Source: an optimization exercise on an open RTL-to-GDS flow (aim: small area). Production flows keep margins and buffers that such runs may drop. RTL that was checked went through simulation tests only; none was proved equivalent to the original. The series may have gaps, and a smaller design here may also do less where the tests do not look. The RTL of runs 5 to 10 was laid out without a check of its function. In run 9 the design's own scripts or RTL, not TritonCTS, make the clock network. The clock port is modelled as an ideal driver, which makes a skipped or thinned clock tree look cheaper than it is; a real chip needs a root buffer or a tree.

**design/flow/config.mk**
```make
export PLATFORM = sky130hd
export DESIGN_NAME = MLP
export DESIGN_NICKNAME = MLP
export VERILOG_FILES = /design/flow/design.v
export SDC_FILE = /design/flow/constraint.sdc
export NUM_CORES = 4
export LEC_CHECK = 0
export CAP_MARGIN = 20
export CORE_MARGIN = 2
export CORE_UTILIZATION = 40
export SLEW_MARGIN = 20
```
**design/flow/constraint.sdc**
```tcl
create_clock -name core_clock -period 7.0 [get_ports {clk}]
set_input_delay 1.4000 -clock core_clock [delete_from_list [all_inputs] [get_ports {clk}]]
set_output_delay 1.4000 -clock core_clock [all_outputs]
set_load 0.01 [all_outputs]
```
**design/flow/design.v**
```verilog
`timescale  1ns/10ps
module neuron2
(
    input   clk,         
    input   rst,         
    input   input1,      
    input   input2,      
    input   [7:0]  weight1,
    input   [7:0]  weight2,
    input   [7:0]  bias,
    output  reg [9:0] neuron_out
);
    reg [9:0] tmp_out;
    always@(posedge clk) begin
        if (rst) begin
            neuron_out <= 10'b000000000;          
        end
        else begin
            tmp_out <= (input1 * weight1) + (input2 * weight2) + bias;
            neuron_out <= (tmp_out <= 10'b000000000) ? 10'b000000000 : tmp_out[9:0];
        end
    end
endmodule
`timescale  1ns/10ps
module neuron3
(
    input   clk,                 
    input   rst,                 
    input   [9:0] input1,       
    input   [9:0] input2,   
    input   [9:0] input3,     
    input   [7:0]  weight1,
    input   [7:0]  weight2,
    input   [7:0]  weight3,
    input   [7:0]  bias,
    output  reg [10:0] neuron_out
);
    reg     [10:0] tmp_out;
    always@(posedge clk) begin
        if (rst) begin
            neuron_out <= 11'b00000000000;          
        end
        else begin
            tmp_out <= (input1 * weight1) + (input2 * weight2) + (input3 * weight3) + bias;
            neuron_out <= (tmp_out <= 11'b00000000000) ? 11'b00000000000 : tmp_out[10:0];
        end
    end
endmodule
`timescale 1ns/10ps
module  MLP (
    input clk,               
    input reset,             
    input in1,               
    input in2,               
    input signed [7:0] hidden_weight1,
    input signed [7:0] hidden_weight2,
    input signed [7:0] hidden_bias1,
    input signed [7:0] hidden_weight3,
    input signed [7:0] hidden_weight4,
    input signed [7:0] hidden_bias2  ,
    input signed [7:0] hidden_weight5,
    input signed [7:0] hidden_weight6,
    input signed [7:0] hidden_bias3  ,
    input signed [7:0] output_weight1,
    input signed [7:0] output_weight2,
    input signed [7:0] output_weight3,
    input signed [7:0] output_bias   ,
    output reg final_out     
);
    wire [9:0] hidden_neuron1_out;
    wire [9:0] hidden_neuron2_out;
    wire [9:0] hidden_neuron3_out;
    neuron2 hidden_neuron1(
        .clk(clk),
        .rst(reset),
        .input1(in1),
        .input2(in2),
        .weight1(hidden_weight1),
        .weight2(hidden_weight2),
        .bias(hidden_bias1),
        .neuron_out(hidden_neuron1_out)
    );
    neuron2 hidden_neuron2(
        .clk(clk),
        .rst(reset),
        .input1(in1),
        .input2(in2),
        .weight1(hidden_weight3),
        .weight2(hidden_weight4),
        .bias(hidden_bias2),
        .neuron_out(hidden_neuron2_out)
    );
    neuron2 hidden_neuron3(
        .clk(clk),
        .rst(reset),
        .input1(in1),
        .input2(in2),
        .weight1(hidden_weight5),
        .weight2(hidden_weight6),
        .bias(hidden_bias3),
        .neuron_out(hidden_neuron3_out)
    );
    wire [10:0] output_neuron_out;
    neuron3 output_neuron(
        .clk(clk),
        .rst(reset),
        .input1(hidden_neuron1_out),
        .input2(hidden_neuron2_out),
        .input3(hidden_neuron3_out),
        .weight1(output_weight1),
        .weight2(output_weight2),
        .weight3(output_weight3),
        .bias(output_bias),
        .neuron_out(output_neuron_out)
    );
    always@(posedge clk) begin
        if(reset) begin                  
            final_out <= 0;
        end
        else begin
            final_out <= output_neuron_out[10];
        end
    end 
endmodule
```
**design/flow/run.sh**
```bash
#!/bin/bash
# synth_recipe.tcl (not shown) runs the flow's synth.tcl, then flattens the netlist and writes it again
# the make line also repeats each setting of config.mk as NAME=value (left out here)
make -C /OpenROAD-flow-scripts/flow DESIGN_CONFIG=/design/flow/config.mk WORK_HOME=/design/flow/orfs CLKGATE_MAP_FILE= SYNTH_SCRIPT=/design/flow/synth_recipe.tcl finish
```
==> run_1/layers.png <==
Scale: 2 px per um.
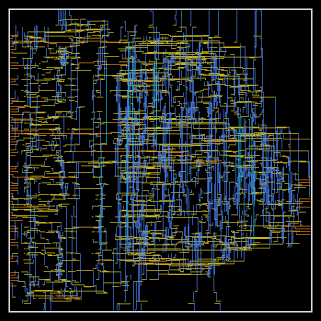
legend:
  M1:
    colour: yellow
    wire_length: 6,860 um
  M3:
    colour: orange
    wire_length: 764 um
  M4:
    colour: cyan
    wire_length: 444 um
  M2:
    colour: blue
    wire_length: 8,530 um
GRT Total Usage: 0.1611
WL/cell: 12.75 um
Detailed Route WL: 16.59 mm

==> run_1/m1.png <==
Scale: 2 px per um. Supply wires on this layer in grey.
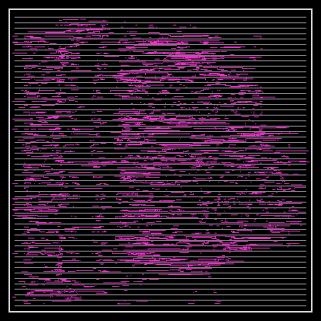
longest straight run: 53.6 um
wire length on this layer: 6,860 um
routing usage on met1: 0.1910
vias: 5,734

==> notes.md, run 1 <==
- WS Path Type: input port to register
- Place WS: -0.1955 ns
- Avg Synthesized Cell Area: around 9.6 sq um
- # Max-Cap Violations: 0
- Slowest cell on the critical path: fa_1
- Footprint of the multi-input gates: between 6000 and 7000 sq um
- Hold Crit Class: register to register
- Placed instance area: between 10,000 and 15,000 sq um
- Hold Crit Depth: 1
- CP Cell Sequence: clkdlybuf4s50_1, buf_4, nand2_1, fa_1, fa_1, fa_1, inv_1, fa_1, fa_1, fa_1, inv_1, fa_1, inv_1, ha_1, inv_1, o21bai_1, a21oi_1, o21ai_1, xnor2_1, xnor2_1
- CP endpoint kind: register
- FMAX: between 100 and 150 MHz
- Hold Violations, Final: 0
- Predominant post-synthesis flop cell: dfxtp_1
- N_diodes: 0
- Worst Tran Pin Value: around 0.8 ns
- Setup violations, final: 0
- Slew margin rel.: 0.4748
- Critical Path Sink: output_neuron.tmp_out[10]$_DFFE_PN_
- Synth Area in Simple Gates: 0.1665
- Most instantiated library cell after synthesis: inv_1
- Leading cell kind: multi-input combinational cells
- Sequential share of cell area: 0.1505
- Synth Area in Compound Gates: 0.02418
- Top post-synthesis cells by area: fa_1, ha_1, edfxtp_1, inv_1, and2_1
- Crit path launch: output_weight1[3]
- Outcome: complete, no violations
- Seq/Total Area, Yosys: 0.1829
- Buffer count from post-CTS setup fixing: 0
- Clk tree area frac: 0.02864
- #MultiIn Comb: 600
- Arrival time worst endpoint: slightly below 7 ns
==> run_1/port_trees.png <==
Scale: 3 px per um.
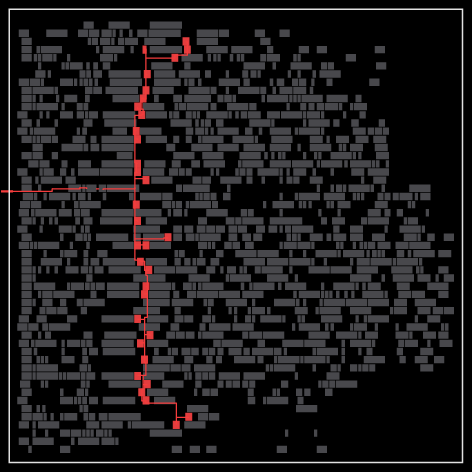
legend:
  reset:
    colour: red
    bits: 1
    direction: input
    end_cells: 33
    buffers: 2
    wire: 251 um
PortBufs: 108
io pins: 109

==> run_1/critical_path.png <==
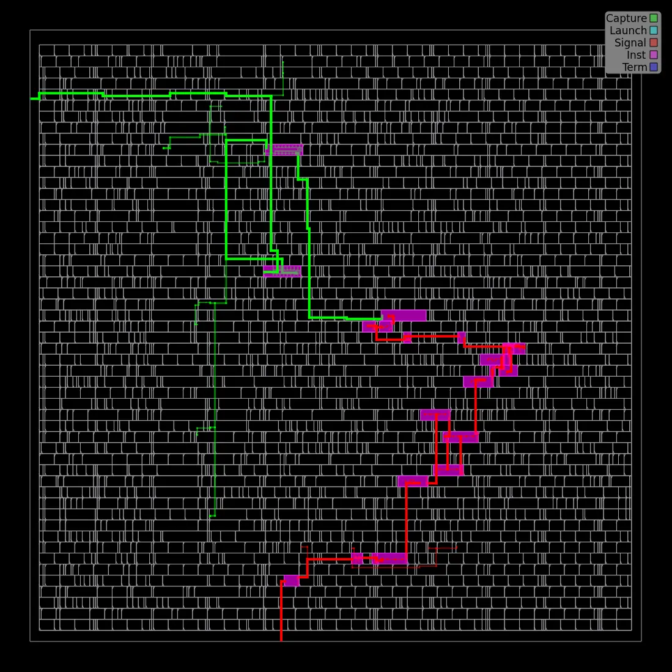
final non-filler cell total: 1,301
Final Util: 0.4966
worst setup margin: 0.2805 ns

## run 1: routing by layer
layer	GRT usage	up-vias	part of all wire
met3	0.02273	24	0.046
li1	-	2855	-
met1	0.1910	2719	0.41
met2	0.2977	136	0.51
met4	0.05425	0	0.027
met5	0	-	0
## run 1: sequential cells by signal, summed over array words and instances (netlist names)
| signal | flops |
|---|---|
| output_neuron.tmp_out | 1 |
| hidden_neuron3.tmp_out | 10 |
| hidden_neuron2.neuron_out | 10 |
| hidden_neuron1.neuron_out | 10 |
| hidden_neuron2.tmp_out | 10 |
| hidden_neuron1.tmp_out | 10 |
| hidden_neuron3.neuron_out | 10 |
| output_neuron.neuron_out | 1 |
| final_out | 1 |
## run 1: worst max-delay path, delay by kind of cell
family / cells / cell delay, ns
compound gates: 3 / 0.43
fa+ha+maj: 8 / 3.80
simple gates: 1 / 0.06
xor+xnor: 2 / 0.23
buf+inv: 6 / 0.87
==> run 2: a larger rewrite; changed files in full <==
==> design/flow/design.v <==
`timescale  1ns/10ps
module neuron2
(
    input   input1,
    input   input2,
    input   [7:0]  weight1,
    input   [7:0]  weight2,
    input   [7:0]  bias,
    output  [9:0] neuron_out
);
    wire p_1_0 = input1 & weight1[0];
    wire p_2_0 = input2 & weight2[0];
    wire bb0 = bias[0];
    wire p_1_1 = input1 & weight1[1];
    wire p_2_1 = input2 & weight2[1];
    wire bb1 = bias[1];
    wire p_1_2 = input1 & weight1[2];
    wire p_2_2 = input2 & weight2[2];
    wire bb2 = bias[2];
    wire p_1_3 = input1 & weight1[3];
    wire p_2_3 = input2 & weight2[3];
    wire bb3 = bias[3];
    wire p_1_4 = input1 & weight1[4];
    wire p_2_4 = input2 & weight2[4];
    wire bb4 = bias[4];
    wire p_1_5 = input1 & weight1[5];
    wire p_2_5 = input2 & weight2[5];
    wire bb5 = bias[5];
    wire p_1_6 = input1 & weight1[6];
    wire p_2_6 = input2 & weight2[6];
    wire bb6 = bias[6];
    wire p_1_7 = input1 & weight1[7];
    wire p_2_7 = input2 & weight2[7];
    wire bb7 = bias[7];
    wire h_s2, h_c1;
    mlp_fa uh_s2 (.a(bb0), .b(p_1_0), .c(p_2_0), .s(h_s2), .co(h_c1));
    wire h_s4, h_c3;
    mlp_fa uh_s4 (.a(bb1), .b(p_1_1), .c(p_2_1), .s(h_s4), .co(h_c3));
    wire h_s5, h_c6;
    mlp_ha uh_s5 (.a(h_c1), .b(h_s4), .s(h_s5), .co(h_c6));
    wire h_s8, h_c7;
    mlp_fa uh_s8 (.a(bb2), .b(p_1_2), .c(p_2_2), .s(h_s8), .co(h_c7));
    wire h_s10, h_c9;
    mlp_fa uh_s10 (.a(h_c3), .b(h_s8), .c(h_c6), .s(h_s10), .co(h_c9));
    wire h_s12, h_c11;
    mlp_fa uh_s12 (.a(bb3), .b(p_1_3), .c(p_2_3), .s(h_s12), .co(h_c11));
    wire h_s14, h_c13;
    mlp_fa uh_s14 (.a(h_c7), .b(h_s12), .c(h_c9), .s(h_s14), .co(h_c13));
    wire h_s16, h_c15;
    mlp_fa uh_s16 (.a(bb4), .b(p_1_4), .c(p_2_4), .s(h_s16), .co(h_c15));
    wire h_s18, h_c17;
    mlp_fa uh_s18 (.a(h_c11), .b(h_s16), .c(h_c13), .s(h_s18), .co(h_c17));
    wire h_s20, h_c19;
    mlp_fa uh_s20 (.a(bb5), .b(p_1_5), .c(p_2_5), .s(h_s20), .co(h_c19));
    wire h_s22, h_c21;
    mlp_fa uh_s22 (.a(h_c15), .b(h_s20), .c(h_c17), .s(h_s22), .co(h_c21));
    wire h_s24, h_c23;
    mlp_fa uh_s24 (.a(bb6), .b(p_1_6), .c(p_2_6), .s(h_s24), .co(h_c23));
    wire h_s26, h_c25;
    mlp_fa uh_s26 (.a(h_c19), .b(h_s24), .c(h_c21), .s(h_s26), .co(h_c25));
    wire h_s28, h_c27;
    mlp_fa uh_s28 (.a(bb7), .b(p_1_7), .c(p_2_7), .s(h_s28), .co(h_c27));
    wire h_s30, h_c29;
    mlp_fa uh_s30 (.a(h_c23), .b(h_s28), .c(h_c25), .s(h_s30), .co(h_c29));
    wire h_s31, h_c32;
    mlp_ha uh_s31 (.a(h_c27), .b(h_c29), .s(h_s31), .co(h_c32));
    assign neuron_out = {h_c32, h_s31, h_s30, h_s26, h_s22, h_s18, h_s14, h_s10, h_s5, h_s2};
endmodule
`timescale  1ns/10ps
module neuron3
(
    input   [9:0] in1,
    input   [9:0] in2,
    input   [9:0] in3,
    input   [7:0]  w1,
    input   [7:0]  w2,
    input   [7:0]  w3,
    input   [7:0]  bias,
    output  msb_out
);
    wire p1_0_0 = ~(in1[0] & w1[0]);
    wire p1_1_0 = ~(in1[1] & w1[0]);
    wire p1_2_0 = ~(in1[2] & w1[0]);
    wire p1_3_0 = ~(in1[3] & w1[0]);
    wire p1_4_0 = ~(in1[4] & w1[0]);
    wire p1_5_0 = ~(in1[5] & w1[0]);
    wire p1_6_0 = ~(in1[6] & w1[0]);
    wire p1_7_0 = ~(in1[7] & w1[0]);
    wire p1_8_0 = ~(in1[8] & w1[0]);
    wire p1_9_0 = ~(in1[9] & w1[0]);
    wire p1_0_1 = ~(in1[0] & w1[1]);
    wire p1_1_1 = ~(in1[1] & w1[1]);
    wire p1_2_1 = ~(in1[2] & w1[1]);
    wire p1_3_1 = ~(in1[3] & w1[1]);
    wire p1_4_1 = ~(in1[4] & w1[1]);
    wire p1_5_1 = ~(in1[5] & w1[1]);
    wire p1_6_1 = ~(in1[6] & w1[1]);
    wire p1_7_1 = ~(in1[7] & w1[1]);
    wire p1_8_1 = ~(in1[8] & w1[1]);
    wire p1_9_1 = ~(in1[9] & w1[1]);
    wire p1_0_2 = ~(in1[0] & w1[2]);
    wire p1_1_2 = ~(in1[1] & w1[2]);
    wire p1_2_2 = ~(in1[2] & w1[2]);
    wire p1_3_2 = ~(in1[3] & w1[2]);
    wire p1_4_2 = ~(in1[4] & w1[2]);
    wire p1_5_2 = ~(in1[5] & w1[2]);
    wire p1_6_2 = ~(in1[6] & w1[2]);
    wire p1_7_2 = ~(in1[7] & w1[2]);
    wire p1_8_2 = ~(in1[8] & w1[2]);
    wire p1_0_3 = ~(in1[0] & w1[3]);
    wire p1_1_3 = ~(in1[1] & w1[3]);
    wire p1_2_3 = ~(in1[2] & w1[3]);
    wire p1_3_3 = ~(in1[3] & w1[3]);
    wire p1_4_3 = ~(in1[4] & w1[3]);
    wire p1_5_3 = ~(in1[5] & w1[3]);
    wire p1_6_3 = ~(in1[6] & w1[3]);
    wire p1_7_3 = ~(in1[7] & w1[3]);
    wire p1_0_4 = ~(in1[0] & w1[4]);
    wire p1_1_4 = ~(in1[1] & w1[4]);
    wire p1_2_4 = ~(in1[2] & w1[4]);
    wire p1_3_4 = ~(in1[3] & w1[4]);
    wire p1_4_4 = ~(in1[4] & w1[4]);
    wire p1_5_4 = ~(in1[5] & w1[4]);
    wire p1_6_4 = ~(in1[6] & w1[4]);
    wire p1_0_5 = ~(in1[0] & w1[5]);
    wire p1_1_5 = ~(in1[1] & w1[5]);
    wire p1_2_5 = ~(in1[2] & w1[5]);
    wire p1_3_5 = ~(in1[3] & w1[5]);
    wire p1_4_5 = ~(in1[4] & w1[5]);
    wire p1_5_5 = ~(in1[5] & w1[5]);
    wire p1_0_6 = ~(in1[0] & w1[6]);
    wire p1_1_6 = ~(in1[1] & w1[6]);
    wire p1_2_6 = ~(in1[2] & w1[6]);
    wire p1_3_6 = ~(in1[3] & w1[6]);
    wire p1_4_6 = ~(in1[4] & w1[6]);
    wire p1_0_7 = ~(in1[0] & w1[7]);
    wire p1_1_7 = ~(in1[1] & w1[7]);
    wire p1_2_7 = ~(in1[2] & w1[7]);
    wire p1_3_7 = ~(in1[3] & w1[7]);
    wire p2_0_0 = ~(in2[0] & w2[0]);
    wire p2_1_0 = ~(in2[1] & w2[0]);
    wire p2_2_0 = ~(in2[2] & w2[0]);
    wire p2_3_0 = ~(in2[3] & w2[0]);
    wire p2_4_0 = ~(in2[4] & w2[0]);
    wire p2_5_0 = ~(in2[5] & w2[0]);
    wire p2_6_0 = ~(in2[6] & w2[0]);
    wire p2_7_0 = ~(in2[7] & w2[0]);
    wire p2_8_0 = ~(in2[8] & w2[0]);
    wire p2_9_0 = ~(in2[9] & w2[0]);
    wire p2_0_1 = ~(in2[0] & w2[1]);
    wire p2_1_1 = ~(in2[1] & w2[1]);
    wire p2_2_1 = ~(in2[2] & w2[1]);
    wire p2_3_1 = ~(in2[3] & w2[1]);
    wire p2_4_1 = ~(in2[4] & w2[1]);
    wire p2_5_1 = ~(in2[5] & w2[1]);
    wire p2_6_1 = ~(in2[6] & w2[1]);
    wire p2_7_1 = ~(in2[7] & w2[1]);
    wire p2_8_1 = ~(in2[8] & w2[1]);
    wire p2_9_1 = ~(in2[9] & w2[1]);
    wire p2_0_2 = ~(in2[0] & w2[2]);
    wire p2_1_2 = ~(in2[1] & w2[2]);
    wire p2_2_2 = ~(in2[2] & w2[2]);
    wire p2_3_2 = ~(in2[3] & w2[2]);
    wire p2_4_2 = ~(in2[4] & w2[2]);
    wire p2_5_2 = ~(in2[5] & w2[2]);
    wire p2_6_2 = ~(in2[6] & w2[2]);
    wire p2_7_2 = ~(in2[7] & w2[2]);
    wire p2_8_2 = ~(in2[8] & w2[2]);
    wire p2_0_3 = ~(in2[0] & w2[3]);
    wire p2_1_3 = ~(in2[1] & w2[3]);
    wire p2_2_3 = ~(in2[2] & w2[3]);
    wire p2_3_3 = ~(in2[3] & w2[3]);
    wire p2_4_3 = ~(in2[4] & w2[3]);
    wire p2_5_3 = ~(in2[5] & w2[3]);
    wire p2_6_3 = ~(in2[6] & w2[3]);
    wire p2_7_3 = ~(in2[7] & w2[3]);
    wire p2_0_4 = ~(in2[0] & w2[4]);
    wire p2_1_4 = ~(in2[1] & w2[4]);
    wire p2_2_4 = ~(in2[2] & w2[4]);
    wire p2_3_4 = ~(in2[3] & w2[4]);
    wire p2_4_4 = ~(in2[4] & w2[4]);
    wire p2_5_4 = ~(in2[5] & w2[4]);
    wire p2_6_4 = ~(in2[6] & w2[4]);
    wire p2_0_5 = ~(in2[0] & w2[5]);
    wire p2_1_5 = ~(in2[1] & w2[5]);
    wire p2_2_5 = ~(in2[2] & w2[5]);
    wire p2_3_5 = ~(in2[3] & w2[5]);
    wire p2_4_5 = ~(in2[4] & w2[5]);
    wire p2_5_5 = ~(in2[5] & w2[5]);
    wire p2_0_6 = ~(in2[0] & w2[6]);
    wire p2_1_6 = ~(in2[1] & w2[6]);
    wire p2_2_6 = ~(in2[2] & w2[6]);
    wire p2_3_6 = ~(in2[3] & w2[6]);
    wire p2_4_6 = ~(in2[4] & w2[6]);
    wire p2_0_7 = ~(in2[0] & w2[7]);
    wire p2_1_7 = ~(in2[1] & w2[7]);
    wire p2_2_7 = ~(in2[2] & w2[7]);
    wire p2_3_7 = ~(in2[3] & w2[7]);
    wire p3_0_0 = ~(in3[0] & w3[0]);
    wire p3_1_0 = ~(in3[1] & w3[0]);
    wire p3_2_0 = ~(in3[2] & w3[0]);
    wire p3_3_0 = ~(in3[3] & w3[0]);
    wire p3_4_0 = ~(in3[4] & w3[0]);
    wire p3_5_0 = ~(in3[5] & w3[0]);
    wire p3_6_0 = ~(in3[6] & w3[0]);
    wire p3_7_0 = ~(in3[7] & w3[0]);
    wire p3_8_0 = ~(in3[8] & w3[0]);
    wire p3_9_0 = ~(in3[9] & w3[0]);
    wire p3_0_1 = ~(in3[0] & w3[1]);
    wire p3_1_1 = ~(in3[1] & w3[1]);
    wire p3_2_1 = ~(in3[2] & w3[1]);
    wire p3_3_1 = ~(in3[3] & w3[1]);
    wire p3_4_1 = ~(in3[4] & w3[1]);
    wire p3_5_1 = ~(in3[5] & w3[1]);
    wire p3_6_1 = ~(in3[6] & w3[1]);
    wire p3_7_1 = ~(in3[7] & w3[1]);
    wire p3_8_1 = ~(in3[8] & w3[1]);
    wire p3_9_1 = ~(in3[9] & w3[1]);
    wire p3_0_2 = ~(in3[0] & w3[2]);
    wire p3_1_2 = ~(in3[1] & w3[2]);
    wire p3_2_2 = ~(in3[2] & w3[2]);
    wire p3_3_2 = ~(in3[3] & w3[2]);
    wire p3_4_2 = ~(in3[4] & w3[2]);
    wire p3_5_2 = ~(in3[5] & w3[2]);
    wire p3_6_2 = ~(in3[6] & w3[2]);
    wire p3_7_2 = ~(in3[7] & w3[2]);
    wire p3_8_2 = ~(in3[8] & w3[2]);
    wire p3_0_3 = ~(in3[0] & w3[3]);
    wire p3_1_3 = ~(in3[1] & w3[3]);
    wire p3_2_3 = ~(in3[2] & w3[3]);
    wire p3_3_3 = ~(in3[3] & w3[3]);
    wire p3_4_3 = ~(in3[4] & w3[3]);
    wire p3_5_3 = ~(in3[5] & w3[3]);
    wire p3_6_3 = ~(in3[6] & w3[3]);
    wire p3_7_3 = ~(in3[7] & w3[3]);
    wire p3_0_4 = ~(in3[0] & w3[4]);
    wire p3_1_4 = ~(in3[1] & w3[4]);
    wire p3_2_4 = ~(in3[2] & w3[4]);
    wire p3_3_4 = ~(in3[3] & w3[4]);
    wire p3_4_4 = ~(in3[4] & w3[4]);
    wire p3_5_4 = ~(in3[5] & w3[4]);
    wire p3_6_4 = ~(in3[6] & w3[4]);
    wire p3_0_5 = ~(in3[0] & w3[5]);
    wire p3_1_5 = ~(in3[1] & w3[5]);
    wire p3_2_5 = ~(in3[2] & w3[5]);
    wire p3_3_5 = ~(in3[3] & w3[5]);
    wire p3_4_5 = ~(in3[4] & w3[5]);
    wire p3_5_5 = ~(in3[5] & w3[5]);
    wire p3_0_6 = ~(in3[0] & w3[6]);
    wire p3_1_6 = ~(in3[1] & w3[6]);
    wire p3_2_6 = ~(in3[2] & w3[6]);
    wire p3_3_6 = ~(in3[3] & w3[6]);
    wire p3_4_6 = ~(in3[4] & w3[6]);
    wire p3_0_7 = ~(in3[0] & w3[7]);
    wire p3_1_7 = ~(in3[1] & w3[7]);
    wire p3_2_7 = ~(in3[2] & w3[7]);
    wire p3_3_7 = ~(in3[3] & w3[7]);
    wire bb0 = ~bias[0];
    wire bb1 = ~bias[1];
    wire bb2 = ~bias[2];
    wire bb3 = ~bias[3];
    wire bb4 = ~bias[4];
    wire bb5 = ~bias[5];
    wire bb6 = ~bias[6];
    wire bb7 = ~bias[7];
    wire m_s2, m_c1;
    mlp_fa um_s2 (.a(bb0), .b(p1_0_0), .c(p2_0_0), .s(m_s2), .co(m_c1));
    wire m_c3 = p3_0_0 | m_s2;
    wire m_s5, m_c4;
    mlp_fa um_s5 (.a(bb1), .b(p1_0_1), .c(p1_1_0), .s(m_s5), .co(m_c4));
    wire m_s7, m_c6;
    mlp_fa um_s7 (.a(p2_0_1), .b(p2_1_0), .c(p3_0_1), .s(m_s7), .co(m_c6));
    wire m_s9, m_c8;
    mlp_fa um_s9 (.a(p3_1_0), .b(m_c1), .c(m_s5), .s(m_s9), .co(m_c8));
    wire m_c10 = (m_s7 & m_c3) | (m_s7 & m_s9) | (m_c3 & m_s9);
    wire m_s12, m_c11;
    mlp_fa um_s12 (.a(bb2), .b(p1_0_2), .c(p1_1_1), .s(m_s12), .co(m_c11));
    wire m_s14, m_c13;
    mlp_fa um_s14 (.a(p1_2_0), .b(p2_0_2), .c(p2_1_1), .s(m_s14), .co(m_c13));
    wire m_s16, m_c15;
    mlp_fa um_s16 (.a(p2_2_0), .b(p3_0_2), .c(p3_1_1), .s(m_s16), .co(m_c15));
    wire m_s18, m_c17;
    mlp_fa um_s18 (.a(p3_2_0), .b(m_c4), .c(m_c6), .s(m_s18), .co(m_c17));
    wire m_s20, m_c19;
    mlp_fa um_s20 (.a(m_s12), .b(m_s14), .c(m_s16), .s(m_s20), .co(m_c19));
    wire m_s22, m_c21;
    mlp_fa um_s22 (.a(m_c8), .b(m_s18), .c(m_s20), .s(m_s22), .co(m_c21));
    wire m_c23 = m_c10 | m_s22;
    wire m_s25, m_c24;
    mlp_fa um_s25 (.a(bb3), .b(p1_0_3), .c(p1_1_2), .s(m_s25), .co(m_c24));
    wire m_s27, m_c26;
    mlp_fa um_s27 (.a(p1_2_1), .b(p1_3_0), .c(p2_0_3), .s(m_s27), .co(m_c26));
    wire m_s29, m_c28;
    mlp_fa um_s29 (.a(p2_1_2), .b(p2_2_1), .c(p2_3_0), .s(m_s29), .co(m_c28));
    wire m_s31, m_c30;
    mlp_fa um_s31 (.a(p3_0_3), .b(p3_1_2), .c(p3_2_1), .s(m_s31), .co(m_c30));
    wire m_s33, m_c32;
    mlp_fa um_s33 (.a(p3_3_0), .b(m_c11), .c(m_c13), .s(m_s33), .co(m_c32));
    wire m_s35, m_c34;
    mlp_fa um_s35 (.a(m_c15), .b(m_s25), .c(m_s27), .s(m_s35), .co(m_c34));
    wire m_s37, m_c36;
    mlp_fa um_s37 (.a(m_s29), .b(m_s31), .c(m_c17), .s(m_s37), .co(m_c36));
    wire m_s39, m_c38;
    mlp_fa um_s39 (.a(m_c19), .b(m_s33), .c(m_s35), .s(m_s39), .co(m_c38));
    wire m_s41, m_c40;
    mlp_fa um_s41 (.a(m_s37), .b(m_c21), .c(m_s39), .s(m_s41), .co(m_c40));
    wire m_c42 = m_c23 | m_s41;
    wire m_s44, m_c43;
    mlp_fa um_s44 (.a(bb4), .b(p1_0_4), .c(p1_1_3), .s(m_s44), .co(m_c43));
    wire m_s46, m_c45;
    mlp_fa um_s46 (.a(p1_2_2), .b(p1_3_1), .c(p1_4_0), .s(m_s46), .co(m_c45));
    wire m_s48, m_c47;
    mlp_fa um_s48 (.a(p2_0_4), .b(p2_1_3), .c(p2_2_2), .s(m_s48), .co(m_c47));
    wire m_s50, m_c49;
    mlp_fa um_s50 (.a(p2_3_1), .b(p2_4_0), .c(p3_0_4), .s(m_s50), .co(m_c49));
    wire m_s52, m_c51;
    mlp_fa um_s52 (.a(p3_1_3), .b(p3_2_2), .c(p3_3_1), .s(m_s52), .co(m_c51));
    wire m_s54, m_c53;
    mlp_fa um_s54 (.a(p3_4_0), .b(m_c24), .c(m_c26), .s(m_s54), .co(m_c53));
    wire m_s56, m_c55;
    mlp_fa um_s56 (.a(m_c28), .b(m_c30), .c(m_s44), .s(m_s56), .co(m_c55));
    wire m_s58, m_c57;
    mlp_fa um_s58 (.a(m_s46), .b(m_s48), .c(m_s50), .s(m_s58), .co(m_c57));
    wire m_s60, m_c59;
    mlp_fa um_s60 (.a(m_s52), .b(m_c32), .c(m_c34), .s(m_s60), .co(m_c59));
    wire m_s62, m_c61;
    mlp_fa um_s62 (.a(m_s54), .b(m_s56), .c(m_s58), .s(m_s62), .co(m_c61));
    wire m_s64, m_c63;
    mlp_fa um_s64 (.a(m_c36), .b(m_s60), .c(m_c38), .s(m_s64), .co(m_c63));
    wire m_s66, m_c65;
    mlp_fa um_s66 (.a(m_s62), .b(m_c40), .c(m_s64), .s(m_s66), .co(m_c65));
    wire m_c67 = m_c42 | m_s66;
    wire m_s69, m_c68;
    mlp_fa um_s69 (.a(bb5), .b(p1_0_5), .c(p1_1_4), .s(m_s69), .co(m_c68));
    wire m_s71, m_c70;
    mlp_fa um_s71 (.a(p1_2_3), .b(p1_3_2), .c(p1_4_1), .s(m_s71), .co(m_c70));
    wire m_s73, m_c72;
    mlp_fa um_s73 (.a(p1_5_0), .b(p2_0_5), .c(p2_1_4), .s(m_s73), .co(m_c72));
    wire m_s75, m_c74;
    mlp_fa um_s75 (.a(p2_2_3), .b(p2_3_2), .c(p2_4_1), .s(m_s75), .co(m_c74));
    wire m_s77, m_c76;
    mlp_fa um_s77 (.a(p2_5_0), .b(p3_0_5), .c(p3_1_4), .s(m_s77), .co(m_c76));
    wire m_s79, m_c78;
    mlp_fa um_s79 (.a(p3_2_3), .b(p3_3_2), .c(p3_4_1), .s(m_s79), .co(m_c78));
    wire m_s81, m_c80;
    mlp_fa um_s81 (.a(p3_5_0), .b(m_c43), .c(m_c45), .s(m_s81), .co(m_c80));
    wire m_s83, m_c82;
    mlp_fa um_s83 (.a(m_c47), .b(m_c49), .c(m_c51), .s(m_s83), .co(m_c82));
    wire m_s85, m_c84;
    mlp_fa um_s85 (.a(m_s69), .b(m_s71), .c(m_s73), .s(m_s85), .co(m_c84));
    wire m_s87, m_c86;
    mlp_fa um_s87 (.a(m_s75), .b(m_s77), .c(m_s79), .s(m_s87), .co(m_c86));
    wire m_s89, m_c88;
    mlp_fa um_s89 (.a(m_c53), .b(m_c55), .c(m_c57), .s(m_s89), .co(m_c88));
    wire m_s91, m_c90;
    mlp_fa um_s91 (.a(m_s81), .b(m_s83), .c(m_s85), .s(m_s91), .co(m_c90));
    wire m_s93, m_c92;
    mlp_fa um_s93 (.a(m_s87), .b(m_c59), .c(m_c61), .s(m_s93), .co(m_c92));
    wire m_s95, m_c94;
    mlp_fa um_s95 (.a(m_s89), .b(m_s91), .c(m_c63), .s(m_s95), .co(m_c94));
    wire m_s97, m_c96;
    mlp_fa um_s97 (.a(m_s93), .b(m_s95), .c(m_c65), .s(m_s97), .co(m_c96));
    wire m_c98 = m_c67 | m_s97;
    wire m_s100, m_c99;
    mlp_fa um_s100 (.a(bb6), .b(p1_0_6), .c(p1_1_5), .s(m_s100), .co(m_c99));
    wire m_s102, m_c101;
    mlp_fa um_s102 (.a(p1_2_4), .b(p1_3_3), .c(p1_4_2), .s(m_s102), .co(m_c101));
    wire m_s104, m_c103;
    mlp_fa um_s104 (.a(p1_5_1), .b(p1_6_0), .c(p2_0_6), .s(m_s104), .co(m_c103));
    wire m_s106, m_c105;
    mlp_fa um_s106 (.a(p2_1_5), .b(p2_2_4), .c(p2_3_3), .s(m_s106), .co(m_c105));
    wire m_s108, m_c107;
    mlp_fa um_s108 (.a(p2_4_2), .b(p2_5_1), .c(p2_6_0), .s(m_s108), .co(m_c107));
    wire m_s110, m_c109;
    mlp_fa um_s110 (.a(p3_0_6), .b(p3_1_5), .c(p3_2_4), .s(m_s110), .co(m_c109));
    wire m_s112, m_c111;
    mlp_fa um_s112 (.a(p3_3_3), .b(p3_4_2), .c(p3_5_1), .s(m_s112), .co(m_c111));
    wire m_s114, m_c113;
    mlp_fa um_s114 (.a(p3_6_0), .b(m_c68), .c(m_c70), .s(m_s114), .co(m_c113));
    wire m_s116, m_c115;
    mlp_fa um_s116 (.a(m_c72), .b(m_c74), .c(m_c76), .s(m_s116), .co(m_c115));
    wire m_s118, m_c117;
    mlp_fa um_s118 (.a(m_c78), .b(m_s100), .c(m_s102), .s(m_s118), .co(m_c117));
    wire m_s120, m_c119;
    mlp_fa um_s120 (.a(m_s104), .b(m_s106), .c(m_s108), .s(m_s120), .co(m_c119));
    wire m_s122, m_c121;
    mlp_fa um_s122 (.a(m_s110), .b(m_s112), .c(m_c80), .s(m_s122), .co(m_c121));
    wire m_s124, m_c123;
    mlp_fa um_s124 (.a(m_c82), .b(m_c84), .c(m_c86), .s(m_s124), .co(m_c123));
    wire m_s126, m_c125;
    mlp_fa um_s126 (.a(m_s114), .b(m_s116), .c(m_s118), .s(m_s126), .co(m_c125));
    wire m_s128, m_c127;
    mlp_fa um_s128 (.a(m_s120), .b(m_s122), .c(m_c88), .s(m_s128), .co(m_c127));
    wire m_s130, m_c129;
    mlp_fa um_s130 (.a(m_c90), .b(m_s124), .c(m_s126), .s(m_s130), .co(m_c129));
    wire m_s132, m_c131;
    mlp_fa um_s132 (.a(m_c92), .b(m_s128), .c(m_s130), .s(m_s132), .co(m_c131));
    wire m_s134, m_c133;
    mlp_fa um_s134 (.a(m_c94), .b(m_s132), .c(m_c96), .s(m_s134), .co(m_c133));
    wire m_c135 = m_c98 | m_s134;
    wire m_s137, m_c136;
    mlp_fa um_s137 (.a(bb7), .b(p1_0_7), .c(p1_1_6), .s(m_s137), .co(m_c136));
    wire m_s139, m_c138;
    mlp_fa um_s139 (.a(p1_2_5), .b(p1_3_4), .c(p1_4_3), .s(m_s139), .co(m_c138));
    wire m_s141, m_c140;
    mlp_fa um_s141 (.a(p1_5_2), .b(p1_6_1), .c(p1_7_0), .s(m_s141), .co(m_c140));
    wire m_s143, m_c142;
    mlp_fa um_s143 (.a(p2_0_7), .b(p2_1_6), .c(p2_2_5), .s(m_s143), .co(m_c142));
    wire m_s145, m_c144;
    mlp_fa um_s145 (.a(p2_3_4), .b(p2_4_3), .c(p2_5_2), .s(m_s145), .co(m_c144));
    wire m_s147, m_c146;
    mlp_fa um_s147 (.a(p2_6_1), .b(p2_7_0), .c(p3_0_7), .s(m_s147), .co(m_c146));
    wire m_s149, m_c148;
    mlp_fa um_s149 (.a(p3_1_6), .b(p3_2_5), .c(p3_3_4), .s(m_s149), .co(m_c148));
    wire m_s151, m_c150;
    mlp_fa um_s151 (.a(p3_4_3), .b(p3_5_2), .c(p3_6_1), .s(m_s151), .co(m_c150));
    wire m_s153, m_c152;
    mlp_fa um_s153 (.a(p3_7_0), .b(m_c101), .c(m_c103), .s(m_s153), .co(m_c152));
    wire m_s155, m_c154;
    mlp_fa um_s155 (.a(m_c105), .b(m_c107), .c(m_c109), .s(m_s155), .co(m_c154));
    wire m_s157, m_c156;
    mlp_fa um_s157 (.a(m_c111), .b(m_c99), .c(m_s137), .s(m_s157), .co(m_c156));
    wire m_s159, m_c158;
    mlp_fa um_s159 (.a(m_s139), .b(m_s141), .c(m_s143), .s(m_s159), .co(m_c158));
    wire m_s161, m_c160;
    mlp_fa um_s161 (.a(m_s145), .b(m_s147), .c(m_s149), .s(m_s161), .co(m_c160));
    wire m_s163, m_c162;
    mlp_fa um_s163 (.a(m_s151), .b(m_c113), .c(m_c115), .s(m_s163), .co(m_c162));
    wire m_s165, m_c164;
    mlp_fa um_s165 (.a(m_c117), .b(m_c119), .c(m_s153), .s(m_s165), .co(m_c164));
    wire m_s167, m_c166;
    mlp_fa um_s167 (.a(m_s155), .b(m_s157), .c(m_s159), .s(m_s167), .co(m_c166));
    wire m_s169, m_c168;
    mlp_fa um_s169 (.a(m_s161), .b(m_c121), .c(m_c123), .s(m_s169), .co(m_c168));
    wire m_s171, m_c170;
    mlp_fa um_s171 (.a(m_s163), .b(m_c125), .c(m_s165), .s(m_s171), .co(m_c170));
    wire m_s173, m_c172;
    mlp_fa um_s173 (.a(m_s167), .b(m_c127), .c(m_s169), .s(m_s173), .co(m_c172));
    wire m_s175, m_c174;
    mlp_fa um_s175 (.a(m_c129), .b(m_s171), .c(m_s173), .s(m_s175), .co(m_c174));
    wire m_s177, m_c176;
    mlp_fa um_s177 (.a(m_c131), .b(m_s175), .c(m_c133), .s(m_s177), .co(m_c176));
    wire m_c178 = m_c135 | m_s177;
    wire m_s180, m_c179;
    mlp_fa um_s180 (.a(p1_1_7), .b(p1_2_6), .c(p1_3_5), .s(m_s180), .co(m_c179));
    wire m_s182, m_c181;
    mlp_fa um_s182 (.a(p1_4_4), .b(p1_5_3), .c(p1_6_2), .s(m_s182), .co(m_c181));
    wire m_s184, m_c183;
    mlp_fa um_s184 (.a(p1_7_1), .b(p1_8_0), .c(p2_1_7), .s(m_s184), .co(m_c183));
    wire m_s186, m_c185;
    mlp_fa um_s186 (.a(p2_2_6), .b(p2_3_5), .c(p2_4_4), .s(m_s186), .co(m_c185));
    wire m_s188, m_c187;
    mlp_fa um_s188 (.a(p2_5_3), .b(p2_6_2), .c(p2_7_1), .s(m_s188), .co(m_c187));
    wire m_s190, m_c189;
    mlp_fa um_s190 (.a(p2_8_0), .b(p3_1_7), .c(p3_2_6), .s(m_s190), .co(m_c189));
    wire m_s192, m_c191;
    mlp_fa um_s192 (.a(p3_3_5), .b(p3_4_4), .c(p3_5_3), .s(m_s192), .co(m_c191));
    wire m_s194, m_c193;
    mlp_fa um_s194 (.a(p3_6_2), .b(p3_7_1), .c(p3_8_0), .s(m_s194), .co(m_c193));
    wire m_s196, m_c195;
    mlp_fa um_s196 (.a(m_c136), .b(m_c138), .c(m_c140), .s(m_s196), .co(m_c195));
    wire m_s198, m_c197;
    mlp_fa um_s198 (.a(m_c142), .b(m_c144), .c(m_c146), .s(m_s198), .co(m_c197));
    wire m_s200, m_c199;
    mlp_fa um_s200 (.a(m_c148), .b(m_c150), .c(m_s180), .s(m_s200), .co(m_c199));
    wire m_s202, m_c201;
    mlp_fa um_s202 (.a(m_s182), .b(m_s184), .c(m_s186), .s(m_s202), .co(m_c201));
    wire m_s204, m_c203;
    mlp_fa um_s204 (.a(m_s188), .b(m_s190), .c(m_s192), .s(m_s204), .co(m_c203));
    wire m_s206, m_c205;
    mlp_fa um_s206 (.a(m_s194), .b(m_c152), .c(m_c154), .s(m_s206), .co(m_c205));
    wire m_s208, m_c207;
    mlp_fa um_s208 (.a(m_c156), .b(m_c158), .c(m_c160), .s(m_s208), .co(m_c207));
    wire m_s210, m_c209;
    mlp_fa um_s210 (.a(m_s196), .b(m_s198), .c(m_s200), .s(m_s210), .co(m_c209));
    wire m_s212, m_c211;
    mlp_fa um_s212 (.a(m_s202), .b(m_s204), .c(m_c162), .s(m_s212), .co(m_c211));
    wire m_s214, m_c213;
    mlp_fa um_s214 (.a(m_c164), .b(m_s206), .c(m_c166), .s(m_s214), .co(m_c213));
    wire m_s216, m_c215;
    mlp_fa um_s216 (.a(m_s208), .b(m_s210), .c(m_s212), .s(m_s216), .co(m_c215));
    wire m_s218, m_c217;
    mlp_fa um_s218 (.a(m_c168), .b(m_c170), .c(m_s214), .s(m_s218), .co(m_c217));
    wire m_s220, m_c219;
    mlp_fa um_s220 (.a(m_s216), .b(m_c172), .c(m_s218), .s(m_s220), .co(m_c219));
    wire m_s222, m_c221;
    mlp_fa um_s222 (.a(m_c174), .b(m_s220), .c(m_c176), .s(m_s222), .co(m_c221));
    wire m_c223 = m_c178 | m_s222;
    wire m_s225, m_c224;
    mlp_fa um_s225 (.a(p1_2_7), .b(p1_3_6), .c(p1_4_5), .s(m_s225), .co(m_c224));
    wire m_s227, m_c226;
    mlp_fa um_s227 (.a(p1_5_4), .b(p1_6_3), .c(p1_7_2), .s(m_s227), .co(m_c226));
    wire m_s229, m_c228;
    mlp_fa um_s229 (.a(p1_8_1), .b(p1_9_0), .c(p2_2_7), .s(m_s229), .co(m_c228));
    wire m_s231, m_c230;
    mlp_fa um_s231 (.a(p2_3_6), .b(p2_4_5), .c(p2_5_4), .s(m_s231), .co(m_c230));
    wire m_s233, m_c232;
    mlp_fa um_s233 (.a(p2_6_3), .b(p2_7_2), .c(p2_8_1), .s(m_s233), .co(m_c232));
    wire m_s235, m_c234;
    mlp_fa um_s235 (.a(p2_9_0), .b(p3_2_7), .c(p3_3_6), .s(m_s235), .co(m_c234));
    wire m_s237, m_c236;
    mlp_fa um_s237 (.a(p3_4_5), .b(p3_5_4), .c(p3_6_3), .s(m_s237), .co(m_c236));
    wire m_s239, m_c238;
    mlp_fa um_s239 (.a(p3_7_2), .b(p3_8_1), .c(p3_9_0), .s(m_s239), .co(m_c238));
    wire m_s241, m_c240;
    mlp_fa um_s241 (.a(m_c179), .b(m_c181), .c(m_c183), .s(m_s241), .co(m_c240));
    wire m_s243, m_c242;
    mlp_fa um_s243 (.a(m_c185), .b(m_c187), .c(m_c189), .s(m_s243), .co(m_c242));
    wire m_s245, m_c244;
    mlp_fa um_s245 (.a(m_c191), .b(m_c193), .c(m_s225), .s(m_s245), .co(m_c244));
    wire m_s247, m_c246;
    mlp_fa um_s247 (.a(m_s227), .b(m_s229), .c(m_s231), .s(m_s247), .co(m_c246));
    wire m_s249, m_c248;
    mlp_fa um_s249 (.a(m_s233), .b(m_s235), .c(m_s237), .s(m_s249), .co(m_c248));
    wire m_s251, m_c250;
    mlp_fa um_s251 (.a(m_s239), .b(m_c195), .c(m_c197), .s(m_s251), .co(m_c250));
    wire m_s253, m_c252;
    mlp_fa um_s253 (.a(m_c199), .b(m_c201), .c(m_c203), .s(m_s253), .co(m_c252));
    wire m_s255, m_c254;
    mlp_fa um_s255 (.a(m_s241), .b(m_s243), .c(m_s245), .s(m_s255), .co(m_c254));
    wire m_s257, m_c256;
    mlp_fa um_s257 (.a(m_s247), .b(m_s249), .c(m_c205), .s(m_s257), .co(m_c256));
    wire m_s259, m_c258;
    mlp_fa um_s259 (.a(m_c207), .b(m_c209), .c(m_s251), .s(m_s259), .co(m_c258));
    wire m_s261, m_c260;
    mlp_fa um_s261 (.a(m_s253), .b(m_s255), .c(m_c211), .s(m_s261), .co(m_c260));
    wire m_s263, m_c262;
    mlp_fa um_s263 (.a(m_s257), .b(m_c213), .c(m_s259), .s(m_s263), .co(m_c262));
    wire m_s265, m_c264;
    mlp_fa um_s265 (.a(m_c215), .b(m_s261), .c(m_c217), .s(m_s265), .co(m_c264));
    wire m_s267, m_c266;
    mlp_fa um_s267 (.a(m_s263), .b(m_s265), .c(m_c219), .s(m_s267), .co(m_c266));
    wire m_c268 = (m_s267 & m_c221) | (m_s267 & m_c223) | (m_c221 & m_c223);
    wire m_x269 = p1_3_7 ^ p1_4_6;
    wire m_x270 = p1_5_5 ^ p1_6_4;
    wire m_x271 = p1_7_3 ^ p1_8_2;
    wire m_x272 = p1_9_1 ^ p2_3_7;
    wire m_x273 = p2_4_6 ^ p2_5_5;
    wire m_x274 = p2_6_4 ^ p2_7_3;
    wire m_x275 = p2_8_2 ^ p2_9_1;
    wire m_x276 = p3_3_7 ^ p3_4_6;
    wire m_x277 = p3_5_5 ^ p3_6_4;
    wire m_x278 = p3_7_3 ^ p3_8_2;
    wire m_x279 = p3_9_1 ^ m_x269;
    wire m_x280 = m_x270 ^ m_x271;
    wire m_x281 = m_x272 ^ m_x273;
    wire m_x282 = m_x274 ^ m_x275;
    wire m_x283 = m_x276 ^ m_x277;
    wire m_x284 = m_x278 ^ m_c224;
    wire m_x285 = m_c226 ^ m_c228;
    wire m_x286 = m_c230 ^ m_c232;
    wire m_x287 = m_c234 ^ m_c236;
    wire m_x288 = m_c238 ^ m_x279;
    wire m_x289 = m_x280 ^ m_x281;
    wire m_x290 = m_x282 ^ m_x283;
    wire m_x291 = m_x284 ^ m_x285;
    wire m_x292 = m_x286 ^ m_x287;
    wire m_x293 = m_x288 ^ m_x289;
    wire m_x294 = m_x290 ^ m_c240;
    wire m_x295 = m_c242 ^ m_x291;
    wire m_x296 = m_x292 ^ m_x293;
    wire m_x297 = m_c244 ^ m_c246;
    wire m_x298 = m_c248 ^ m_x294;
    wire m_x299 = m_x295 ^ m_x296;
    wire m_x300 = m_x297 ^ m_c250;
    wire m_x301 = m_x298 ^ m_x299;
    wire m_x302 = m_c252 ^ m_c254;
    wire m_x303 = m_x300 ^ m_x301;
    wire m_x304 = m_x302 ^ m_c256;
    wire m_x305 = m_x303 ^ m_c258;
    wire m_x306 = m_x304 ^ m_x305;
    wire m_x307 = m_c260 ^ m_x306;
    wire m_x308 = m_c262 ^ m_x307;
    wire m_x309 = m_c264 ^ m_x308;
    wire m_x310 = m_x309 ^ m_c266;
    wire m_x311 = m_x310 ^ m_c268;
    wire m_n312 = ~m_x311;
    assign msb_out = ~m_n312;
endmodule
module mlp_fa (input a, input b, input c, output s, output co);
    assign s  = a ^ b ^ c;
    assign co = (a & b) | (a & c) | (b & c);
endmodule
module mlp_ha (input a, input b, output s, output co);
    assign s  = a ^ b;
    assign co = a & b;
endmodule
`timescale 1ns/10ps
module  MLP (
    input clk,               
    input reset,             
    input in1,               
    input in2,               
    input signed [7:0] hidden_weight1,
    input signed [7:0] hidden_weight2,
    input signed [7:0] hidden_bias1,
    input signed [7:0] hidden_weight3,
    input signed [7:0] hidden_weight4,
    input signed [7:0] hidden_bias2  ,
    input signed [7:0] hidden_weight5,
    input signed [7:0] hidden_weight6,
    input signed [7:0] hidden_bias3  ,
    input signed [7:0] output_weight1,
    input signed [7:0] output_weight2,
    input signed [7:0] output_weight3,
    input signed [7:0] output_bias   ,
    output reg final_out     
);
    wire [9:0] h1, h2, h3;
    neuron2 hidden_neuron1(
        .input1(in1), .input2(in2),
        .weight1(hidden_weight1), .weight2(hidden_weight2), .bias(hidden_bias1),
        .neuron_out(h1)
    );
    neuron2 hidden_neuron2(
        .input1(in1), .input2(in2),
        .weight1(hidden_weight3), .weight2(hidden_weight4), .bias(hidden_bias2),
        .neuron_out(h2)
    );
    neuron2 hidden_neuron3(
        .input1(in1), .input2(in2),
        .weight1(hidden_weight5), .weight2(hidden_weight6), .bias(hidden_bias3),
        .neuron_out(h3)
    );
    reg [9:0] hid1_q1, hid1_q2, hid1_q3;    
    reg [9:0] hid2_q1, hid2_q2, hid2_q3;    
    always @(posedge clk) begin
        hid1_q1 <= h1;
        hid1_q2 <= h2;
        hid1_q3 <= h3;
        hid2_q1 <= hid1_q1;
        hid2_q2 <= hid1_q2;
        hid2_q3 <= hid1_q3;
    end
    wire msb;
    neuron3 output_neuron(
        .in1(hid2_q1), .in2(hid2_q2), .in3(hid2_q3),
        .w1(output_weight1), .w2(output_weight2), .w3(output_weight3),
        .bias(output_bias),
        .msb_out(msb)
    );
    reg msb1_q, msb2_q;
    always @(posedge clk) begin
        msb1_q <= msb;
        msb2_q <= msb1_q;
        if (reset)
            final_out <= 1'b0;
        else
            final_out <= msb2_q;
    end
endmodule
==> design/flow/config.mk <==
export PLATFORM = sky130hd
export DESIGN_NAME = MLP
export DESIGN_NICKNAME = MLP
export VERILOG_FILES = /design/flow/design.v
export SDC_FILE = /design/flow/constraint.sdc
export NUM_CORES = 4
export LEC_CHECK = 0
export CAP_MARGIN = 20
export CORE_MARGIN = 2
export CORE_UTILIZATION = 40
export SLEW_MARGIN = 20
export SYNTH_HIERARCHICAL = 1
export SYNTH_MINIMUM_KEEP_SIZE = 0
==> run_2/port_trees.png <==
Scale: 4 px per um.
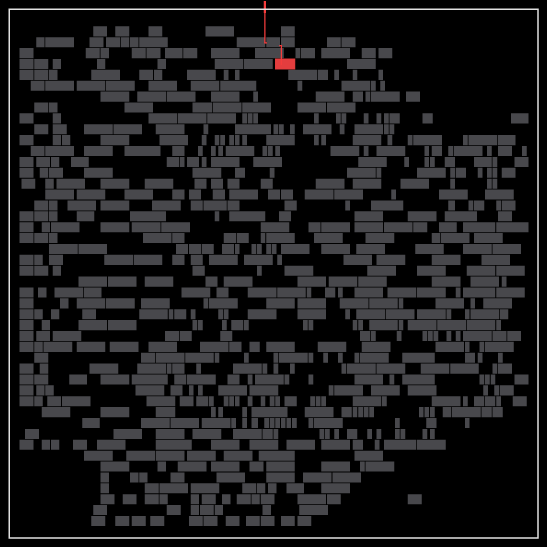
legend:
  reset:
    colour: red
    bits: 1
    direction: input
    end_cells: 1
    buffers: 1
    wire: 13.7 um

==> notes.md, run 2 <==
- WL met3: 794 um (+4.1%)
- Predominant post-synthesis flop cell: dfxtp_1
- WS Path Type: input port to register
- Placed instance area: 7696 sq um (-24%)
- Initial DRC Count: roughly 180
- M1 WL: 6.056 mm (-12%)
- Place WS: -0.2512 ns (-0.05578 ns)
- Slowest cell on the critical path: fa_1
- Reg clk slew, reported paths: approximately 0.05 ns
- DR DRC count: 0
- CP endpoint kind: register
- Final non-filler cell total: 880 (-32%)
- N_diodes: 0 (unchanged)
- CP bufs+invs: 1 (-5)
- Slew margin rel.: 0.5728 (+0.09799)
- Seq/Total Area, Yosys: 0.1930 (+0.01006)
- Cell taking the most area after synthesis: fa_1
- WL/cell: 17.79 um (+40%)
- Top Usage Layer GRT: met2
- Avg Synthesized Cell Area: 11.35 sq um (+18%)
- Outcome: complete, no violations
- CP Cell Sequence: clkdlybuf4s50_1, nand2_2, fa_1, fa_2, fa_1, fa_2, fa_1, fa_2, fa_1, fa_1, fa_1, nor4_2, nand4_1, maj3_1, xnor3_1
- Io pins: 109 (unchanged)
- Uppermost routed layer: met4
- Commonest cells after routing, fill and taps aside: nand2_1, fa_1, clkdlybuf4s50_1
- Die span in y: approximately 130 um
- Top post-synthesis cells by area: fa_1, dfxtp_1, nand2_1, and2_1, xnor2_1
- CTS root buf: clkbuf_16
- # Max-Cap Violations: 0 (unchanged)
- Setup violations, final: 0 (unchanged)
- Synth Area in Simple Gates: 0.1530 (-0.01350)
- PortBufs: 108 (unchanged)
- Final Util: 0.5021 (+0.005482)
- Worst setup margin: 0.2286 ns (-0.05189 ns)
- GRT Total Usage: 0.1958 (+0.03461)
- Nets: 946
- Number of flops mapped to enable cells by yosys: 0
- Hold Crit Class: register to register
- Met2 routed WL: 7.911 mm (-7.2%)
- CP delay by family, top: adder cells
- Met3 usage: 0.03268 (+0.009952)
- Worst Tran Pin Value: 0.6389 ns (-0.1465 ns)
- Met2 Use GR: 0.3394 (+0.04171)
- Critical-path maximum fanout: 2
- Synth Area in Compound Gates: 0.0009573 (-0.02322)
- FMAX: 147.7 MHz (-0.77%)
- Hold Violations, Final: 0 (unchanged)
- Most instantiated library cell after synthesis: nand2_1
==> run_2/m1.png <==
Scale: 3 px per um. Supply wires on this layer in grey.
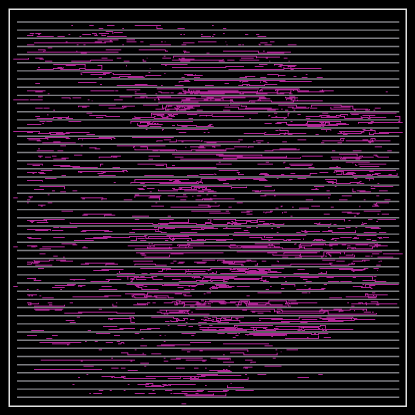
routing usage on met1: 0.2303
Detailed Route WL: 15.66 mm
vias: 4,144

[run 2: Yosys stat by module, one instance, submodules excluded]
module / copies in the design / cells
MLP: 1 / 64
neuron2: 3 / 26
mlp_fa: 171 / 1
mlp_ha: 6 / 1
neuron3: 1 / 257
[run 2: cells by family after synthesis]
logic type	after synthesis
xor+xnor	42
buf+inv	62
simple gates	230
fa+ha+maj	178
flops	63
compound gates	1
[run 2: layout make-up]
cell class,count,area (sq um)
tap,216,270.3
timing repair buffer,128,1241
inverter,8,30.03
fill,1449,7938
multi-input combinational,451,4930
clock buffer,11,252.7
clock inverter,3,20.02
sequential,63,1261
[run 2: worst paths after layout]
kind	end	cells past startpoint	from	slack, ns
setup reg to reg	msb1_q$_DFF_P_	14	hid2_q1[0]$_DFF_P_	1.20
hold reg to reg	hid2_q1[9]$_DFF_P_	0	hid1_q1[9]$_DFF_P_	0.32
hold / removal	hid2_q1[9]$_DFF_P_	0	hid1_q1[9]$_DFF_P_	0.32
setup / recovery	msb1_q$_DFF_P_	15	output_weight2[3]	0.23
[run 2: repair_timing]
item	4_1_cts	5_1_grt
endpoints found under the hold margin	0	0
gates resized for setup	0	13
buffers inserted	0	0
hold buffers	0	0
setup endpoints to repair	0	1
==> inputs of run 3 (changes only) <==
==> design/flow/flow/run.sh (new file) <==
#!/bin/bash
# Own layout flow: the standard flow (standard.sh) with smaller port
# buffers, synthesis buffers removed at floorplan, and a leaner clock tree.
set -euo pipefail
bash standard.sh \
  'BUFFER_PORTS_ARGS=-buffer_cell sky130_fd_sc_hd__buf_1' \
  REMOVE_ABC_BUFFERS=1 \
  'CTS_ARGS=-sink_clustering_enable -repair_clock_nets -dont_use_dummy_load -buf_list sky130_fd_sc_hd__clkbuf_4' \
  finish > standard_flow.log 2>&1
==> design/flow/standard.sh (new file) <==
#!/bin/bash
# synth_recipe.tcl (not shown) runs the flow's synth.tcl, then flattens the netlist and writes it again
# the make line also repeats each setting of config.mk as NAME=value (left out here)
make -C /OpenROAD-flow-scripts/flow DESIGN_CONFIG=/design/flow/config.mk WORK_HOME=/design/flow/orfs CLKGATE_MAP_FILE= SYNTH_SCRIPT=/design/flow/synth_recipe.tcl "${@:-finish}"
removed: design/flow/run.sh
==> run_3/critical_path.png <==
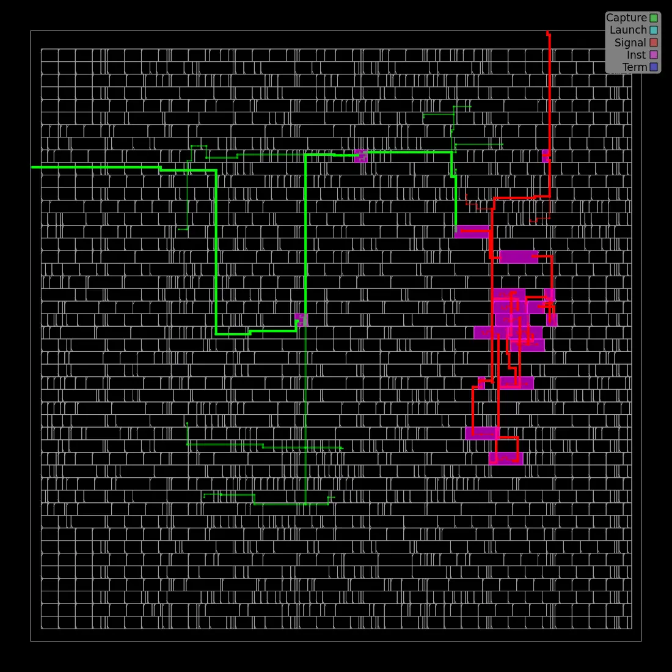
crit path time final: 6.483 ns
final non-filler cell total: 870
worst setup margin: 0.5174 ns
Final Util: 0.4423

==> notes.md, run 3 <==
- Vias: 4,113 (-0.75%)
- Cell taking the most area after synthesis: fa_1
- FMAX: 154.3 MHz (+4.5%)
- WS Path Type: input port to register
- Seq/Total Area, Yosys: 0.1930 (unchanged)
- PortBufs: 108 (unchanged)
- Most instantiated library cell after synthesis: nand2_1
- Critical-path maximum fanout: 5 (+3)
- Filler Cell Count: 1,584 (+9.3%)
- CP bufs+invs: 1 (unchanged)
- Reg clk slew, reported paths: 0.09 ns (+0.04 ns)
- N_diodes: 0 (unchanged)
- Slowest cell on the critical path: fa_1
- Synth Area in Compound Gates: 0.0009573 (unchanged)
- Nets: 941 (-0.53%)
- GRT Total Usage: 0.1924 (-0.003331)
- CP Cell Sequence: buf_1, nand2_1, fa_1, fa_1, fa_1, fa_1, fa_1, fa_1, fa_1, fa_1, fa_1, nor4_1, nand4_1, maj3_1, xnor3_1
- CTS resizes: 0 (unchanged)
- CTS root buf: clkbuf_4
- Avg Synthesized Cell Area: 11.35 sq um (unchanged)
- # Max-Cap Violations: 0 (unchanged)
- Initial DRC Count: 247 (+40%)
- Detailed Route WL: 15.28 mm (-2.4%)
- Buffer count from post-CTS setup fixing: 0 (unchanged)
- Commonest cells after routing, fill and taps aside: nand2_1, fa_1, buf_1
- Setup violations, final: 0 (unchanged)
- CTS Hold Buffers Added: 0 (unchanged)
- CP delay by family, top: adder cells
- Hold Crit Class: register to register
- Predominant post-synthesis flop cell: dfxtp_1
- Post-Synth Adder-Cell Area: 0.5369
- Outcome: complete, no violations
- Top post-synthesis cells by area: fa_1, dfxtp_1, nand2_1, and2_1, xnor2_1
- Die span in y: 131.8 um (unchanged)
- Number of flops mapped to enable cells by yosys: 0 (unchanged)
- Hold Violations, Final: 0 (unchanged)
- Slew margin rel.: 0.3331 (-0.2396)
- Io pins: 109 (unchanged)
- CP endpoint kind: register
- Place WS: 0.08734 ns (+0.3386 ns)
==> run_3/port_trees.png <==
Scale: 4 px per um.
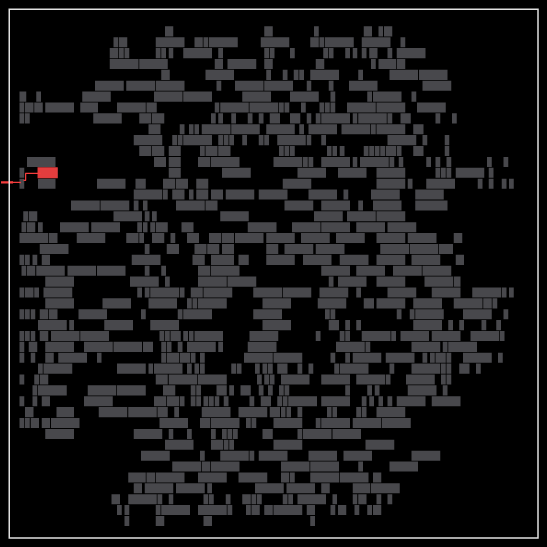

[run 3: cell counts after synthesis]
Identical to the previous run, type by type.
[run 3: layer usage]
layer / share of wire / global-route usage / vias up
met3: 0.058 / 0.03883 / 24
met1: 0.39 / 0.2399 / 2094
li1: - / - / 1840
met2: 0.52 / 0.3345 / 155
met4: 0.034 / 0.06703 / 0
met5: 0 / 0 / -
[run 3: final cells by class]
class	count	area [sq um]	area share
multi-input combinational	451	4903	0.6954
sequential	63	1261	0.1789
timing repair buffer	123	519.2	0.07363
tap	216	270.3	0.03833
clock buffer	9	67.56	0.009581
inverter	8	30.03	0.004258
[run 3: path summary, 6_finish.rpt]
path         cells after the start          startpoint                  to  slack, ns
max                             15   output_weight1[0]      msb1_q$_DFF_P_       0.52
min                              0  hid1_q2[0]$_DFF_P_  hid2_q2[0]$_DFF_P_       0.31
max reg2reg                     14  hid2_q1[2]$_DFF_P_      msb1_q$_DFF_P_       1.14
min reg2reg                      0  hid1_q2[0]$_DFF_P_  hid2_q2[0]$_DFF_P_       0.31
==> run_3/m1.png <==
Scale: 3 px per um. Supply wires on this layer in grey.
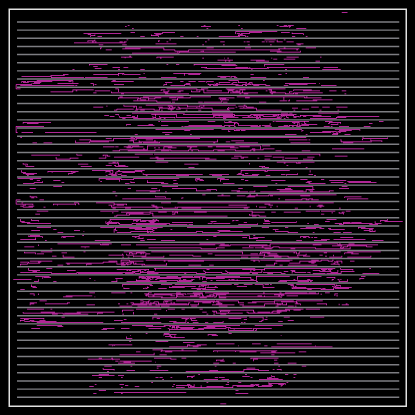

==> inputs of run 4 (changes only) <==
==> design/flow/flow/run.sh (replaced) <==
#!/bin/bash
# Own layout flow: the standard flow (standard.sh) with smaller port
# buffers, synthesis buffers removed at floorplan, and a leaner clock tree.
set -euo pipefail
bash standard.sh \
  'BUFFER_PORTS_ARGS=-buffer_cell sky130_fd_sc_hd__buf_1' \
  REMOVE_ABC_BUFFERS=1 \
  'CTS_ARGS=-sink_clustering_enable -sink_clustering_size 32 -sink_clustering_max_diameter 300 -repair_clock_nets -dont_use_dummy_load -buf_list sky130_fd_sc_hd__clkbuf_8' \
  finish > standard_flow.log 2>&1
==> design/flow/config.mk (replaced) <==
export PLATFORM = sky130hd
export DESIGN_NAME = MLP
export DESIGN_NICKNAME = MLP
export VERILOG_FILES = /design/flow/design.v
export SDC_FILE = /design/flow/constraint.sdc
export NUM_CORES = 4
export LEC_CHECK = 0
export CAP_MARGIN = 0
export CORE_MARGIN = 2
export CORE_UTILIZATION = 40
export GPL_TIMING_DRIVEN = 0
export SLEW_MARGIN = 0
export SYNTH_HIERARCHICAL = 1
export SYNTH_MINIMUM_KEEP_SIZE = 0
==> run_4/m1.png <==
Scale: 3 px per um. Supply wires on this layer in grey.
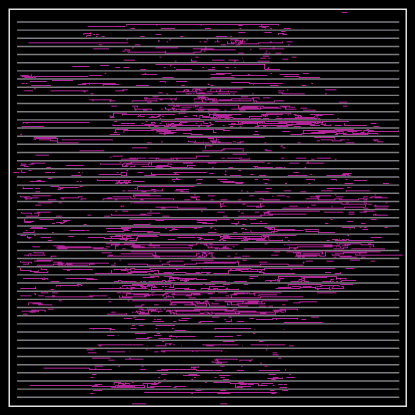
share of all routed wire: 37%
main direction: horizontal

==> run_4/layers.png <==
Scale: 3 px per um.
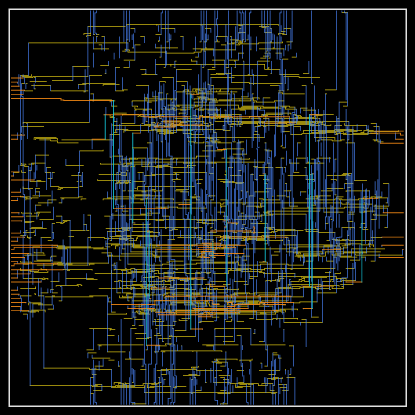
legend:
  M4:
    colour: cyan
    wire_length: 434 um
  M2:
    colour: blue
    wire_length: 7,540 um
  M3:
    colour: orange
    wire_length: 846 um
  M1:
    colour: yellow
    wire_length: 5,240 um
vias: 4,036
GRT Total Usage: 0.1797

==> notes.md, run 4 <==
- Outcome: complete, no violations
- CTS Hold Buffers Added: 0 (unchanged)
- Seq/Total Area, Yosys: 0.1930 (unchanged)
- Slew margin rel.: 0.3971 (+0.06402)
- Met2 Use GR: 0.3272 (-0.007272)
- Critical-path maximum fanout: 9 (+4)
- Commonest cells after routing, fill and taps aside: nand2_1, fa_1, buf_1
- Die span in y: 131.8 um (unchanged)
- Number of flops mapped to enable cells by yosys: 0 (unchanged)
- Routing usage on met1: 0.2131 (-0.02684)
- FMAX: 147.0 MHz (-4.7%)
- Reg clk slew, reported paths: 0.06 ns (-0.03 ns)
- Uppermost routed layer: met4
- Hold Crit Depth: 0 (unchanged)
- Setup violations, final: 0 (unchanged)
- Reg-to-reg endpoint: msb1_q$_DFF_P_
- WL met3: 846 um (-3.9%)
- FF-to-FF path depth: 14 (unchanged)
- Met3 usage: 0.03383 (-0.004998)
- Top Usage Layer GRT: met2
- Predominant post-synthesis flop cell: dfxtp_1
- CTS root buf: clkbuf_8
- N_diodes: 0 (unchanged)
- CP Cell Sequence: buf_1, nand2_1, fa_1, fa_1, fa_1, fa_1, fa_1, fa_1, fa_1, fa_1, fa_1, nor4_1, nand4_1, maj3_1, xnor3_1
- CP endpoint kind: register
- Top post-synthesis cells by area: fa_1, dfxtp_1, nand2_1, and2_1, xnor2_1
- Crit path time final: 6.801 ns (+0.3180 ns)
- Avg Synthesized Cell Area: 11.35 sq um (unchanged)
- Detailed Route WL: 14.06 mm (-8.0%)
- Crit path depth: 15 (unchanged)
- CTS resizes: 0 (unchanged)
- # Max-Cap Violations: 0 (unchanged)
- RR Startpoint: hid2_q1[2]$_DFF_P_
- PortBufs: 108 (unchanged)
- HP Start: hid1_q1[0]$_DFF_P_
- Initial DRC Count: 231 (-6.5%)
- Critical Path Sink: msb1_q$_DFF_P_
- Hold Crit Class: register to register
- Buffer count from post-CTS setup fixing: 0 (unchanged)
- Crit path launch: output_weight2[2]
- R2R Setup Slk: 1.08 ns (-0.06 ns)
- Nets: 926 (-1.6%)
- Io pins: 109 (unchanged)
- M1 WL: 5.239 mm (-13%)
- Met2 routed WL: 7.544 mm (-4.4%)
-- run 4: cell counts after synthesis --
Identical to the previous run, type by type.
-- run 4: cell type report --
class	count	area, sq um	share of cell area
Clock buffer	9	123.9	0.01768
Tap cell	216	270.3	0.03858
Multi-Input combinational cell	451	4903	0.6999
Timing Repair Buffer	108	416.7	0.05947
Inverter	8	30.03	0.004286
Sequential cell	63	1261	0.1800
-- run 4: through the flow --
step / hold WS [ns] / setup WS (ns) / utilization
after floorplan: 0.3096 / 0.6401 / -
after global placement: 0.3118 / -0.2991 / 0.4309
after detailed placement: 0.3121 / -0.2813 / 0.4309
after CTS: 0.3255 / 0.08360 / 0.4387
after global routing: 0.3312 / 0.02713 / 0.4394
final: 0.3219 / 0.1994 / 0.4394
-- run 4: kinds of logic after synthesis --
family | after synthesis | synth area share
XOR/XNOR | 42 | 0.05955
AO/OA/AOI/OAI | 1 | 0.0009579
buffers and inverters | 62 | 0.05667
AND/OR/NAND/NOR | 230 | 0.1530
flip-flops | 63 | 0.1930
adder cells (fa/ha/maj) | 178 | 0.5369
==> inputs of run 5 (changes only) <==
--- a/design/flow/design.v
+++ b/design/flow/design.v
@@ -87,7 +87,6 @@
     wire p1_6_0 = ~(in1[6] & w1[0]);
     wire p1_7_0 = ~(in1[7] & w1[0]);
     wire p1_8_0 = ~(in1[8] & w1[0]);
-    wire p1_9_0 = ~(in1[9] & w1[0]);
     wire p1_0_1 = ~(in1[0] & w1[1]);
     wire p1_1_1 = ~(in1[1] & w1[1]);
     wire p1_2_1 = ~(in1[2] & w1[1]);
@@ -96,8 +95,6 @@
     wire p1_5_1 = ~(in1[5] & w1[1]);
     wire p1_6_1 = ~(in1[6] & w1[1]);
     wire p1_7_1 = ~(in1[7] & w1[1]);
-    wire p1_8_1 = ~(in1[8] & w1[1]);
-    wire p1_9_1 = ~(in1[9] & w1[1]);
     wire p1_0_2 = ~(in1[0] & w1[2]);
     wire p1_1_2 = ~(in1[1] & w1[2]);
     wire p1_2_2 = ~(in1[2] & w1[2]);
@@ -106,7 +103,6 @@
     wire p1_5_2 = ~(in1[5] & w1[2]);
     wire p1_6_2 = ~(in1[6] & w1[2]);
     wire p1_7_2 = ~(in1[7] & w1[2]);
-    wire p1_8_2 = ~(in1[8] & w1[2]);
     wire p1_0_3 = ~(in1[0] & w1[3]);
     wire p1_1_3 = ~(in1[1] & w1[3]);
     wire p1_2_3 = ~(in1[2] & w1[3]);
@@ -137,6 +133,8 @@
     wire p1_1_7 = ~(in1[1] & w1[7]);
     wire p1_2_7 = ~(in1[2] & w1[7]);
     wire p1_3_7 = ~(in1[3] & w1[7]);
+    wire q1_9 = ~((in1[9] & w1[0]) | (in1[8] & w1[1]));
+    wire q1_10 = ~((in1[9] & w1[1]) | (in1[8] & w1[2]));
     wire p2_0_0 = ~(in2[0] & w2[0]);
     wire p2_1_0 = ~(in2[1] & w2[0]);
     wire p2_2_0 = ~(in2[2] & w2[0]);
@@ -146,7 +144,6 @@
     wire p2_6_0 = ~(in2[6] & w2[0]);
     wire p2_7_0 = ~(in2[7] & w2[0]);
     wire p2_8_0 = ~(in2[8] & w2[0]);
-    wire p2_9_0 = ~(in2[9] & w2[0]);
     wire p2_0_1 = ~(in2[0] & w2[1]);
     wire p2_1_1 = ~(in2[1] & w2[1]);
     wire p2_2_1 = ~(in2[2] & w2[1]);
@@ -155,8 +152,6 @@
     wire p2_5_1 = ~(in2[5] & w2[1]);
     wire p2_6_1 = ~(in2[6] & w2[1]);
     wire p2_7_1 = ~(in2[7] & w2[1]);
-    wire p2_8_1 = ~(in2[8] & w2[1]);
-    wire p2_9_1 = ~(in2[9] & w2[1]);
     wire p2_0_2 = ~(in2[0] & w2[2]);
     wire p2_1_2 = ~(in2[1] & w2[2]);
     wire p2_2_2 = ~(in2[2] & w2[2]);
@@ -165,7 +160,6 @@
     wire p2_5_2 = ~(in2[5] & w2[2]);
     wire p2_6_2 = ~(in2[6] & w2[2]);
     wire p2_7_2 = ~(in2[7] & w2[2]);
-    wire p2_8_2 = ~(in2[8] & w2[2]);
     wire p2_0_3 = ~(in2[0] & w2[3]);
     wire p2_1_3 = ~(in2[1] & w2[3]);
     wire p2_2_3 = ~(in2[2] & w2[3]);
@@ -196,6 +190,8 @@
     wire p2_1_7 = ~(in2[1] & w2[7]);
     wire p2_2_7 = ~(in2[2] & w2[7]);
     wire p2_3_7 = ~(in2[3] & w2[7]);
+    wire q2_9 = ~((in2[9] & w2[0]) | (in2[8] & w2[1]));
+    wire q2_10 = ~((in2[9] & w2[1]) | (in2[8] & w2[2]));
     wire p3_0_0 = ~(in3[0] & w3[0]);
     wire p3_1_0 = ~(in3[1] & w3[0]);
     wire p3_2_0 = ~(in3[2] & w3[0]);
@@ -205,7 +201,6 @@
     wire p3_6_0 = ~(in3[6] & w3[0]);
     wire p3_7_0 = ~(in3[7] & w3[0]);
     wire p3_8_0 = ~(in3[8] & w3[0]);
-    wire p3_9_0 = ~(in3[9] & w3[0]);
     wire p3_0_1 = ~(in3[0] & w3[1]);
     wire p3_1_1 = ~(in3[1] & w3[1]);
     wire p3_2_1 = ~(in3[2] & w3[1]);
@@ -214,8 +209,6 @@
     wire p3_5_1 = ~(in3[5] & w3[1]);
     wire p3_6_1 = ~(in3[6] & w3[1]);
     wire p3_7_1 = ~(in3[7] & w3[1]);
-    wire p3_8_1 = ~(in3[8] & w3[1]);
-    wire p3_9_1 = ~(in3[9] & w3[1]);
     wire p3_0_2 = ~(in3[0] & w3[2]);
     wire p3_1_2 = ~(in3[1] & w3[2]);
     wire p3_2_2 = ~(in3[2] & w3[2]);
@@ -224,7 +217,6 @@
     wire p3_5_2 = ~(in3[5] & w3[2]);
     wire p3_6_2 = ~(in3[6] & w3[2]);
     wire p3_7_2 = ~(in3[7] & w3[2]);
-    wire p3_8_2 = ~(in3[8] & w3[2]);
     wire p3_0_3 = ~(in3[0] & w3[3]);
     wire p3_1_3 = ~(in3[1] & w3[3]);
     wire p3_2_3 = ~(in3[2] & w3[3]);
@@ -255,6 +247,8 @@
     wire p3_1_7 = ~(in3[1] & w3[7]);
     wire p3_2_7 = ~(in3[2] & w3[7]);
     wire p3_3_7 = ~(in3[3] & w3[7]);
+    wire q3_9 = ~((in3[9] & w3[0]) | (in3[8] & w3[1]));
+    wire q3_10 = ~((in3[9] & w3[1]) | (in3[8] & w3[2]));
     wire bb0 = ~bias[0];
     wire bb1 = ~bias[1];
     wire bb2 = ~bias[2];
@@ -491,91 +485,85 @@
     wire m_s227, m_c226;
     mlp_fa um_s227 (.a(p1_5_4), .b(p1_6_3), .c(p1_7_2), .s(m_s227), .co(m_c226));
     wire m_s229, m_c228;
-    mlp_fa um_s229 (.a(p1_8_1), .b(p1_9_0), .c(p2_2_7), .s(m_s229), .co(m_c228));
+    mlp_fa um_s229 (.a(p2_2_7), .b(p2_3_6), .c(p2_4_5), .s(m_s229), .co(m_c228));
     wire m_s231, m_c230;
-    mlp_fa um_s231 (.a(p2_3_6), .b(p2_4_5), .c(p2_5_4), .s(m_s231), .co(m_c230));
+    mlp_fa um_s231 (.a(p2_5_4), .b(p2_6_3), .c(p2_7_2), .s(m_s231), .co(m_c230));
     wire m_s233, m_c232;
-    mlp_fa um_s233 (.a(p2_6_3), .b(p2_7_2), .c(p2_8_1), .s(m_s233), .co(m_c232));
+    mlp_fa um_s233 (.a(p3_2_7), .b(p3_3_6), .c(p3_4_5), .s(m_s233), .co(m_c232));
     wire m_s235, m_c234;
-    mlp_fa um_s235 (.a(p2_9_0), .b(p3_2_7), .c(p3_3_6), .s(m_s235), .co(m_c234));
+    mlp_fa um_s235 (.a(p3_5_4), .b(p3_6_3), .c(p3_7_2), .s(m_s235), .co(m_c234));
     wire m_s237, m_c236;
-    mlp_fa um_s237 (.a(p3_4_5), .b(p3_5_4), .c(p3_6_3), .s(m_s237), .co(m_c236));
+    mlp_fa um_s237 (.a(q1_9), .b(q2_9), .c(q3_9), .s(m_s237), .co(m_c236));
     wire m_s239, m_c238;
-    mlp_fa um_s239 (.a(p3_7_2), .b(p3_8_1), .c(p3_9_0), .s(m_s239), .co(m_c238));
+    mlp_fa um_s239 (.a(m_c179), .b(m_c181), .c(m_c183), .s(m_s239), .co(m_c238));
     wire m_s241, m_c240;
-    mlp_fa um_s241 (.a(m_c179), .b(m_c181), .c(m_c183), .s(m_s241), .co(m_c240));
+    mlp_fa um_s241 (.a(m_c185), .b(m_c187), .c(m_c189), .s(m_s241), .co(m_c240));
     wire m_s243, m_c242;
-    mlp_fa um_s243 (.a(m_c185), .b(m_c187), .c(m_c189), .s(m_s243), .co(m_c242));
+    mlp_fa um_s243 (.a(m_c191), .b(m_c193), .c(m_s225), .s(m_s243), .co(m_c242));
     wire m_s245, m_c244;
-    mlp_fa um_s245 (.a(m_c191), .b(m_c193), .c(m_s225), .s(m_s245), .co(m_c244));
+    mlp_fa um_s245 (.a(m_s227), .b(m_s229), .c(m_s231), .s(m_s245), .co(m_c244));
     wire m_s247, m_c246;
-    mlp_fa um_s247 (.a(m_s227), .b(m_s229), .c(m_s231), .s(m_s247), .co(m_c246));
+    mlp_fa um_s247 (.a(m_s233), .b(m_s235), .c(m_s237), .s(m_s247), .co(m_c246));
     wire m_s249, m_c248;
-    mlp_fa um_s249 (.a(m_s233), .b(m_s235), .c(m_s237), .s(m_s249), .co(m_c248));
+    mlp_fa um_s249 (.a(m_c195), .b(m_c197), .c(m_c199), .s(m_s249), .co(m_c248));
     wire m_s251, m_c250;
-    mlp_fa um_s251 (.a(m_s239), .b(m_c195), .c(m_c197), .s(m_s251), .co(m_c250));
+    mlp_fa um_s251 (.a(m_c201), .b(m_c203), .c(m_s239), .s(m_s251), .co(m_c250));
     wire m_s253, m_c252;
-    mlp_fa um_s253 (.a(m_c199), .b(m_c201), .c(m_c203), .s(m_s253), .co(m_c252));
+    mlp_fa um_s253 (.a(m_s241), .b(m_s243), .c(m_s245), .s(m_s253), .co(m_c252));
     wire m_s255, m_c254;
-    mlp_fa um_s255 (.a(m_s241), .b(m_s243), .c(m_s245), .s(m_s255), .co(m_c254));
+    mlp_fa um_s255 (.a(m_s247), .b(m_c205), .c(m_c207), .s(m_s255), .co(m_c254));
     wire m_s257, m_c256;
-    mlp_fa um_s257 (.a(m_s247), .b(m_s249), .c(m_c205), .s(m_s257), .co(m_c256));
+    mlp_fa um_s257 (.a(m_c209), .b(m_s249), .c(m_s251), .s(m_s257), .co(m_c256));
     wire m_s259, m_c258;
-    mlp_fa um_s259 (.a(m_c207), .b(m_c209), .c(m_s251), .s(m_s259), .co(m_c258));
+    mlp_fa um_s259 (.a(m_s253), .b(m_c211), .c(m_c213), .s(m_s259), .co(m_c258));
     wire m_s261, m_c260;
-    mlp_fa um_s261 (.a(m_s253), .b(m_s255), .c(m_c211), .s(m_s261), .co(m_c260));
+    mlp_fa um_s261 (.a(m_s255), .b(m_s257), .c(m_c215), .s(m_s261), .co(m_c260));
     wire m_s263, m_c262;
-    mlp_fa um_s263 (.a(m_s257), .b(m_c213), .c(m_s259), .s(m_s263), .co(m_c262));
+    mlp_fa um_s263 (.a(m_c217), .b(m_s259), .c(m_s261), .s(m_s263), .co(m_c262));
     wire m_s265, m_c264;
-    mlp_fa um_s265 (.a(m_c215), .b(m_s261), .c(m_c217), .s(m_s265), .co(m_c264));
-    wire m_s267, m_c266;
-    mlp_fa um_s267 (.a(m_s263), .b(m_s265), .c(m_c219), .s(m_s267), .co(m_c266));
-    wire m_c268 = (m_s267 & m_c221) | (m_s267 & m_c223) | (m_c221 & m_c223);
-    wire m_x269 = p1_3_7 ^ p1_4_6;
-    wire m_x270 = p1_5_5 ^ p1_6_4;
-    wire m_x271 = p1_7_3 ^ p1_8_2;
-    wire m_x272 = p1_9_1 ^ p2_3_7;
-    wire m_x273 = p2_4_6 ^ p2_5_5;
-    wire m_x274 = p2_6_4 ^ p2_7_3;
-    wire m_x275 = p2_8_2 ^ p2_9_1;
-    wire m_x276 = p3_3_7 ^ p3_4_6;
-    wire m_x277 = p3_5_5 ^ p3_6_4;
-    wire m_x278 = p3_7_3 ^ p3_8_2;
-    wire m_x279 = p3_9_1 ^ m_x269;
-    wire m_x280 = m_x270 ^ m_x271;
-    wire m_x281 = m_x272 ^ m_x273;
-    wire m_x282 = m_x274 ^ m_x275;
-    wire m_x283 = m_x276 ^ m_x277;
-    wire m_x284 = m_x278 ^ m_c224;
-    wire m_x285 = m_c226 ^ m_c228;
-    wire m_x286 = m_c230 ^ m_c232;
-    wire m_x287 = m_c234 ^ m_c236;
-    wire m_x288 = m_c238 ^ m_x279;
-    wire m_x289 = m_x280 ^ m_x281;
-    wire m_x290 = m_x282 ^ m_x283;
-    wire m_x291 = m_x284 ^ m_x285;
-    wire m_x292 = m_x286 ^ m_x287;
-    wire m_x293 = m_x288 ^ m_x289;
-    wire m_x294 = m_x290 ^ m_c240;
-    wire m_x295 = m_c242 ^ m_x291;
-    wire m_x296 = m_x292 ^ m_x293;
-    wire m_x297 = m_c244 ^ m_c246;
-    wire m_x298 = m_c248 ^ m_x294;
-    wire m_x299 = m_x295 ^ m_x296;
-    wire m_x300 = m_x297 ^ m_c250;
-    wire m_x301 = m_x298 ^ m_x299;
-    wire m_x302 = m_c252 ^ m_c254;
-    wire m_x303 = m_x300 ^ m_x301;
-    wire m_x304 = m_x302 ^ m_c256;
-    wire m_x305 = m_x303 ^ m_c258;
-    wire m_x306 = m_x304 ^ m_x305;
-    wire m_x307 = m_c260 ^ m_x306;
-    wire m_x308 = m_c262 ^ m_x307;
-    wire m_x309 = m_c264 ^ m_x308;
-    wire m_x310 = m_x309 ^ m_c266;
-    wire m_x311 = m_x310 ^ m_c268;
-    wire m_n312 = ~m_x311;
-    assign msb_out = ~m_n312;
+    mlp_fa um_s265 (.a(m_c219), .b(m_s263), .c(m_c221), .s(m_s265), .co(m_c264));
+    wire m_c266 = m_c223 | m_s265;
+    wire m_x267 = p1_3_7 ^ p1_4_6;
+    wire m_x268 = p1_5_5 ^ p1_6_4;
+    wire m_x269 = p1_7_3 ^ p2_3_7;
+    wire m_x270 = p2_4_6 ^ p2_5_5;
+    wire m_x271 = p2_6_4 ^ p2_7_3;
+    wire m_x272 = p3_3_7 ^ p3_4_6;
+    wire m_x273 = p3_5_5 ^ p3_6_4;
+    wire m_x274 = p3_7_3 ^ q1_10;
+    wire m_x275 = q2_10 ^ q3_10;
+    wire m_x276 = m_x267 ^ m_x268;
+    wire m_x277 = m_x269 ^ m_x270;
+    wire m_x278 = m_x271 ^ m_x272;
+    wire m_x279 = m_x273 ^ m_x274;
+    wire m_x280 = m_x275 ^ m_c224;
+    wire m_x281 = m_c226 ^ m_c228;
+    wire m_x282 = m_c230 ^ m_c232;
+    wire m_x283 = m_c234 ^ m_x276;
+    wire m_x284 = m_x277 ^ m_x278;
+    wire m_x285 = m_c236 ^ m_x279;
+    wire m_x286 = m_x280 ^ m_x281;
+    wire m_x287 = m_x282 ^ m_x283;
+    wire m_x288 = m_x284 ^ m_x285;
+    wire m_x289 = m_c238 ^ m_c240;
+    wire m_x290 = m_x286 ^ m_x287;
+    wire m_x291 = m_c242 ^ m_c244;
+    wire m_x292 = m_x288 ^ m_c246;
+    wire m_x293 = m_x289 ^ m_x290;
+    wire m_x294 = m_x291 ^ m_x292;
+    wire m_x295 = m_c248 ^ m_x293;
+    wire m_x296 = m_c250 ^ m_c252;
+    wire m_x297 = m_x294 ^ m_x295;
+    wire m_x298 = m_x296 ^ m_c254;
+    wire m_x299 = m_x297 ^ m_c256;
+    wire m_x300 = m_x298 ^ m_x299;
+    wire m_x301 = m_c258 ^ m_x300;
+    wire m_x302 = m_c260 ^ m_x301;
+    wire m_x303 = m_x302 ^ m_c262;
+    wire m_x304 = m_x303 ^ m_c264;
+    wire m_x305 = m_x304 ^ m_c266;
+    wire m_n306 = ~m_x305;
+    assign msb_out = ~m_n306;
 endmodule
 module mlp_fa (input a, input b, input c, output s, output co);
     assign s  = a ^ b ^ c;
==> design/flow/flow/run.sh (replaced) <==
#!/bin/bash
# Own layout flow: the standard flow (standard.sh) with smaller port
# buffers, synthesis buffers removed at floorplan, and a leaner clock tree.
set -euo pipefail
bash standard.sh \
  'BUFFER_PORTS_ARGS=-buffer_cell sky130_fd_sc_hd__buf_1' \
  REMOVE_ABC_BUFFERS=1 \
  'CTS_ARGS=-sink_clustering_enable -repair_clock_nets -dont_use_dummy_load -buf_list sky130_fd_sc_hd__clkbuf_4' \
  finish > standard_flow.log 2>&1
==> design/flow/config.mk (replaced) <==
export PLATFORM = sky130hd
export DESIGN_NAME = MLP
export DESIGN_NICKNAME = MLP
export VERILOG_FILES = /design/flow/design.v
export SDC_FILE = /design/flow/constraint.sdc
export NUM_CORES = 4
export LEC_CHECK = 0
export CAP_MARGIN = 20
export CORE_MARGIN = 2
export CORE_UTILIZATION = 40
export SLEW_MARGIN = 20
export SYNTH_HIERARCHICAL = 1
export SYNTH_MINIMUM_KEEP_SIZE = 0
==> run_5/layers.png <==
Scale: 3 px per um.
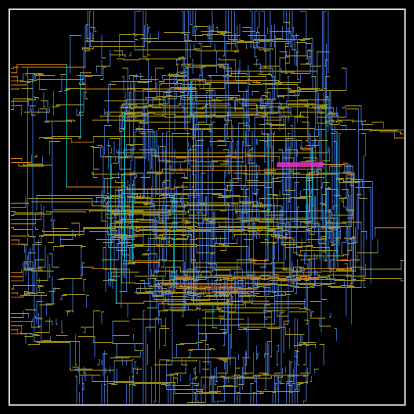
legend:
  M4:
    colour: cyan
    wire_length: 625 um
  M5:
    colour: magenta
    wire_length: 13.8 um
  M2:
    colour: blue
    wire_length: 7,860 um
  M3:
    colour: orange
    wire_length: 817 um
  M1:
    colour: yellow
    wire_length: 6,170 um
Detailed Route WL: 15.49 mm
GRT Total Usage: 0.1990
WL/cell: 17.82 um
vias: 4,153

==> notes.md, run 5 <==
- Outcome: complete, no violations
- M1 WL: 6.169 mm (+18%)
- Uppermost routed layer: met5
- CP endpoint kind: register
- Reg clk slew, reported paths: 0.11 ns (+0.05 ns)
- Place WS: -0.4928 ns (-0.2115 ns)
- Avg Synthesized Cell Area: 11.60 sq um (+2.2%)
- Routing usage on met1: 0.2397 (+0.02662)
- FMAX: 147.6 MHz (+0.41%)
- Seq/Total Area, Yosys: 0.1942 (+0.001227)
- Synth Area in Simple Gates: 0.1480 (-0.005000)
- Hold Crit Depth: 0 (unchanged)
- Hold slack final: 0.3009 ns (-0.02100 ns)
- CTS root buf: clkbuf_4
- # Max-Cap Violations: 0 (unchanged)
- Met2 routed WL: 7.860 mm (+4.2%)
- Met3 usage: 0.04321 (+0.009377)
- Synth Area in Compound Gates: 0.008285 (+0.007328)
- Critical-path maximum fanout: 3 (-6)
- Crit path depth: 18 (+3)
- Top post-synthesis cells by area: fa_1, dfxtp_1, nand2_1, and2_1, buf_4
- CTS resizes: 1 (+1)
- XOR/XNOR share of the synthesized area: 0.05857 (-0.0009701)
- Hold Crit Class: register to register
- Number of flops mapped to enable cells by yosys: 0 (unchanged)
- Cell taking the most area after synthesis: fa_1
- Crit path launch: output_weight2[3]
- FF-to-FF path depth: 16 (+2)
- Predominant post-synthesis flop cell: dfxtp_1
- Critical Path Sink: msb1_q$_DFF_P_
- N_diodes: 0 (unchanged)
- Reg-to-reg endpoint: msb1_q$_DFF_P_
- Multiplexer area fraction after synthesis: 0 (unchanged)
- Combinational family with the most area after synthesis: adder cells
- CTS Hold Buffers Added: 0 (unchanged)
- CP Cell Sequence: buf_1, buf_4, nand2_1, fa_1, fa_2, fa_1, fa_2, fa_1, fa_2, fa_2, fa_2, fa_2, fa_1, nor4_2, o2111ai_1, xnor3_1, xnor2_1, xnor3_1
- WL met3: 816 um (-3.5%)
- Io pins: 109 (unchanged)
- Nets: 939 (+1.4%)
- R2R Setup Slk: 0.76 ns (-0.32 ns)
- Top Usage Layer GRT: met2
- Setup violations, final: 0 (unchanged)
- Die span in y: 131.4 um (-0.31%)
- Buffer count from post-CTS setup fixing: 0 (unchanged)
- Post-Synth Adder-Cell Area: 0.5356 (-0.001211)
- HP Start: hid1_q3[5]$_DFF_P_
- Commonest cells after routing, fill and taps aside: nand2_1, fa_1, buf_1
- Met2 Use GR: 0.3432 (+0.01600)
- PortBufs: 108 (unchanged)
- RR Startpoint: hid2_q2[0]$_DFF_P_
==> run_5/critical_path.png <==
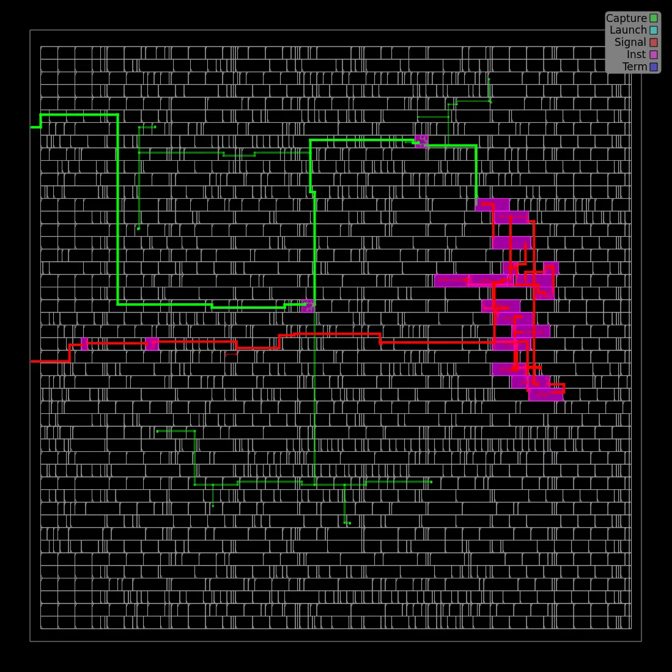
final non-filler cell total: 869
Final Util: 0.4507
crit path time final: 6.773 ns
Fin Setup TNS: 0 ns
worst setup margin: 0.2270 ns

[run 5: cell count changes after synthesis, moves of 3 or more]
cell and change:
a22oi_1 +6, nand2_1 -13, xnor2_1 -7, buf_2 -6, xnor3_1 +3, clkbuf_1 +5
xor2_1 -3
[run 5: layout make-up]
type / count / area [sq um] / share of cell area
multi-input combinational: 436 / 4900 / 0.6844
tap: 216 / 270.3 / 0.03775
timing repair buffer: 137 / 630.6 / 0.08808
sequential: 63 / 1261 / 0.1762
clock buffer: 9 / 67.56 / 0.009437
inverter: 8 / 30.03 / 0.004194
[run 5: per-module statistics from Yosys, one instance, submodules excluded]
module   copies in the design  cells  area (sq um)
MLP                         1     64          1275
mlp_fa                    170      1         20.02
mlp_ha                      6      1         12.51
neuron2                     3     26         175.2
neuron3                     1    242          1215
==> inputs of run 6 (changes only) <==
==> design/flow/config.mk (replaced) <==
export PLATFORM = sky130hd
export DESIGN_NAME = MLP
export DESIGN_NICKNAME = MLP
export VERILOG_FILES = /design/flow/design.v
export SDC_FILE = /design/flow/constraint.sdc
export NUM_CORES = 4
export LEC_CHECK = 0
export CAP_MARGIN = 0
export CORE_MARGIN = 2
export CORE_UTILIZATION = 40
export GPL_TIMING_DRIVEN = 0
export SLEW_MARGIN = 0
export SYNTH_HIERARCHICAL = 1
export SYNTH_MINIMUM_KEEP_SIZE = 0
==> run_6/layers.png <==
Scale: 3 px per um.
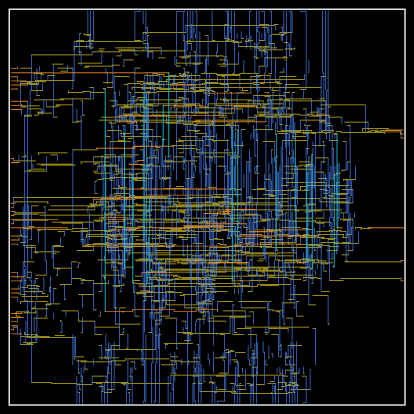
legend:
  M4:
    colour: cyan
    wire_length: 636 um
  M2:
    colour: blue
    wire_length: 7,340 um
  M3:
    colour: orange
    wire_length: 774 um
  M1:
    colour: yellow
    wire_length: 5,150 um

==> notes.md, run 6 <==
- Nets: 910 (-3.1%)
- Outcome: complete, no violations
- Seq/Total Area, Yosys: 0.1942 (unchanged)
- Combinational family with the most area after synthesis: adder cells
- Top post-synthesis cells by area: fa_1, dfxtp_1, nand2_1, and2_1, buf_4
- CTS Hold Buffers Added: 0 (unchanged)
- # Max-Cap Violations: 0 (unchanged)
- Top Usage Layer GRT: met2
- Reg-to-reg endpoint: msb1_q$_DFF_P_
- Commonest cells after routing, fill and taps aside: nand2_1, fa_1, buf_1
- CP endpoint kind: register
- Met3 usage: 0.02546 (-0.01775)
- Met2 routed WL: 7.340 mm (-6.6%)
- CP Cell Sequence: clkbuf_4, nand2_1, fa_1, fa_2, fa_2, fa_2, fa_1, fa_1, fa_2, fa_2, fa_2, fa_1, nor4_2, o2111ai_2, xnor3_1, xnor2_1, xnor3_1
- Synth Area in Compound Gates: 0.008285 (unchanged)
- Hold Crit Class: register to register
- Routing usage on met1: 0.2181 (-0.02154)
- Cell taking the most area after synthesis: fa_1
- N_diodes: 0 (unchanged)
- Crit path depth: 17 (-1)
- HP Start: hid1_q3[5]$_DFF_P_
- Worst setup margin: 0.1670 ns (-0.05996 ns)
- Final non-filler cell total: 840 (-3.3%)
- Multiplexer area fraction after synthesis: 0 (unchanged)
- Crit path launch: output_weight2[3]
- Hold slack final: 0.3081 ns (+0.007168 ns)
- Met2 Use GR: 0.3121 (-0.03112)
- Setup violations, final: 0 (unchanged)
- Place WS: -1.020 ns (-0.5267 ns)
- Critical-path maximum fanout: 8 (+5)
- CTS root buf: clkbuf_4
- Post-Synth Adder-Cell Area: 0.5356 (unchanged)
- XOR/XNOR share of the synthesized area: 0.05857 (unchanged)
- Die span in y: 131.4 um (unchanged)
- GRT Total Usage: 0.1782 (-0.02080)
==> run_6/port_trees.png <==
Scale: 4 px per um.
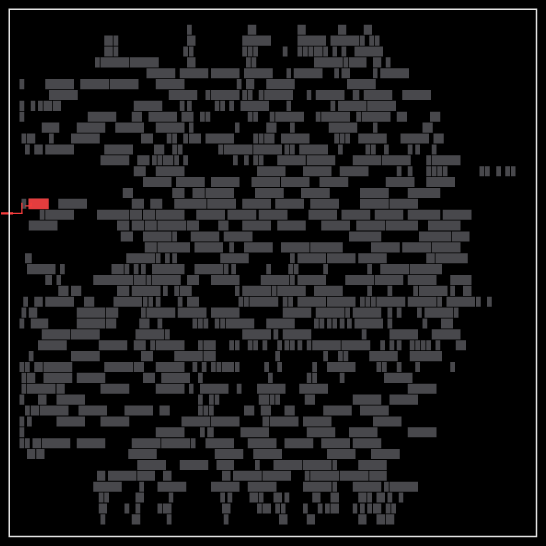
legend:
  reset:
    colour: red
    bits: 1
    direction: input
    end_cells: 1
    buffers: 1
    wire: 7.10 um

==> run 6: final cells by class <==
| class | count | share of cell area |
|---|---|---|
| clock buffer | 9 | 0.009672 |
| sequential | 63 | 0.1805 |
| timing repair buffer | 108 | 0.06376 |
| multi-input combinational | 436 | 0.7030 |
| inverter | 8 | 0.004299 |
| tap | 216 | 0.03869 |
==> run 6: timing repair <==
item,CTS,global route
hold endpoints to repair,0,0
cloned,0,0
endpoints found under the setup margin,1,1
setup buffers,0,0
pin swaps,2,6
gates resized for setup,17,19
==> run 6: per-module statistics from Yosys (local to each module, per instance) <==
module	flops+latches	copies in the design
neuron3	0	1
MLP	63	1
mlp_ha	0	6
neuron2	0	3
mlp_fa	0	170
==> run_6/critical_path.png <==
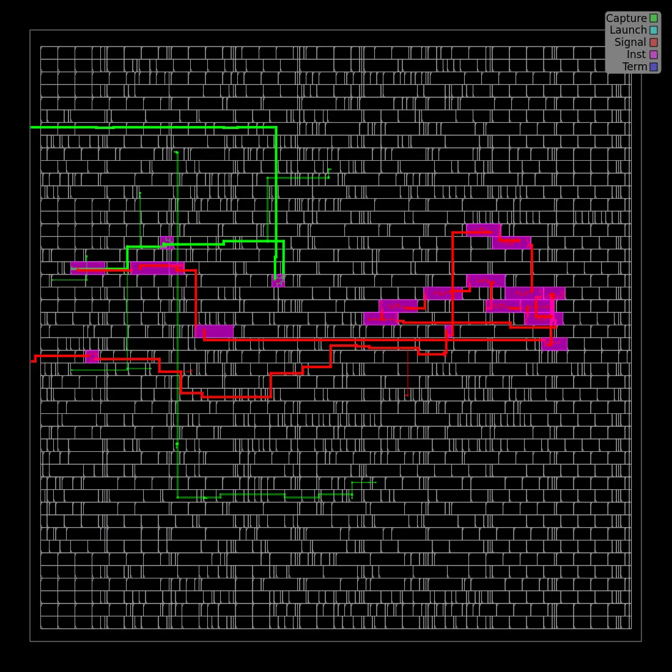

==> inputs of run 7 (changes only) <==
--- a/design/flow/config.mk
+++ b/design/flow/config.mk
@@ -7,7 +7,7 @@
 export LEC_CHECK = 0
 export CAP_MARGIN = 0
 export CORE_MARGIN = 2
-export CORE_UTILIZATION = 40
+export CORE_UTILIZATION = 60
 export GPL_TIMING_DRIVEN = 0
 export SLEW_MARGIN = 0
 export SYNTH_HIERARCHICAL = 1
==> run_7/critical_path.png <==
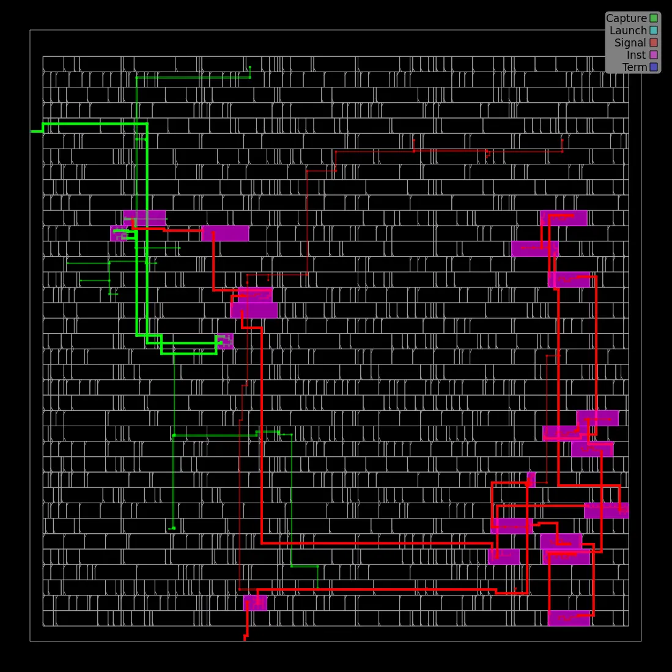
worst setup margin: 0.1581 ns
final non-filler cell total: 760
Final Util: 0.6634

==> run_7/port_trees.png <==
Scale: 4 px per um.
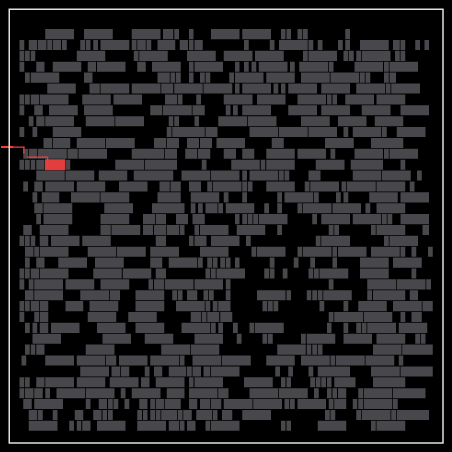
legend:
  reset:
    colour: red
    bits: 1
    direction: input
    end_cells: 1
    buffers: 1
    wire: 11.6 um

==> notes.md, run 7 <==
- Initial DRC Count: roughly 260
- Hold Crit Class: register to register
- Clock Latency Late Sink: around 0.39 ns
- Top post-synthesis cells by area: fa_1, dfxtp_1, nand2_1, and2_1, buf_4
- CLK BUF: 9 (unchanged)
- Leading cell kind: multi-input combinational cells
- Bufs on Longest Clock Path: 2
- PortBufs: approximately 110
- Setup violations, final: 0 (unchanged)
- Hold Violations, Final: 0
- XOR/XNOR share of the synthesized area: 0.05857 (unchanged)
- CTS resizes: 38 (+21)
- Fraction of area in multi-input gates: 0.7123 (+0.009267)
- Commonest cells after routing, fill and taps aside: nand2_1, fa_1, buf_1
- Vias: 4,068
- #MultiIn Comb: 436 (unchanged)
- Slew margin rel.: 0.4518
- Sequential share of cell area: 0.1825 (+0.001961)
- TAP cells: 136 (-37%)
- Die span in y: 108.0 um (-18%)
- Mapped cell area: approximately 6500 sq um
- Synth Area in Compound Gates: 0.008285 (unchanged)
- Dpl cells: roughly 750
- Seq_cells: 63 (unchanged)
- CTS Hold Buffers Added: 0 (unchanged)
- Non-clk invs: 8 (unchanged)
- Post-Synth Adder-Cell Area: 0.5356 (unchanged)
- Hold slack final: 0.3122 ns (+0.004098 ns)
- Die width: 108.0 um
- Combinational family with the most area after synthesis: adder cells
- CP Cell Sequence: buf_6, nand2_1, fa_1, fa_1, fa_1, fa_2, fa_1, fa_1, fa_2, fa_1, fa_2, fa_2, nor4_4, o2111ai_2, xnor3_1, xnor2_2, xnor3_1
- CP endpoint kind: register
- Most instantiated library cell after synthesis: fa_1
- Nets: 910 (unchanged)
- Buffer count from post-CTS setup fixing: 0 (unchanged)
- Place WS: -1.387 ns (-0.3673 ns)
- # Max-Cap Violations: 0 (unchanged)
- GRT Total Usage: 0.2875 (+0.1093)
- Cell taking the most area after synthesis: fa_1
- Multiplexer area fraction after synthesis: 0 (unchanged)
- HPWL Detailed: between 10 and 15 mm
- Seq/Total Area, Yosys: 0.1942 (unchanged)
- N_diodes: 0 (unchanged)
- Outcome: complete, no violations
- Critical-path maximum fanout: 10 (+2)
- Non-clk bufs: 108 (unchanged)
- Predominant post-synthesis flop cell: dfxtp_1
- Clk tree area frac: 0.009777 (+0.0001051)
- Largest net degree at the start of global routing: 25
- CTS root buf: clkbuf_4
- NonClk Buf Share: 0.06645 (+0.002684)
- Routability Congestion: 0.9001
[run 7: cell counts after synthesis]
Identical to the previous run, type by type.
[run 7: per-layer routing]
metal	track usage	routed length [um]	vias to the layer above
li1	-	-	1789
met1	0.3500	5617	2056
met2	0.4874	7562	179
met3	0.05606	915	44
met4	0.1520	743	0
met5	0	0	-
[run 7: final timing paths]
check / cells after the start / startpoint / end
worst max-delay path: 17 / output_weight1[1] / msb1_q$_DFF_P_
worst min-delay path: 0 / hid1_q1[4]$_DFF_P_ / hid2_q1[4]$_DFF_P_
worst min register to register: 0 / hid1_q1[4]$_DFF_P_ / hid2_q1[4]$_DFF_P_
worst max register to register: 16 / hid2_q1[1]$_DFF_P_ / msb1_q$_DFF_P_
[run 7: critical path: cells and delay by family]
family | cells | cell delay (ns)
AOI/OAI and AO/OA | 1 | 0.24
adders and majority gates | 10 | 4.34
xor gates and xnor gates | 3 | 0.67
buffers and inverters | 1 | 0.15
and+or+nand+nor | 2 | 0.30
==> run_7/layers.png <==
Scale: 3 px per um.
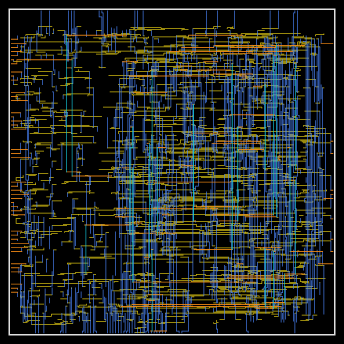

==> inputs of run 8 (changes only) <==
--- a/design/flow/design.v
+++ b/design/flow/design.v
@@ -523,47 +523,85 @@
     wire m_s265, m_c264;
     mlp_fa um_s265 (.a(m_c219), .b(m_s263), .c(m_c221), .s(m_s265), .co(m_c264));
     wire m_c266 = m_c223 | m_s265;
-    wire m_x267 = p1_3_7 ^ p1_4_6;
-    wire m_x268 = p1_5_5 ^ p1_6_4;
-    wire m_x269 = p1_7_3 ^ p2_3_7;
-    wire m_x270 = p2_4_6 ^ p2_5_5;
-    wire m_x271 = p2_6_4 ^ p2_7_3;
-    wire m_x272 = p3_3_7 ^ p3_4_6;
-    wire m_x273 = p3_5_5 ^ p3_6_4;
-    wire m_x274 = p3_7_3 ^ q1_10;
-    wire m_x275 = q2_10 ^ q3_10;
-    wire m_x276 = m_x267 ^ m_x268;
-    wire m_x277 = m_x269 ^ m_x270;
-    wire m_x278 = m_x271 ^ m_x272;
-    wire m_x279 = m_x273 ^ m_x274;
-    wire m_x280 = m_x275 ^ m_c224;
-    wire m_x281 = m_c226 ^ m_c228;
-    wire m_x282 = m_c230 ^ m_c232;
-    wire m_x283 = m_c234 ^ m_x276;
-    wire m_x284 = m_x277 ^ m_x278;
-    wire m_x285 = m_c236 ^ m_x279;
-    wire m_x286 = m_x280 ^ m_x281;
-    wire m_x287 = m_x282 ^ m_x283;
-    wire m_x288 = m_x284 ^ m_x285;
-    wire m_x289 = m_c238 ^ m_c240;
-    wire m_x290 = m_x286 ^ m_x287;
-    wire m_x291 = m_c242 ^ m_c244;
-    wire m_x292 = m_x288 ^ m_c246;
-    wire m_x293 = m_x289 ^ m_x290;
-    wire m_x294 = m_x291 ^ m_x292;
-    wire m_x295 = m_c248 ^ m_x293;
-    wire m_x296 = m_c250 ^ m_c252;
-    wire m_x297 = m_x294 ^ m_x295;
-    wire m_x298 = m_x296 ^ m_c254;
-    wire m_x299 = m_x297 ^ m_c256;
-    wire m_x300 = m_x298 ^ m_x299;
-    wire m_x301 = m_c258 ^ m_x300;
-    wire m_x302 = m_c260 ^ m_x301;
-    wire m_x303 = m_x302 ^ m_c262;
-    wire m_x304 = m_x303 ^ m_c264;
-    wire m_x305 = m_x304 ^ m_c266;
-    wire m_n306 = ~m_x305;
-    assign msb_out = ~m_n306;
+    wire m_x267;
+    mlp_xor um_x267 (.a(p1_3_7), .b(p1_4_6), .y(m_x267));
+    wire m_x268;
+    mlp_xor um_x268 (.a(p1_5_5), .b(p1_6_4), .y(m_x268));
+    wire m_x269;
+    mlp_xor um_x269 (.a(p1_7_3), .b(p2_3_7), .y(m_x269));
+    wire m_x270;
+    mlp_xor um_x270 (.a(p2_4_6), .b(p2_5_5), .y(m_x270));
+    wire m_x271;
+    mlp_xor um_x271 (.a(p2_6_4), .b(p2_7_3), .y(m_x271));
+    wire m_x272;
+    mlp_xor um_x272 (.a(p3_3_7), .b(p3_4_6), .y(m_x272));
+    wire m_x273;
+    mlp_xor um_x273 (.a(p3_5_5), .b(p3_6_4), .y(m_x273));
+    wire m_x274;
+    mlp_xor um_x274 (.a(p3_7_3), .b(q1_10), .y(m_x274));
+    wire m_x275;
+    mlp_xor um_x275 (.a(q2_10), .b(q3_10), .y(m_x275));
+    wire m_x276;
+    mlp_xor um_x276 (.a(m_x267), .b(m_x268), .y(m_x276));
+    wire m_x277;
+    mlp_xor um_x277 (.a(m_x269), .b(m_x270), .y(m_x277));
+    wire m_x278;
+    mlp_xor um_x278 (.a(m_x271), .b(m_x272), .y(m_x278));
+    wire m_x279;
+    mlp_xor um_x279 (.a(m_x273), .b(m_x274), .y(m_x279));
+    wire m_x280;
+    mlp_xor um_x280 (.a(m_x275), .b(m_c224), .y(m_x280));
+    wire m_x281;
+    mlp_xor um_x281 (.a(m_c226), .b(m_c228), .y(m_x281));
+    wire m_x282;
+    mlp_xor um_x282 (.a(m_c230), .b(m_c232), .y(m_x282));
+    wire m_x283;
+    mlp_xor um_x283 (.a(m_c234), .b(m_x276), .y(m_x283));
+    wire m_x284;
+    mlp_xor um_x284 (.a(m_x277), .b(m_x278), .y(m_x284));
+    wire m_x285;
+    mlp_xor um_x285 (.a(m_c236), .b(m_x279), .y(m_x285));
+    wire m_x286;
+    mlp_xor um_x286 (.a(m_x280), .b(m_x281), .y(m_x286));
+    wire m_x287;
+    mlp_xor um_x287 (.a(m_x282), .b(m_x283), .y(m_x287));
+    wire m_x288;
+    mlp_xor um_x288 (.a(m_x284), .b(m_x285), .y(m_x288));
+    wire m_x289;
+    mlp_xor um_x289 (.a(m_c238), .b(m_c240), .y(m_x289));
+    wire m_x290;
+    mlp_xor um_x290 (.a(m_x286), .b(m_x287), .y(m_x290));
+    wire m_x291;
+    mlp_xor um_x291 (.a(m_c242), .b(m_c244), .y(m_x291));
+    wire m_x292;
+    mlp_xor um_x292 (.a(m_x288), .b(m_c246), .y(m_x292));
+    wire m_x293;
+    mlp_xor um_x293 (.a(m_x289), .b(m_x290), .y(m_x293));
+    wire m_x294;
+    mlp_xor um_x294 (.a(m_x291), .b(m_x292), .y(m_x294));
+    wire m_x295;
+    mlp_xor um_x295 (.a(m_c248), .b(m_x293), .y(m_x295));
+    wire m_x296;
+    mlp_xor um_x296 (.a(m_c250), .b(m_c252), .y(m_x296));
+    wire m_x297;
+    mlp_xor um_x297 (.a(m_x294), .b(m_x295), .y(m_x297));
+    wire m_x298;
+    mlp_xor um_x298 (.a(m_x296), .b(m_c254), .y(m_x298));
+    wire m_x299;
+    mlp_xor um_x299 (.a(m_x297), .b(m_c256), .y(m_x299));
+    wire m_x300;
+    mlp_xor um_x300 (.a(m_x298), .b(m_x299), .y(m_x300));
+    wire m_x301;
+    mlp_xor um_x301 (.a(m_c258), .b(m_x300), .y(m_x301));
+    wire m_x302;
+    mlp_xor um_x302 (.a(m_c260), .b(m_x301), .y(m_x302));
+    wire m_x303;
+    mlp_xor um_x303 (.a(m_x302), .b(m_c262), .y(m_x303));
+    wire m_x304;
+    mlp_xor um_x304 (.a(m_x303), .b(m_c264), .y(m_x304));
+    wire m_x305;
+    mlp_xor um_x305 (.a(m_x304), .b(m_c266), .y(m_x305));
+    assign msb_out = m_x305;
 endmodule
 module mlp_fa (input a, input b, input c, output s, output co);
     assign s  = a ^ b ^ c;
@@ -573,6 +611,12 @@
     assign s  = a ^ b;
     assign co = a & b;
 endmodule
+module mlp_xor (input a, input b, output y);
+    assign y = a ^ b;
+endmodule
+module mlp_xnor (input a, input b, output y);
+    assign y = ~(a ^ b);
+endmodule
 `timescale 1ns/10ps
 module  MLP (
     input clk,               
--- a/design/flow/flow/run.sh
+++ b/design/flow/flow/run.sh
@@ -4,6 +4,6 @@
 set -euo pipefail
 bash standard.sh \
   'BUFFER_PORTS_ARGS=-buffer_cell sky130_fd_sc_hd__buf_1' \
-  REMOVE_ABC_BUFFERS=1 \
+  REMOVE_ABC_BUFFERS=1 RECOVER_POWER=100 \
   'CTS_ARGS=-sink_clustering_enable -repair_clock_nets -dont_use_dummy_load -buf_list sky130_fd_sc_hd__clkbuf_4' \
   finish > standard_flow.log 2>&1
--- a/design/flow/config.mk
+++ b/design/flow/config.mk
@@ -7,7 +7,7 @@
 export LEC_CHECK = 0
 export CAP_MARGIN = 0
 export CORE_MARGIN = 2
-export CORE_UTILIZATION = 60
+export CORE_UTILIZATION = 40
 export GPL_TIMING_DRIVEN = 0
 export SLEW_MARGIN = 0
 export SYNTH_HIERARCHICAL = 1
==> run_8/layers.png <==
Scale: 3 px per um.
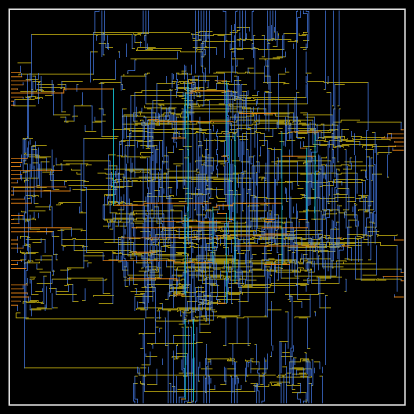
vias: 3,992
Detailed Route WL: 13.69 mm
GRT Total Usage: 0.1750
WL/cell: 16.22 um

==> run_8/clock_wires.png <==
Scale: 4 px per um.
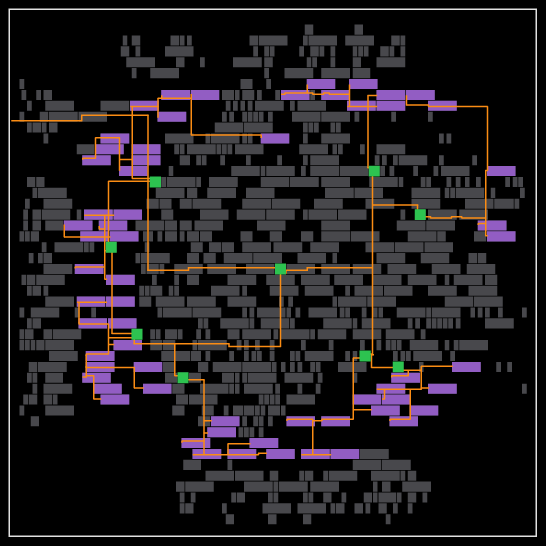
legend:
  flip-flops:
    colour: purple
    count: 63
  clock-net drivers:
    colour: green
    count: 9
  clock wires:
    colour: orange
    length: 851 um
flops lie: widely spread

==> notes.md, run 8 <==
- Outcome: complete, no violations
- Setup violations, final: 0 (unchanged)
- Met2 Use GR: 0.3208 (-0.1667)
- Place WS: -0.02782 ns (+1.359 ns)
- Hold slack final: 0.3256 ns (+0.01341 ns)
- Most instantiated library cell after synthesis: fa_1
- NonClk Buf Share: 0.05892 (-0.007529)
- Fraction of area in multi-input gates: 0.7043 (-0.007984)
- XOR/XNOR share of the synthesized area: 0.05262 (-0.005953)
- CP delay by family, top: adder cells
- Final non-filler cell total: 844 (+11%)
- Leading cell kind: multi-input combinational cells
- # Max-Cap Violations: 0 (unchanged)
- M1 WL: 5.223 mm (-7.0%)
- CP bufs+invs: 1 (unchanged)
- Top post-synthesis cells by area: fa_1, dfxtp_1, nand2_1, xor2_1, and2_1
- Non-clk invs: 8 (unchanged)
- CP Cell Sequence: buf_1, nand2_1, fa_1, fa_1, fa_1, fa_1, fa_1, fa_1, fa_1, fa_1, fa_1, fa_1, nor4_1, nand4_1, xor2_1
- CP endpoint kind: register
- Commonest cells after routing, fill and taps aside: fa_1, nand2_1, buf_1
- Worst setup margin: 0.4006 ns (+0.2425 ns)
- PortBufs: 108 (unchanged)
- Reg-to-reg endpoint: msb1_q$_DFF_P_
- Hold Violations, Final: 0 (unchanged)
- Dpl cells: 835 (+11%)
- TAP cells: 216 (+59%)
- Buffer count from post-CTS setup fixing: 0 (unchanged)
- Die width: 131.4 um (+22%)
- Met3 usage: 0.03395 (-0.02211)
- FF-to-FF path depth: 14 (-2)
- Hold Crit Class: register to register
- Critical-path maximum fanout: 10 (unchanged)
- Final Util: 0.4331 (-0.2303)
- N_diodes: 0 (unchanged)
-- run 8: how the worst min path moves through the flow --
stage | start | end | slack, ns | cells past startpoint
finish | hid1_q3[3]$_DFF_P_ | hid2_q3[3]$_DFF_P_ | 0.33 | 0
detailed placement | hid1_q1[5]$_DFF_P_ | hid2_q1[5]$_DFF_P_ | 0.31 | 0
floorplan | hid1_q1[0]$_DFF_P_ | hid2_q1[0]$_DFF_P_ | 0.31 | 0
CTS | hid1_q1[1]$_DFF_P_ | hid2_q1[1]$_DFF_P_ | 0.33 | 0
global placement | hid1_q2[2]$_DFF_P_ | hid2_q2[2]$_DFF_P_ | 0.31 | 0
global route | hid1_q1[1]$_DFF_P_ | hid2_q1[1]$_DFF_P_ | 0.34 | 0
==> run_8/m1.png <==
Scale: 3 px per um. Supply wires on this layer in grey.
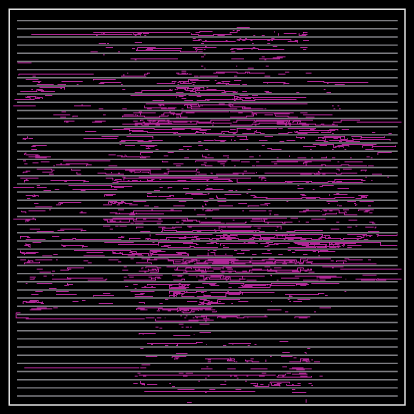

==> inputs of run 9 (changes only) <==
==> design/flow/flow/run.sh (replaced) <==
#!/bin/bash
# Own layout flow: the standard flow (standard.sh) with smaller port
# buffers, synthesis buffers removed at floorplan, and a small fixed clock
# tree (flow/manual_cts.tcl: four clock buffers, one per group of flip-flops,
# in place of TritonCTS's nine).
set -euo pipefail
bash standard.sh \
  'BUFFER_PORTS_ARGS=-buffer_cell sky130_fd_sc_hd__buf_1' \
  REMOVE_ABC_BUFFERS=1 \
  "PRE_CTS_TCL=$PWD/flow/manual_cts.tcl" \
  finish > standard_flow.log 2>&1
==> design/flow/flow/manual_cts.tcl (new file) <==

proc manual_clock_tree { cell k } {
  set block [ord::get_db_block]
  set clknet [$block findNet clk]
  set master [[ord::get_db] findMaster $cell]
  set sinks {}
  foreach it [$clknet getITerms] {
    set loc [[$it getInst] getLocation]
    lappend sinks [list $it [lindex $loc 0] [lindex $loc 1]]
  }
  set sorted [lsort -integer -index 1 $sinks]
  set n [llength $sorted]
  set cent {}
  for {set i 0} {$i < $k} {incr i} {
    set s [lindex $sorted [expr {($i * $n) / $k + $n / (2 * $k)}]]
    lappend cent [list [lindex $s 1] [lindex $s 2]]
  }
  for {set iter 0} {$iter < 50} {incr iter} {
    set sumx [lrepeat $k 0]; set sumy [lrepeat $k 0]; set cnt [lrepeat $k 0]
    set assign {}
    foreach s $sinks {
      set best 0; set bd -1
      for {set i 0} {$i < $k} {incr i} {
        set c [lindex $cent $i]
        set d [expr {abs([lindex $s 1] - [lindex $c 0]) + abs([lindex $s 2] - [lindex $c 1])}]
        if {$bd < 0 || $d < $bd} { set bd $d; set best $i }
      }
      lappend assign $best
      lset sumx $best [expr {[lindex $sumx $best] + [lindex $s 1]}]
      lset sumy $best [expr {[lindex $sumy $best] + [lindex $s 2]}]
      lset cnt $best [expr {[lindex $cnt $best] + 1}]
    }
    set newcent {}
    for {set i 0} {$i < $k} {incr i} {
      if {[lindex $cnt $i] > 0} {
        lappend newcent [list [expr {[lindex $sumx $i] / [lindex $cnt $i]}] [expr {[lindex $sumy $i] / [lindex $cnt $i]}]]
      } else {
        lappend newcent [lindex $cent $i]
      }
    }
    set cent $newcent
  }
  for {set i 0} {$i < $k} {incr i} {
    set inst [odb::dbInst_create $block $master clkbuf_m$i]
    set net [odb::dbNet_create $block clknet_m$i]
    $net setSigType CLOCK
    [$inst findITerm A] connect $clknet
    [$inst findITerm X] connect $net
    set c [lindex $cent $i]
    $inst setLocation [lindex $c 0] [lindex $c 1]
    $inst setPlacementStatus PLACED
    set nets($i) $net
  }
  foreach s $sinks a $assign {
    set it [lindex $s 0]
    $it disconnect
    $it connect $nets($a)
  }
  puts "manual clock tree: $k x $cell, group sizes $cnt"
}

rename clock_tree_synthesis orig_clock_tree_synthesis
proc clock_tree_synthesis { args } {
  manual_clock_tree sky130_fd_sc_hd__clkbuf_8 4
  # the ORFS CTS step legalises the placement and repairs timing next
}

# Logic cells that synthesis sized up (drive 2 or more) go back to drive 1
# where the library has one; the CTS step's timing repair that follows
# sizes up again whatever needs it.
proc downsize_logic { } {
  set db [ord::get_db]
  set n 0
  foreach inst [[ord::get_db_block] getInsts] {
    set m [[$inst getMaster] getName]
    if {![regexp {^(sky130_fd_sc_hd__\w+)_([0-9]+)$} $m -> base drive]} { continue }
    if {$drive <= 1} { continue }
    if {[regexp {buf|inv|dfx|dfr|conb|tap|fill|decap|dly} $base]} { continue }
    set small [$db findMaster ${base}_1]
    if {$small eq "NULL" || $small eq ""} { continue }
    $inst swapMaster $small
    incr n
  }
  puts "downsize_logic: $n cells set to drive 1"
}
downsize_logic
==> run_9/m1.png <==
Scale: 3 px per um. Supply wires on this layer in grey.
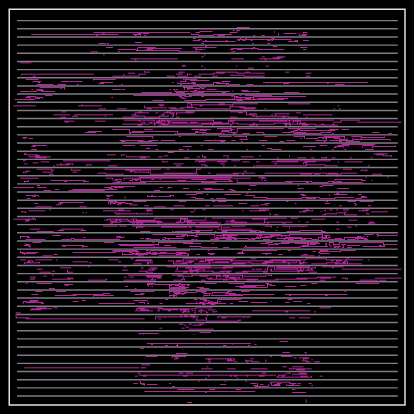
Detailed Route WL: 13.59 mm
routing usage on met1: 0.1984
vias: 4,015

==> run_9/critical_path.png <==
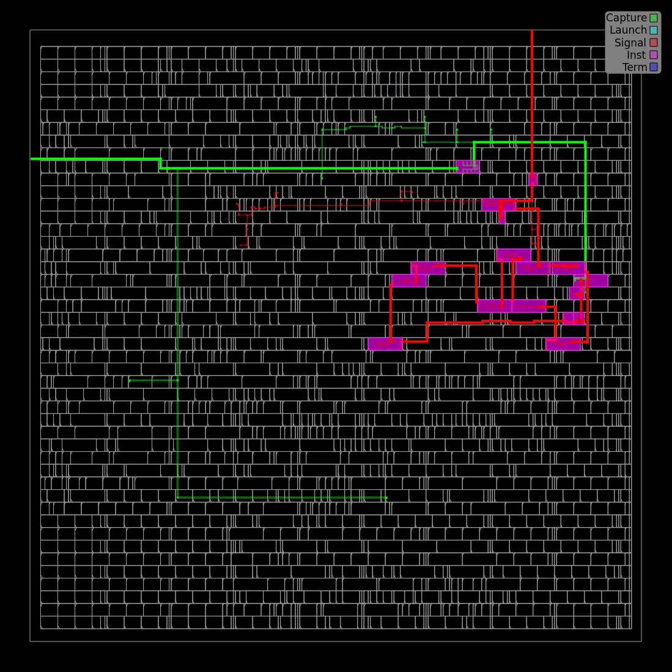
crit path time final: 6.610 ns
Final Util: 0.4316
worst setup margin: 0.3899 ns

==> notes.md, run 9 <==
- CP endpoint kind: register
- Outcome: complete, no violations
- CP Cell Sequence: clkbuf_2, nand2_1, fa_1, fa_1, fa_1, fa_1, fa_1, fa_1, fa_1, fa_1, fa_1, fa_1, nor4_1, nand4_1, xor2_1
- PortBufs: 108 (unchanged)
- Number of flops mapped to enable cells by yosys: 0
- Place WS: -0.02782 ns (unchanged)
- Commonest cells after routing, fill and taps aside: fa_1, nand2_1, buf_1
- Top post-synthesis cells by area: fa_1, dfxtp_1, nand2_1, xor2_1, and2_1
- WL/cell: 16.19 um (-0.16%)
- Met2 Use GR: 0.3140 (-0.006725)
- Slowest cell on the critical path: fa_1
- GRT Total Usage: 0.1658 (-0.009138)
- Share of layout cells above drive strength 1: 0.02247
- Critical-path maximum fanout: 10 (unchanged)
- # Max-Cap Violations: 0 (unchanged)
- Die width: 131.4 um (unchanged)
- Met3 usage: 0.01543 (-0.01852)
- Final non-filler cell total: 839 (-0.59%)
- Setup violations, final: 0 (unchanged)
- Non-clk invs: 8 (unchanged)
- Leading cell kind: multi-input combinational cells
- Hold slack final: 0.3275 ns (+0.001860 ns)
- Buffer count from post-CTS setup fixing: 0 (unchanged)
- M1 WL: 5.155 mm (-1.3%)
- Nets: roughly 910
- TAP cells: 216 (unchanged)
- Hold Crit Class: register to register
- Hold Violations, Final: 0 (unchanged)
- Dpl cells: 835 (unchanged)
- CP delay by family, top: adder cells
- Fin Setup TNS: 0 ns
- Most instantiated library cell after synthesis: fa_1
- Seq/Total Area, Yosys: 0.1943
- FMAX: 151.3 MHz
- N_diodes: 0 (unchanged)
- Post-detailed-route count of antenna-violating nets: 0
- DR DRC count: 0
- Cell taking the most area after synthesis: fa_1
## run 9: cell families after synthesis
family	after synthesis	synth area share
compound gates	7	0.008288
simple gates	218	0.1498
flops	63	0.1943
buf+inv	62	0.05918
xor+xnor	39	0.05262
fa+ha+maj	176	0.5359
## run 9: worst paths after layout
check / startpoint / to / slack (ns) / depth (start not counted)
setup / recovery: output_weight1[1] / msb1_q$_DFF_P_ / 0.39 / 15
hold / removal: hid1_q1[5]$_DFF_P_ / hid2_q1[5]$_DFF_P_ / 0.33 / 0
setup reg to reg: hid2_q2[2]$_DFF_P_ / msb1_q$_DFF_P_ / 1.30 / 14
hold reg to reg: hid1_q1[5]$_DFF_P_ / hid2_q1[5]$_DFF_P_ / 0.33 / 0
## run 9: timing repair
item                                    in CTS  in global routing
pin swaps                                    0                  0
endpoints found under the setup margin       1                  1
gates resized for setup                      2                  8
==> run 10: too many edits to list; what changed since run 9 <==
design/flow/design.v: 683 -> 660 lines; modules unchanged: 3
  neuron2: edited, 67 -> 67 lines
  neuron3: edited, 536 -> 519 lines
  removed: mlp_xor, mlp_xnor
==> design/flow/run.sh (new file) <==
#!/bin/bash
# synth_recipe.tcl (not shown) runs the flow's synth.tcl, then flattens the netlist and writes it again
# the make line also repeats each setting of config.mk as NAME=value (left out here)
make -C /OpenROAD-flow-scripts/flow DESIGN_CONFIG=/design/flow/config.mk WORK_HOME=/design/flow/orfs CLKGATE_MAP_FILE= SYNTH_SCRIPT=/design/flow/synth_recipe.tcl finish
--- a/design/flow/config.mk
+++ b/design/flow/config.mk
@@ -6,9 +6,8 @@
 export NUM_CORES = 4
 export LEC_CHECK = 0
-export CAP_MARGIN = 0
+export CAP_MARGIN = 20
 export CORE_MARGIN = 2
 export CORE_UTILIZATION = 40
-export GPL_TIMING_DRIVEN = 0
-export SLEW_MARGIN = 0
+export SLEW_MARGIN = 20
 export SYNTH_HIERARCHICAL = 1
 export SYNTH_MINIMUM_KEEP_SIZE = 0
removed: design/flow/flow/run.sh
removed: design/flow/flow/manual_cts.tcl
removed: design/flow/standard.sh
==> run_10/critical_path.png <==
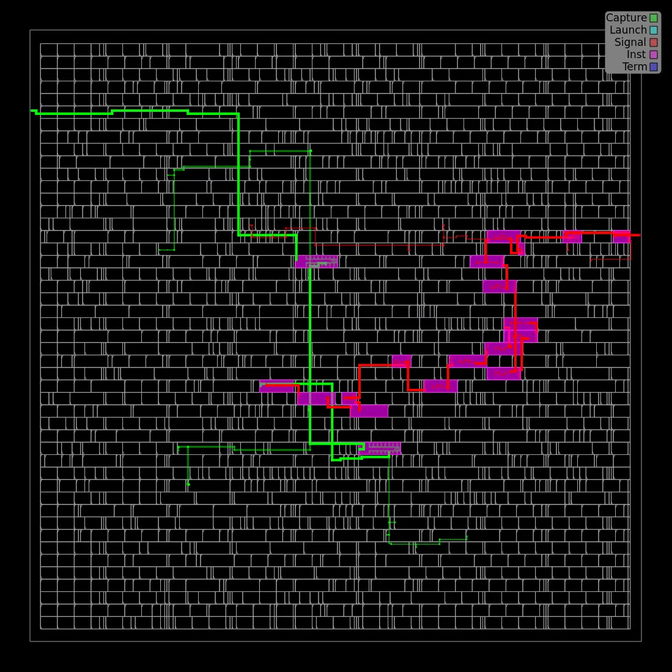
worst setup margin: 0.1465 ns
Final Util: 0.5016
crit path time final: 6.853 ns

==> notes.md, run 10 <==
- Final non-filler cell total: 898 (+7.0%)
- Detailed Route WL: 14.96 mm (+10%)
- Initial DRC Count: 193
- GRT Total Usage: 0.1850 (+0.01918)
- Hold Crit Class: register to register
- Met3 usage: 0.02968 (+0.01425)
- DR DRC count: 0 (unchanged)
- Nets: 967 (+6.4%)
- Routing usage on met1: 0.2259 (+0.02757)
- CP Cell Sequence: clkdlybuf4s50_1, buf_6, nand2_1, fa_1, fa_1, fa_1, fa_1, fa_1, fa_1, fa_2, fa_2, fa_1, maj3_2, xnor2_1, xnor3_1, xnor3_1
- Place WS: -0.4636 ns (-0.4358 ns)
- Seq/Total Area, Yosys: 0.1878 (-0.006445)
- CTS Buf Count: 9
- Met2 Use GR: 0.3250 (+0.01099)
- Vias: 4,173 (+3.9%)
- PortBufs: 108 (unchanged)
- First-pass GRT wire length: approximately 25 mm
- CP delay by family, top: adder cells
- N_diodes: 0 (unchanged)
- # Max-Cap Violations: 0 (unchanged)
- Most instantiated library cell after synthesis: fa_1
- Slowest cell on the critical path: fa_1
- Outcome: complete, no violations
- Commonest cells after routing, fill and taps aside: nand2_1, fa_1, clkdlybuf4s50_1
- Hold slack final: 0.3227 ns (-0.004742 ns)
- Cell taking the most area after synthesis: fa_1
- M1 WL: 5.803 mm (+13%)
- Dpl cells: 882 (+5.6%)
- Die width: 133.6 um (+1.6%)
- Number of flops mapped to enable cells by yosys: 0 (unchanged)
- Critical-path maximum fanout: 9 (-1)
- FMAX: 145.9 MHz (-3.6%)
- Share of layout cells above drive strength 1: 0.08260 (+0.06012)
- Hold Violations, Final: 0 (unchanged)
- Top-area cell type share of the netlist area: 0.5129
- Routability Congestion: 0.8721
- Setup violations, final: 0 (unchanged)
==> run_10/port_trees.png <==
Scale: 4 px per um.
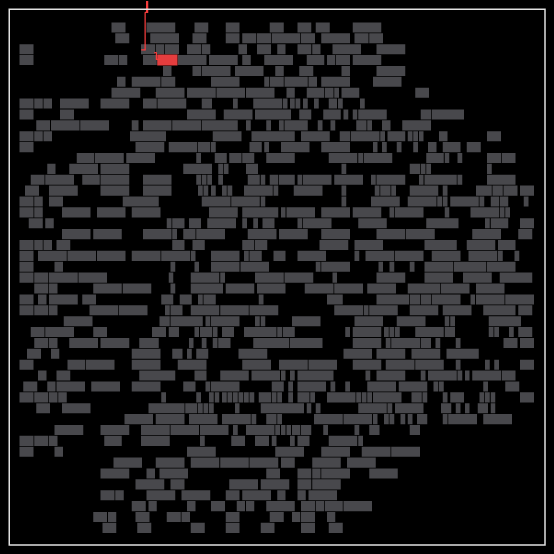

==> run 10: area by class of cell <==
class	count	share of cell area
multi-input cells	452	0.6157
flip-flops and latches	63	0.1527
repair buffers	130	0.1513
well taps	220	0.03333
clock buffers	11	0.02939
clock inverters	5	0.009847
inverters	17	0.007726
==> run 10: timing repair <==
action                                  4_1_cts  5_1_grt
endpoints found under the setup margin        1        1
buffers inserted                              0        0
gates resized for setup                       9        4
pin swaps                                     3        1
==> run 10: cells by family (layout without fill, tap and decap cells) <==
logic type	count (synthesis)	after routing	synth area share
xor gates and xnor gates	39	39	0.06131
adders and majority gates	187	187	0.5404
buffers and inverters	67	163	0.05908
DFF	63	63	0.1878
and+or+nand+nor	226	226	0.1513
==> run 10: path summary, 6_finish.rpt <==
path              slack [ns]                 end  cells past startpoint          startpoint
setup / recovery        0.15      msb1_q$_DFF_P_                     16   output_weight1[1]
setup reg to reg        1.21      msb1_q$_DFF_P_                     15  hid2_q1[1]$_DFF_P_
hold / removal          0.32  hid2_q1[3]$_DFF_P_                      0  hid1_q1[3]$_DFF_P_
hold reg to reg         0.32  hid2_q1[3]$_DFF_P_                      0  hid1_q1[3]$_DFF_P_

-- port drivers added, routing unchanged --
How much do the figures lean on ideal ports? The routed layouts below were timed once more, with nothing changed but the port constraints.
Step 1 assumes that a clkbuf_16 drives the clock port and a buf_2 every other input.
Step 2, shift: input delay + t, output delay - t, t = (earliest + latest rising clock arrival at the registers) / 2. This alone moves slack from input paths to output paths.
Slacks: no drivers / after step 1 / after step 2; pairs: no drivers / after step 1.
run	t (ns)	setup WS [ns]	worst hold slack (ns)
run 1	0.362	0.280 / 0.285 / -0.078	0.440 / 0.440 / 0.440
run 2	0.365	0.229 / 0.239 / -0.126	0.318 / 0.318 / 0.318
run 3	0.444	0.517 / 0.507 / 0.063	0.313 / 0.313 / 0.313
run 4	0.372	0.199 / 0.193 / -0.180	0.322 / 0.322 / 0.322
run 5	0.463	0.227 / 0.227 / -0.236	0.301 / 0.301 / 0.301
run 6	0.427	0.167 / 0.156 / -0.272	0.308 / 0.308 / 0.308
run 7	0.407	0.158 / 0.146 / -0.261	0.312 / 0.312 / 0.312
run 8	0.445	0.401 / 0.396 / -0.049	0.326 / 0.326 / 0.326
run 9	0.216	0.390 / 0.423 / 0.207	0.327 / 0.327 / 0.327
run 10	0.359	0.147 / 0.159 / -0.201	0.323 / 0.323 / 0.323
With both steps, setup timing fails in 8 of these runs, where it was met with ideal ports. The setup slack of run 5, which loses most, moves by 0.000 ns with the drivers and by -0.463 ns with both steps.
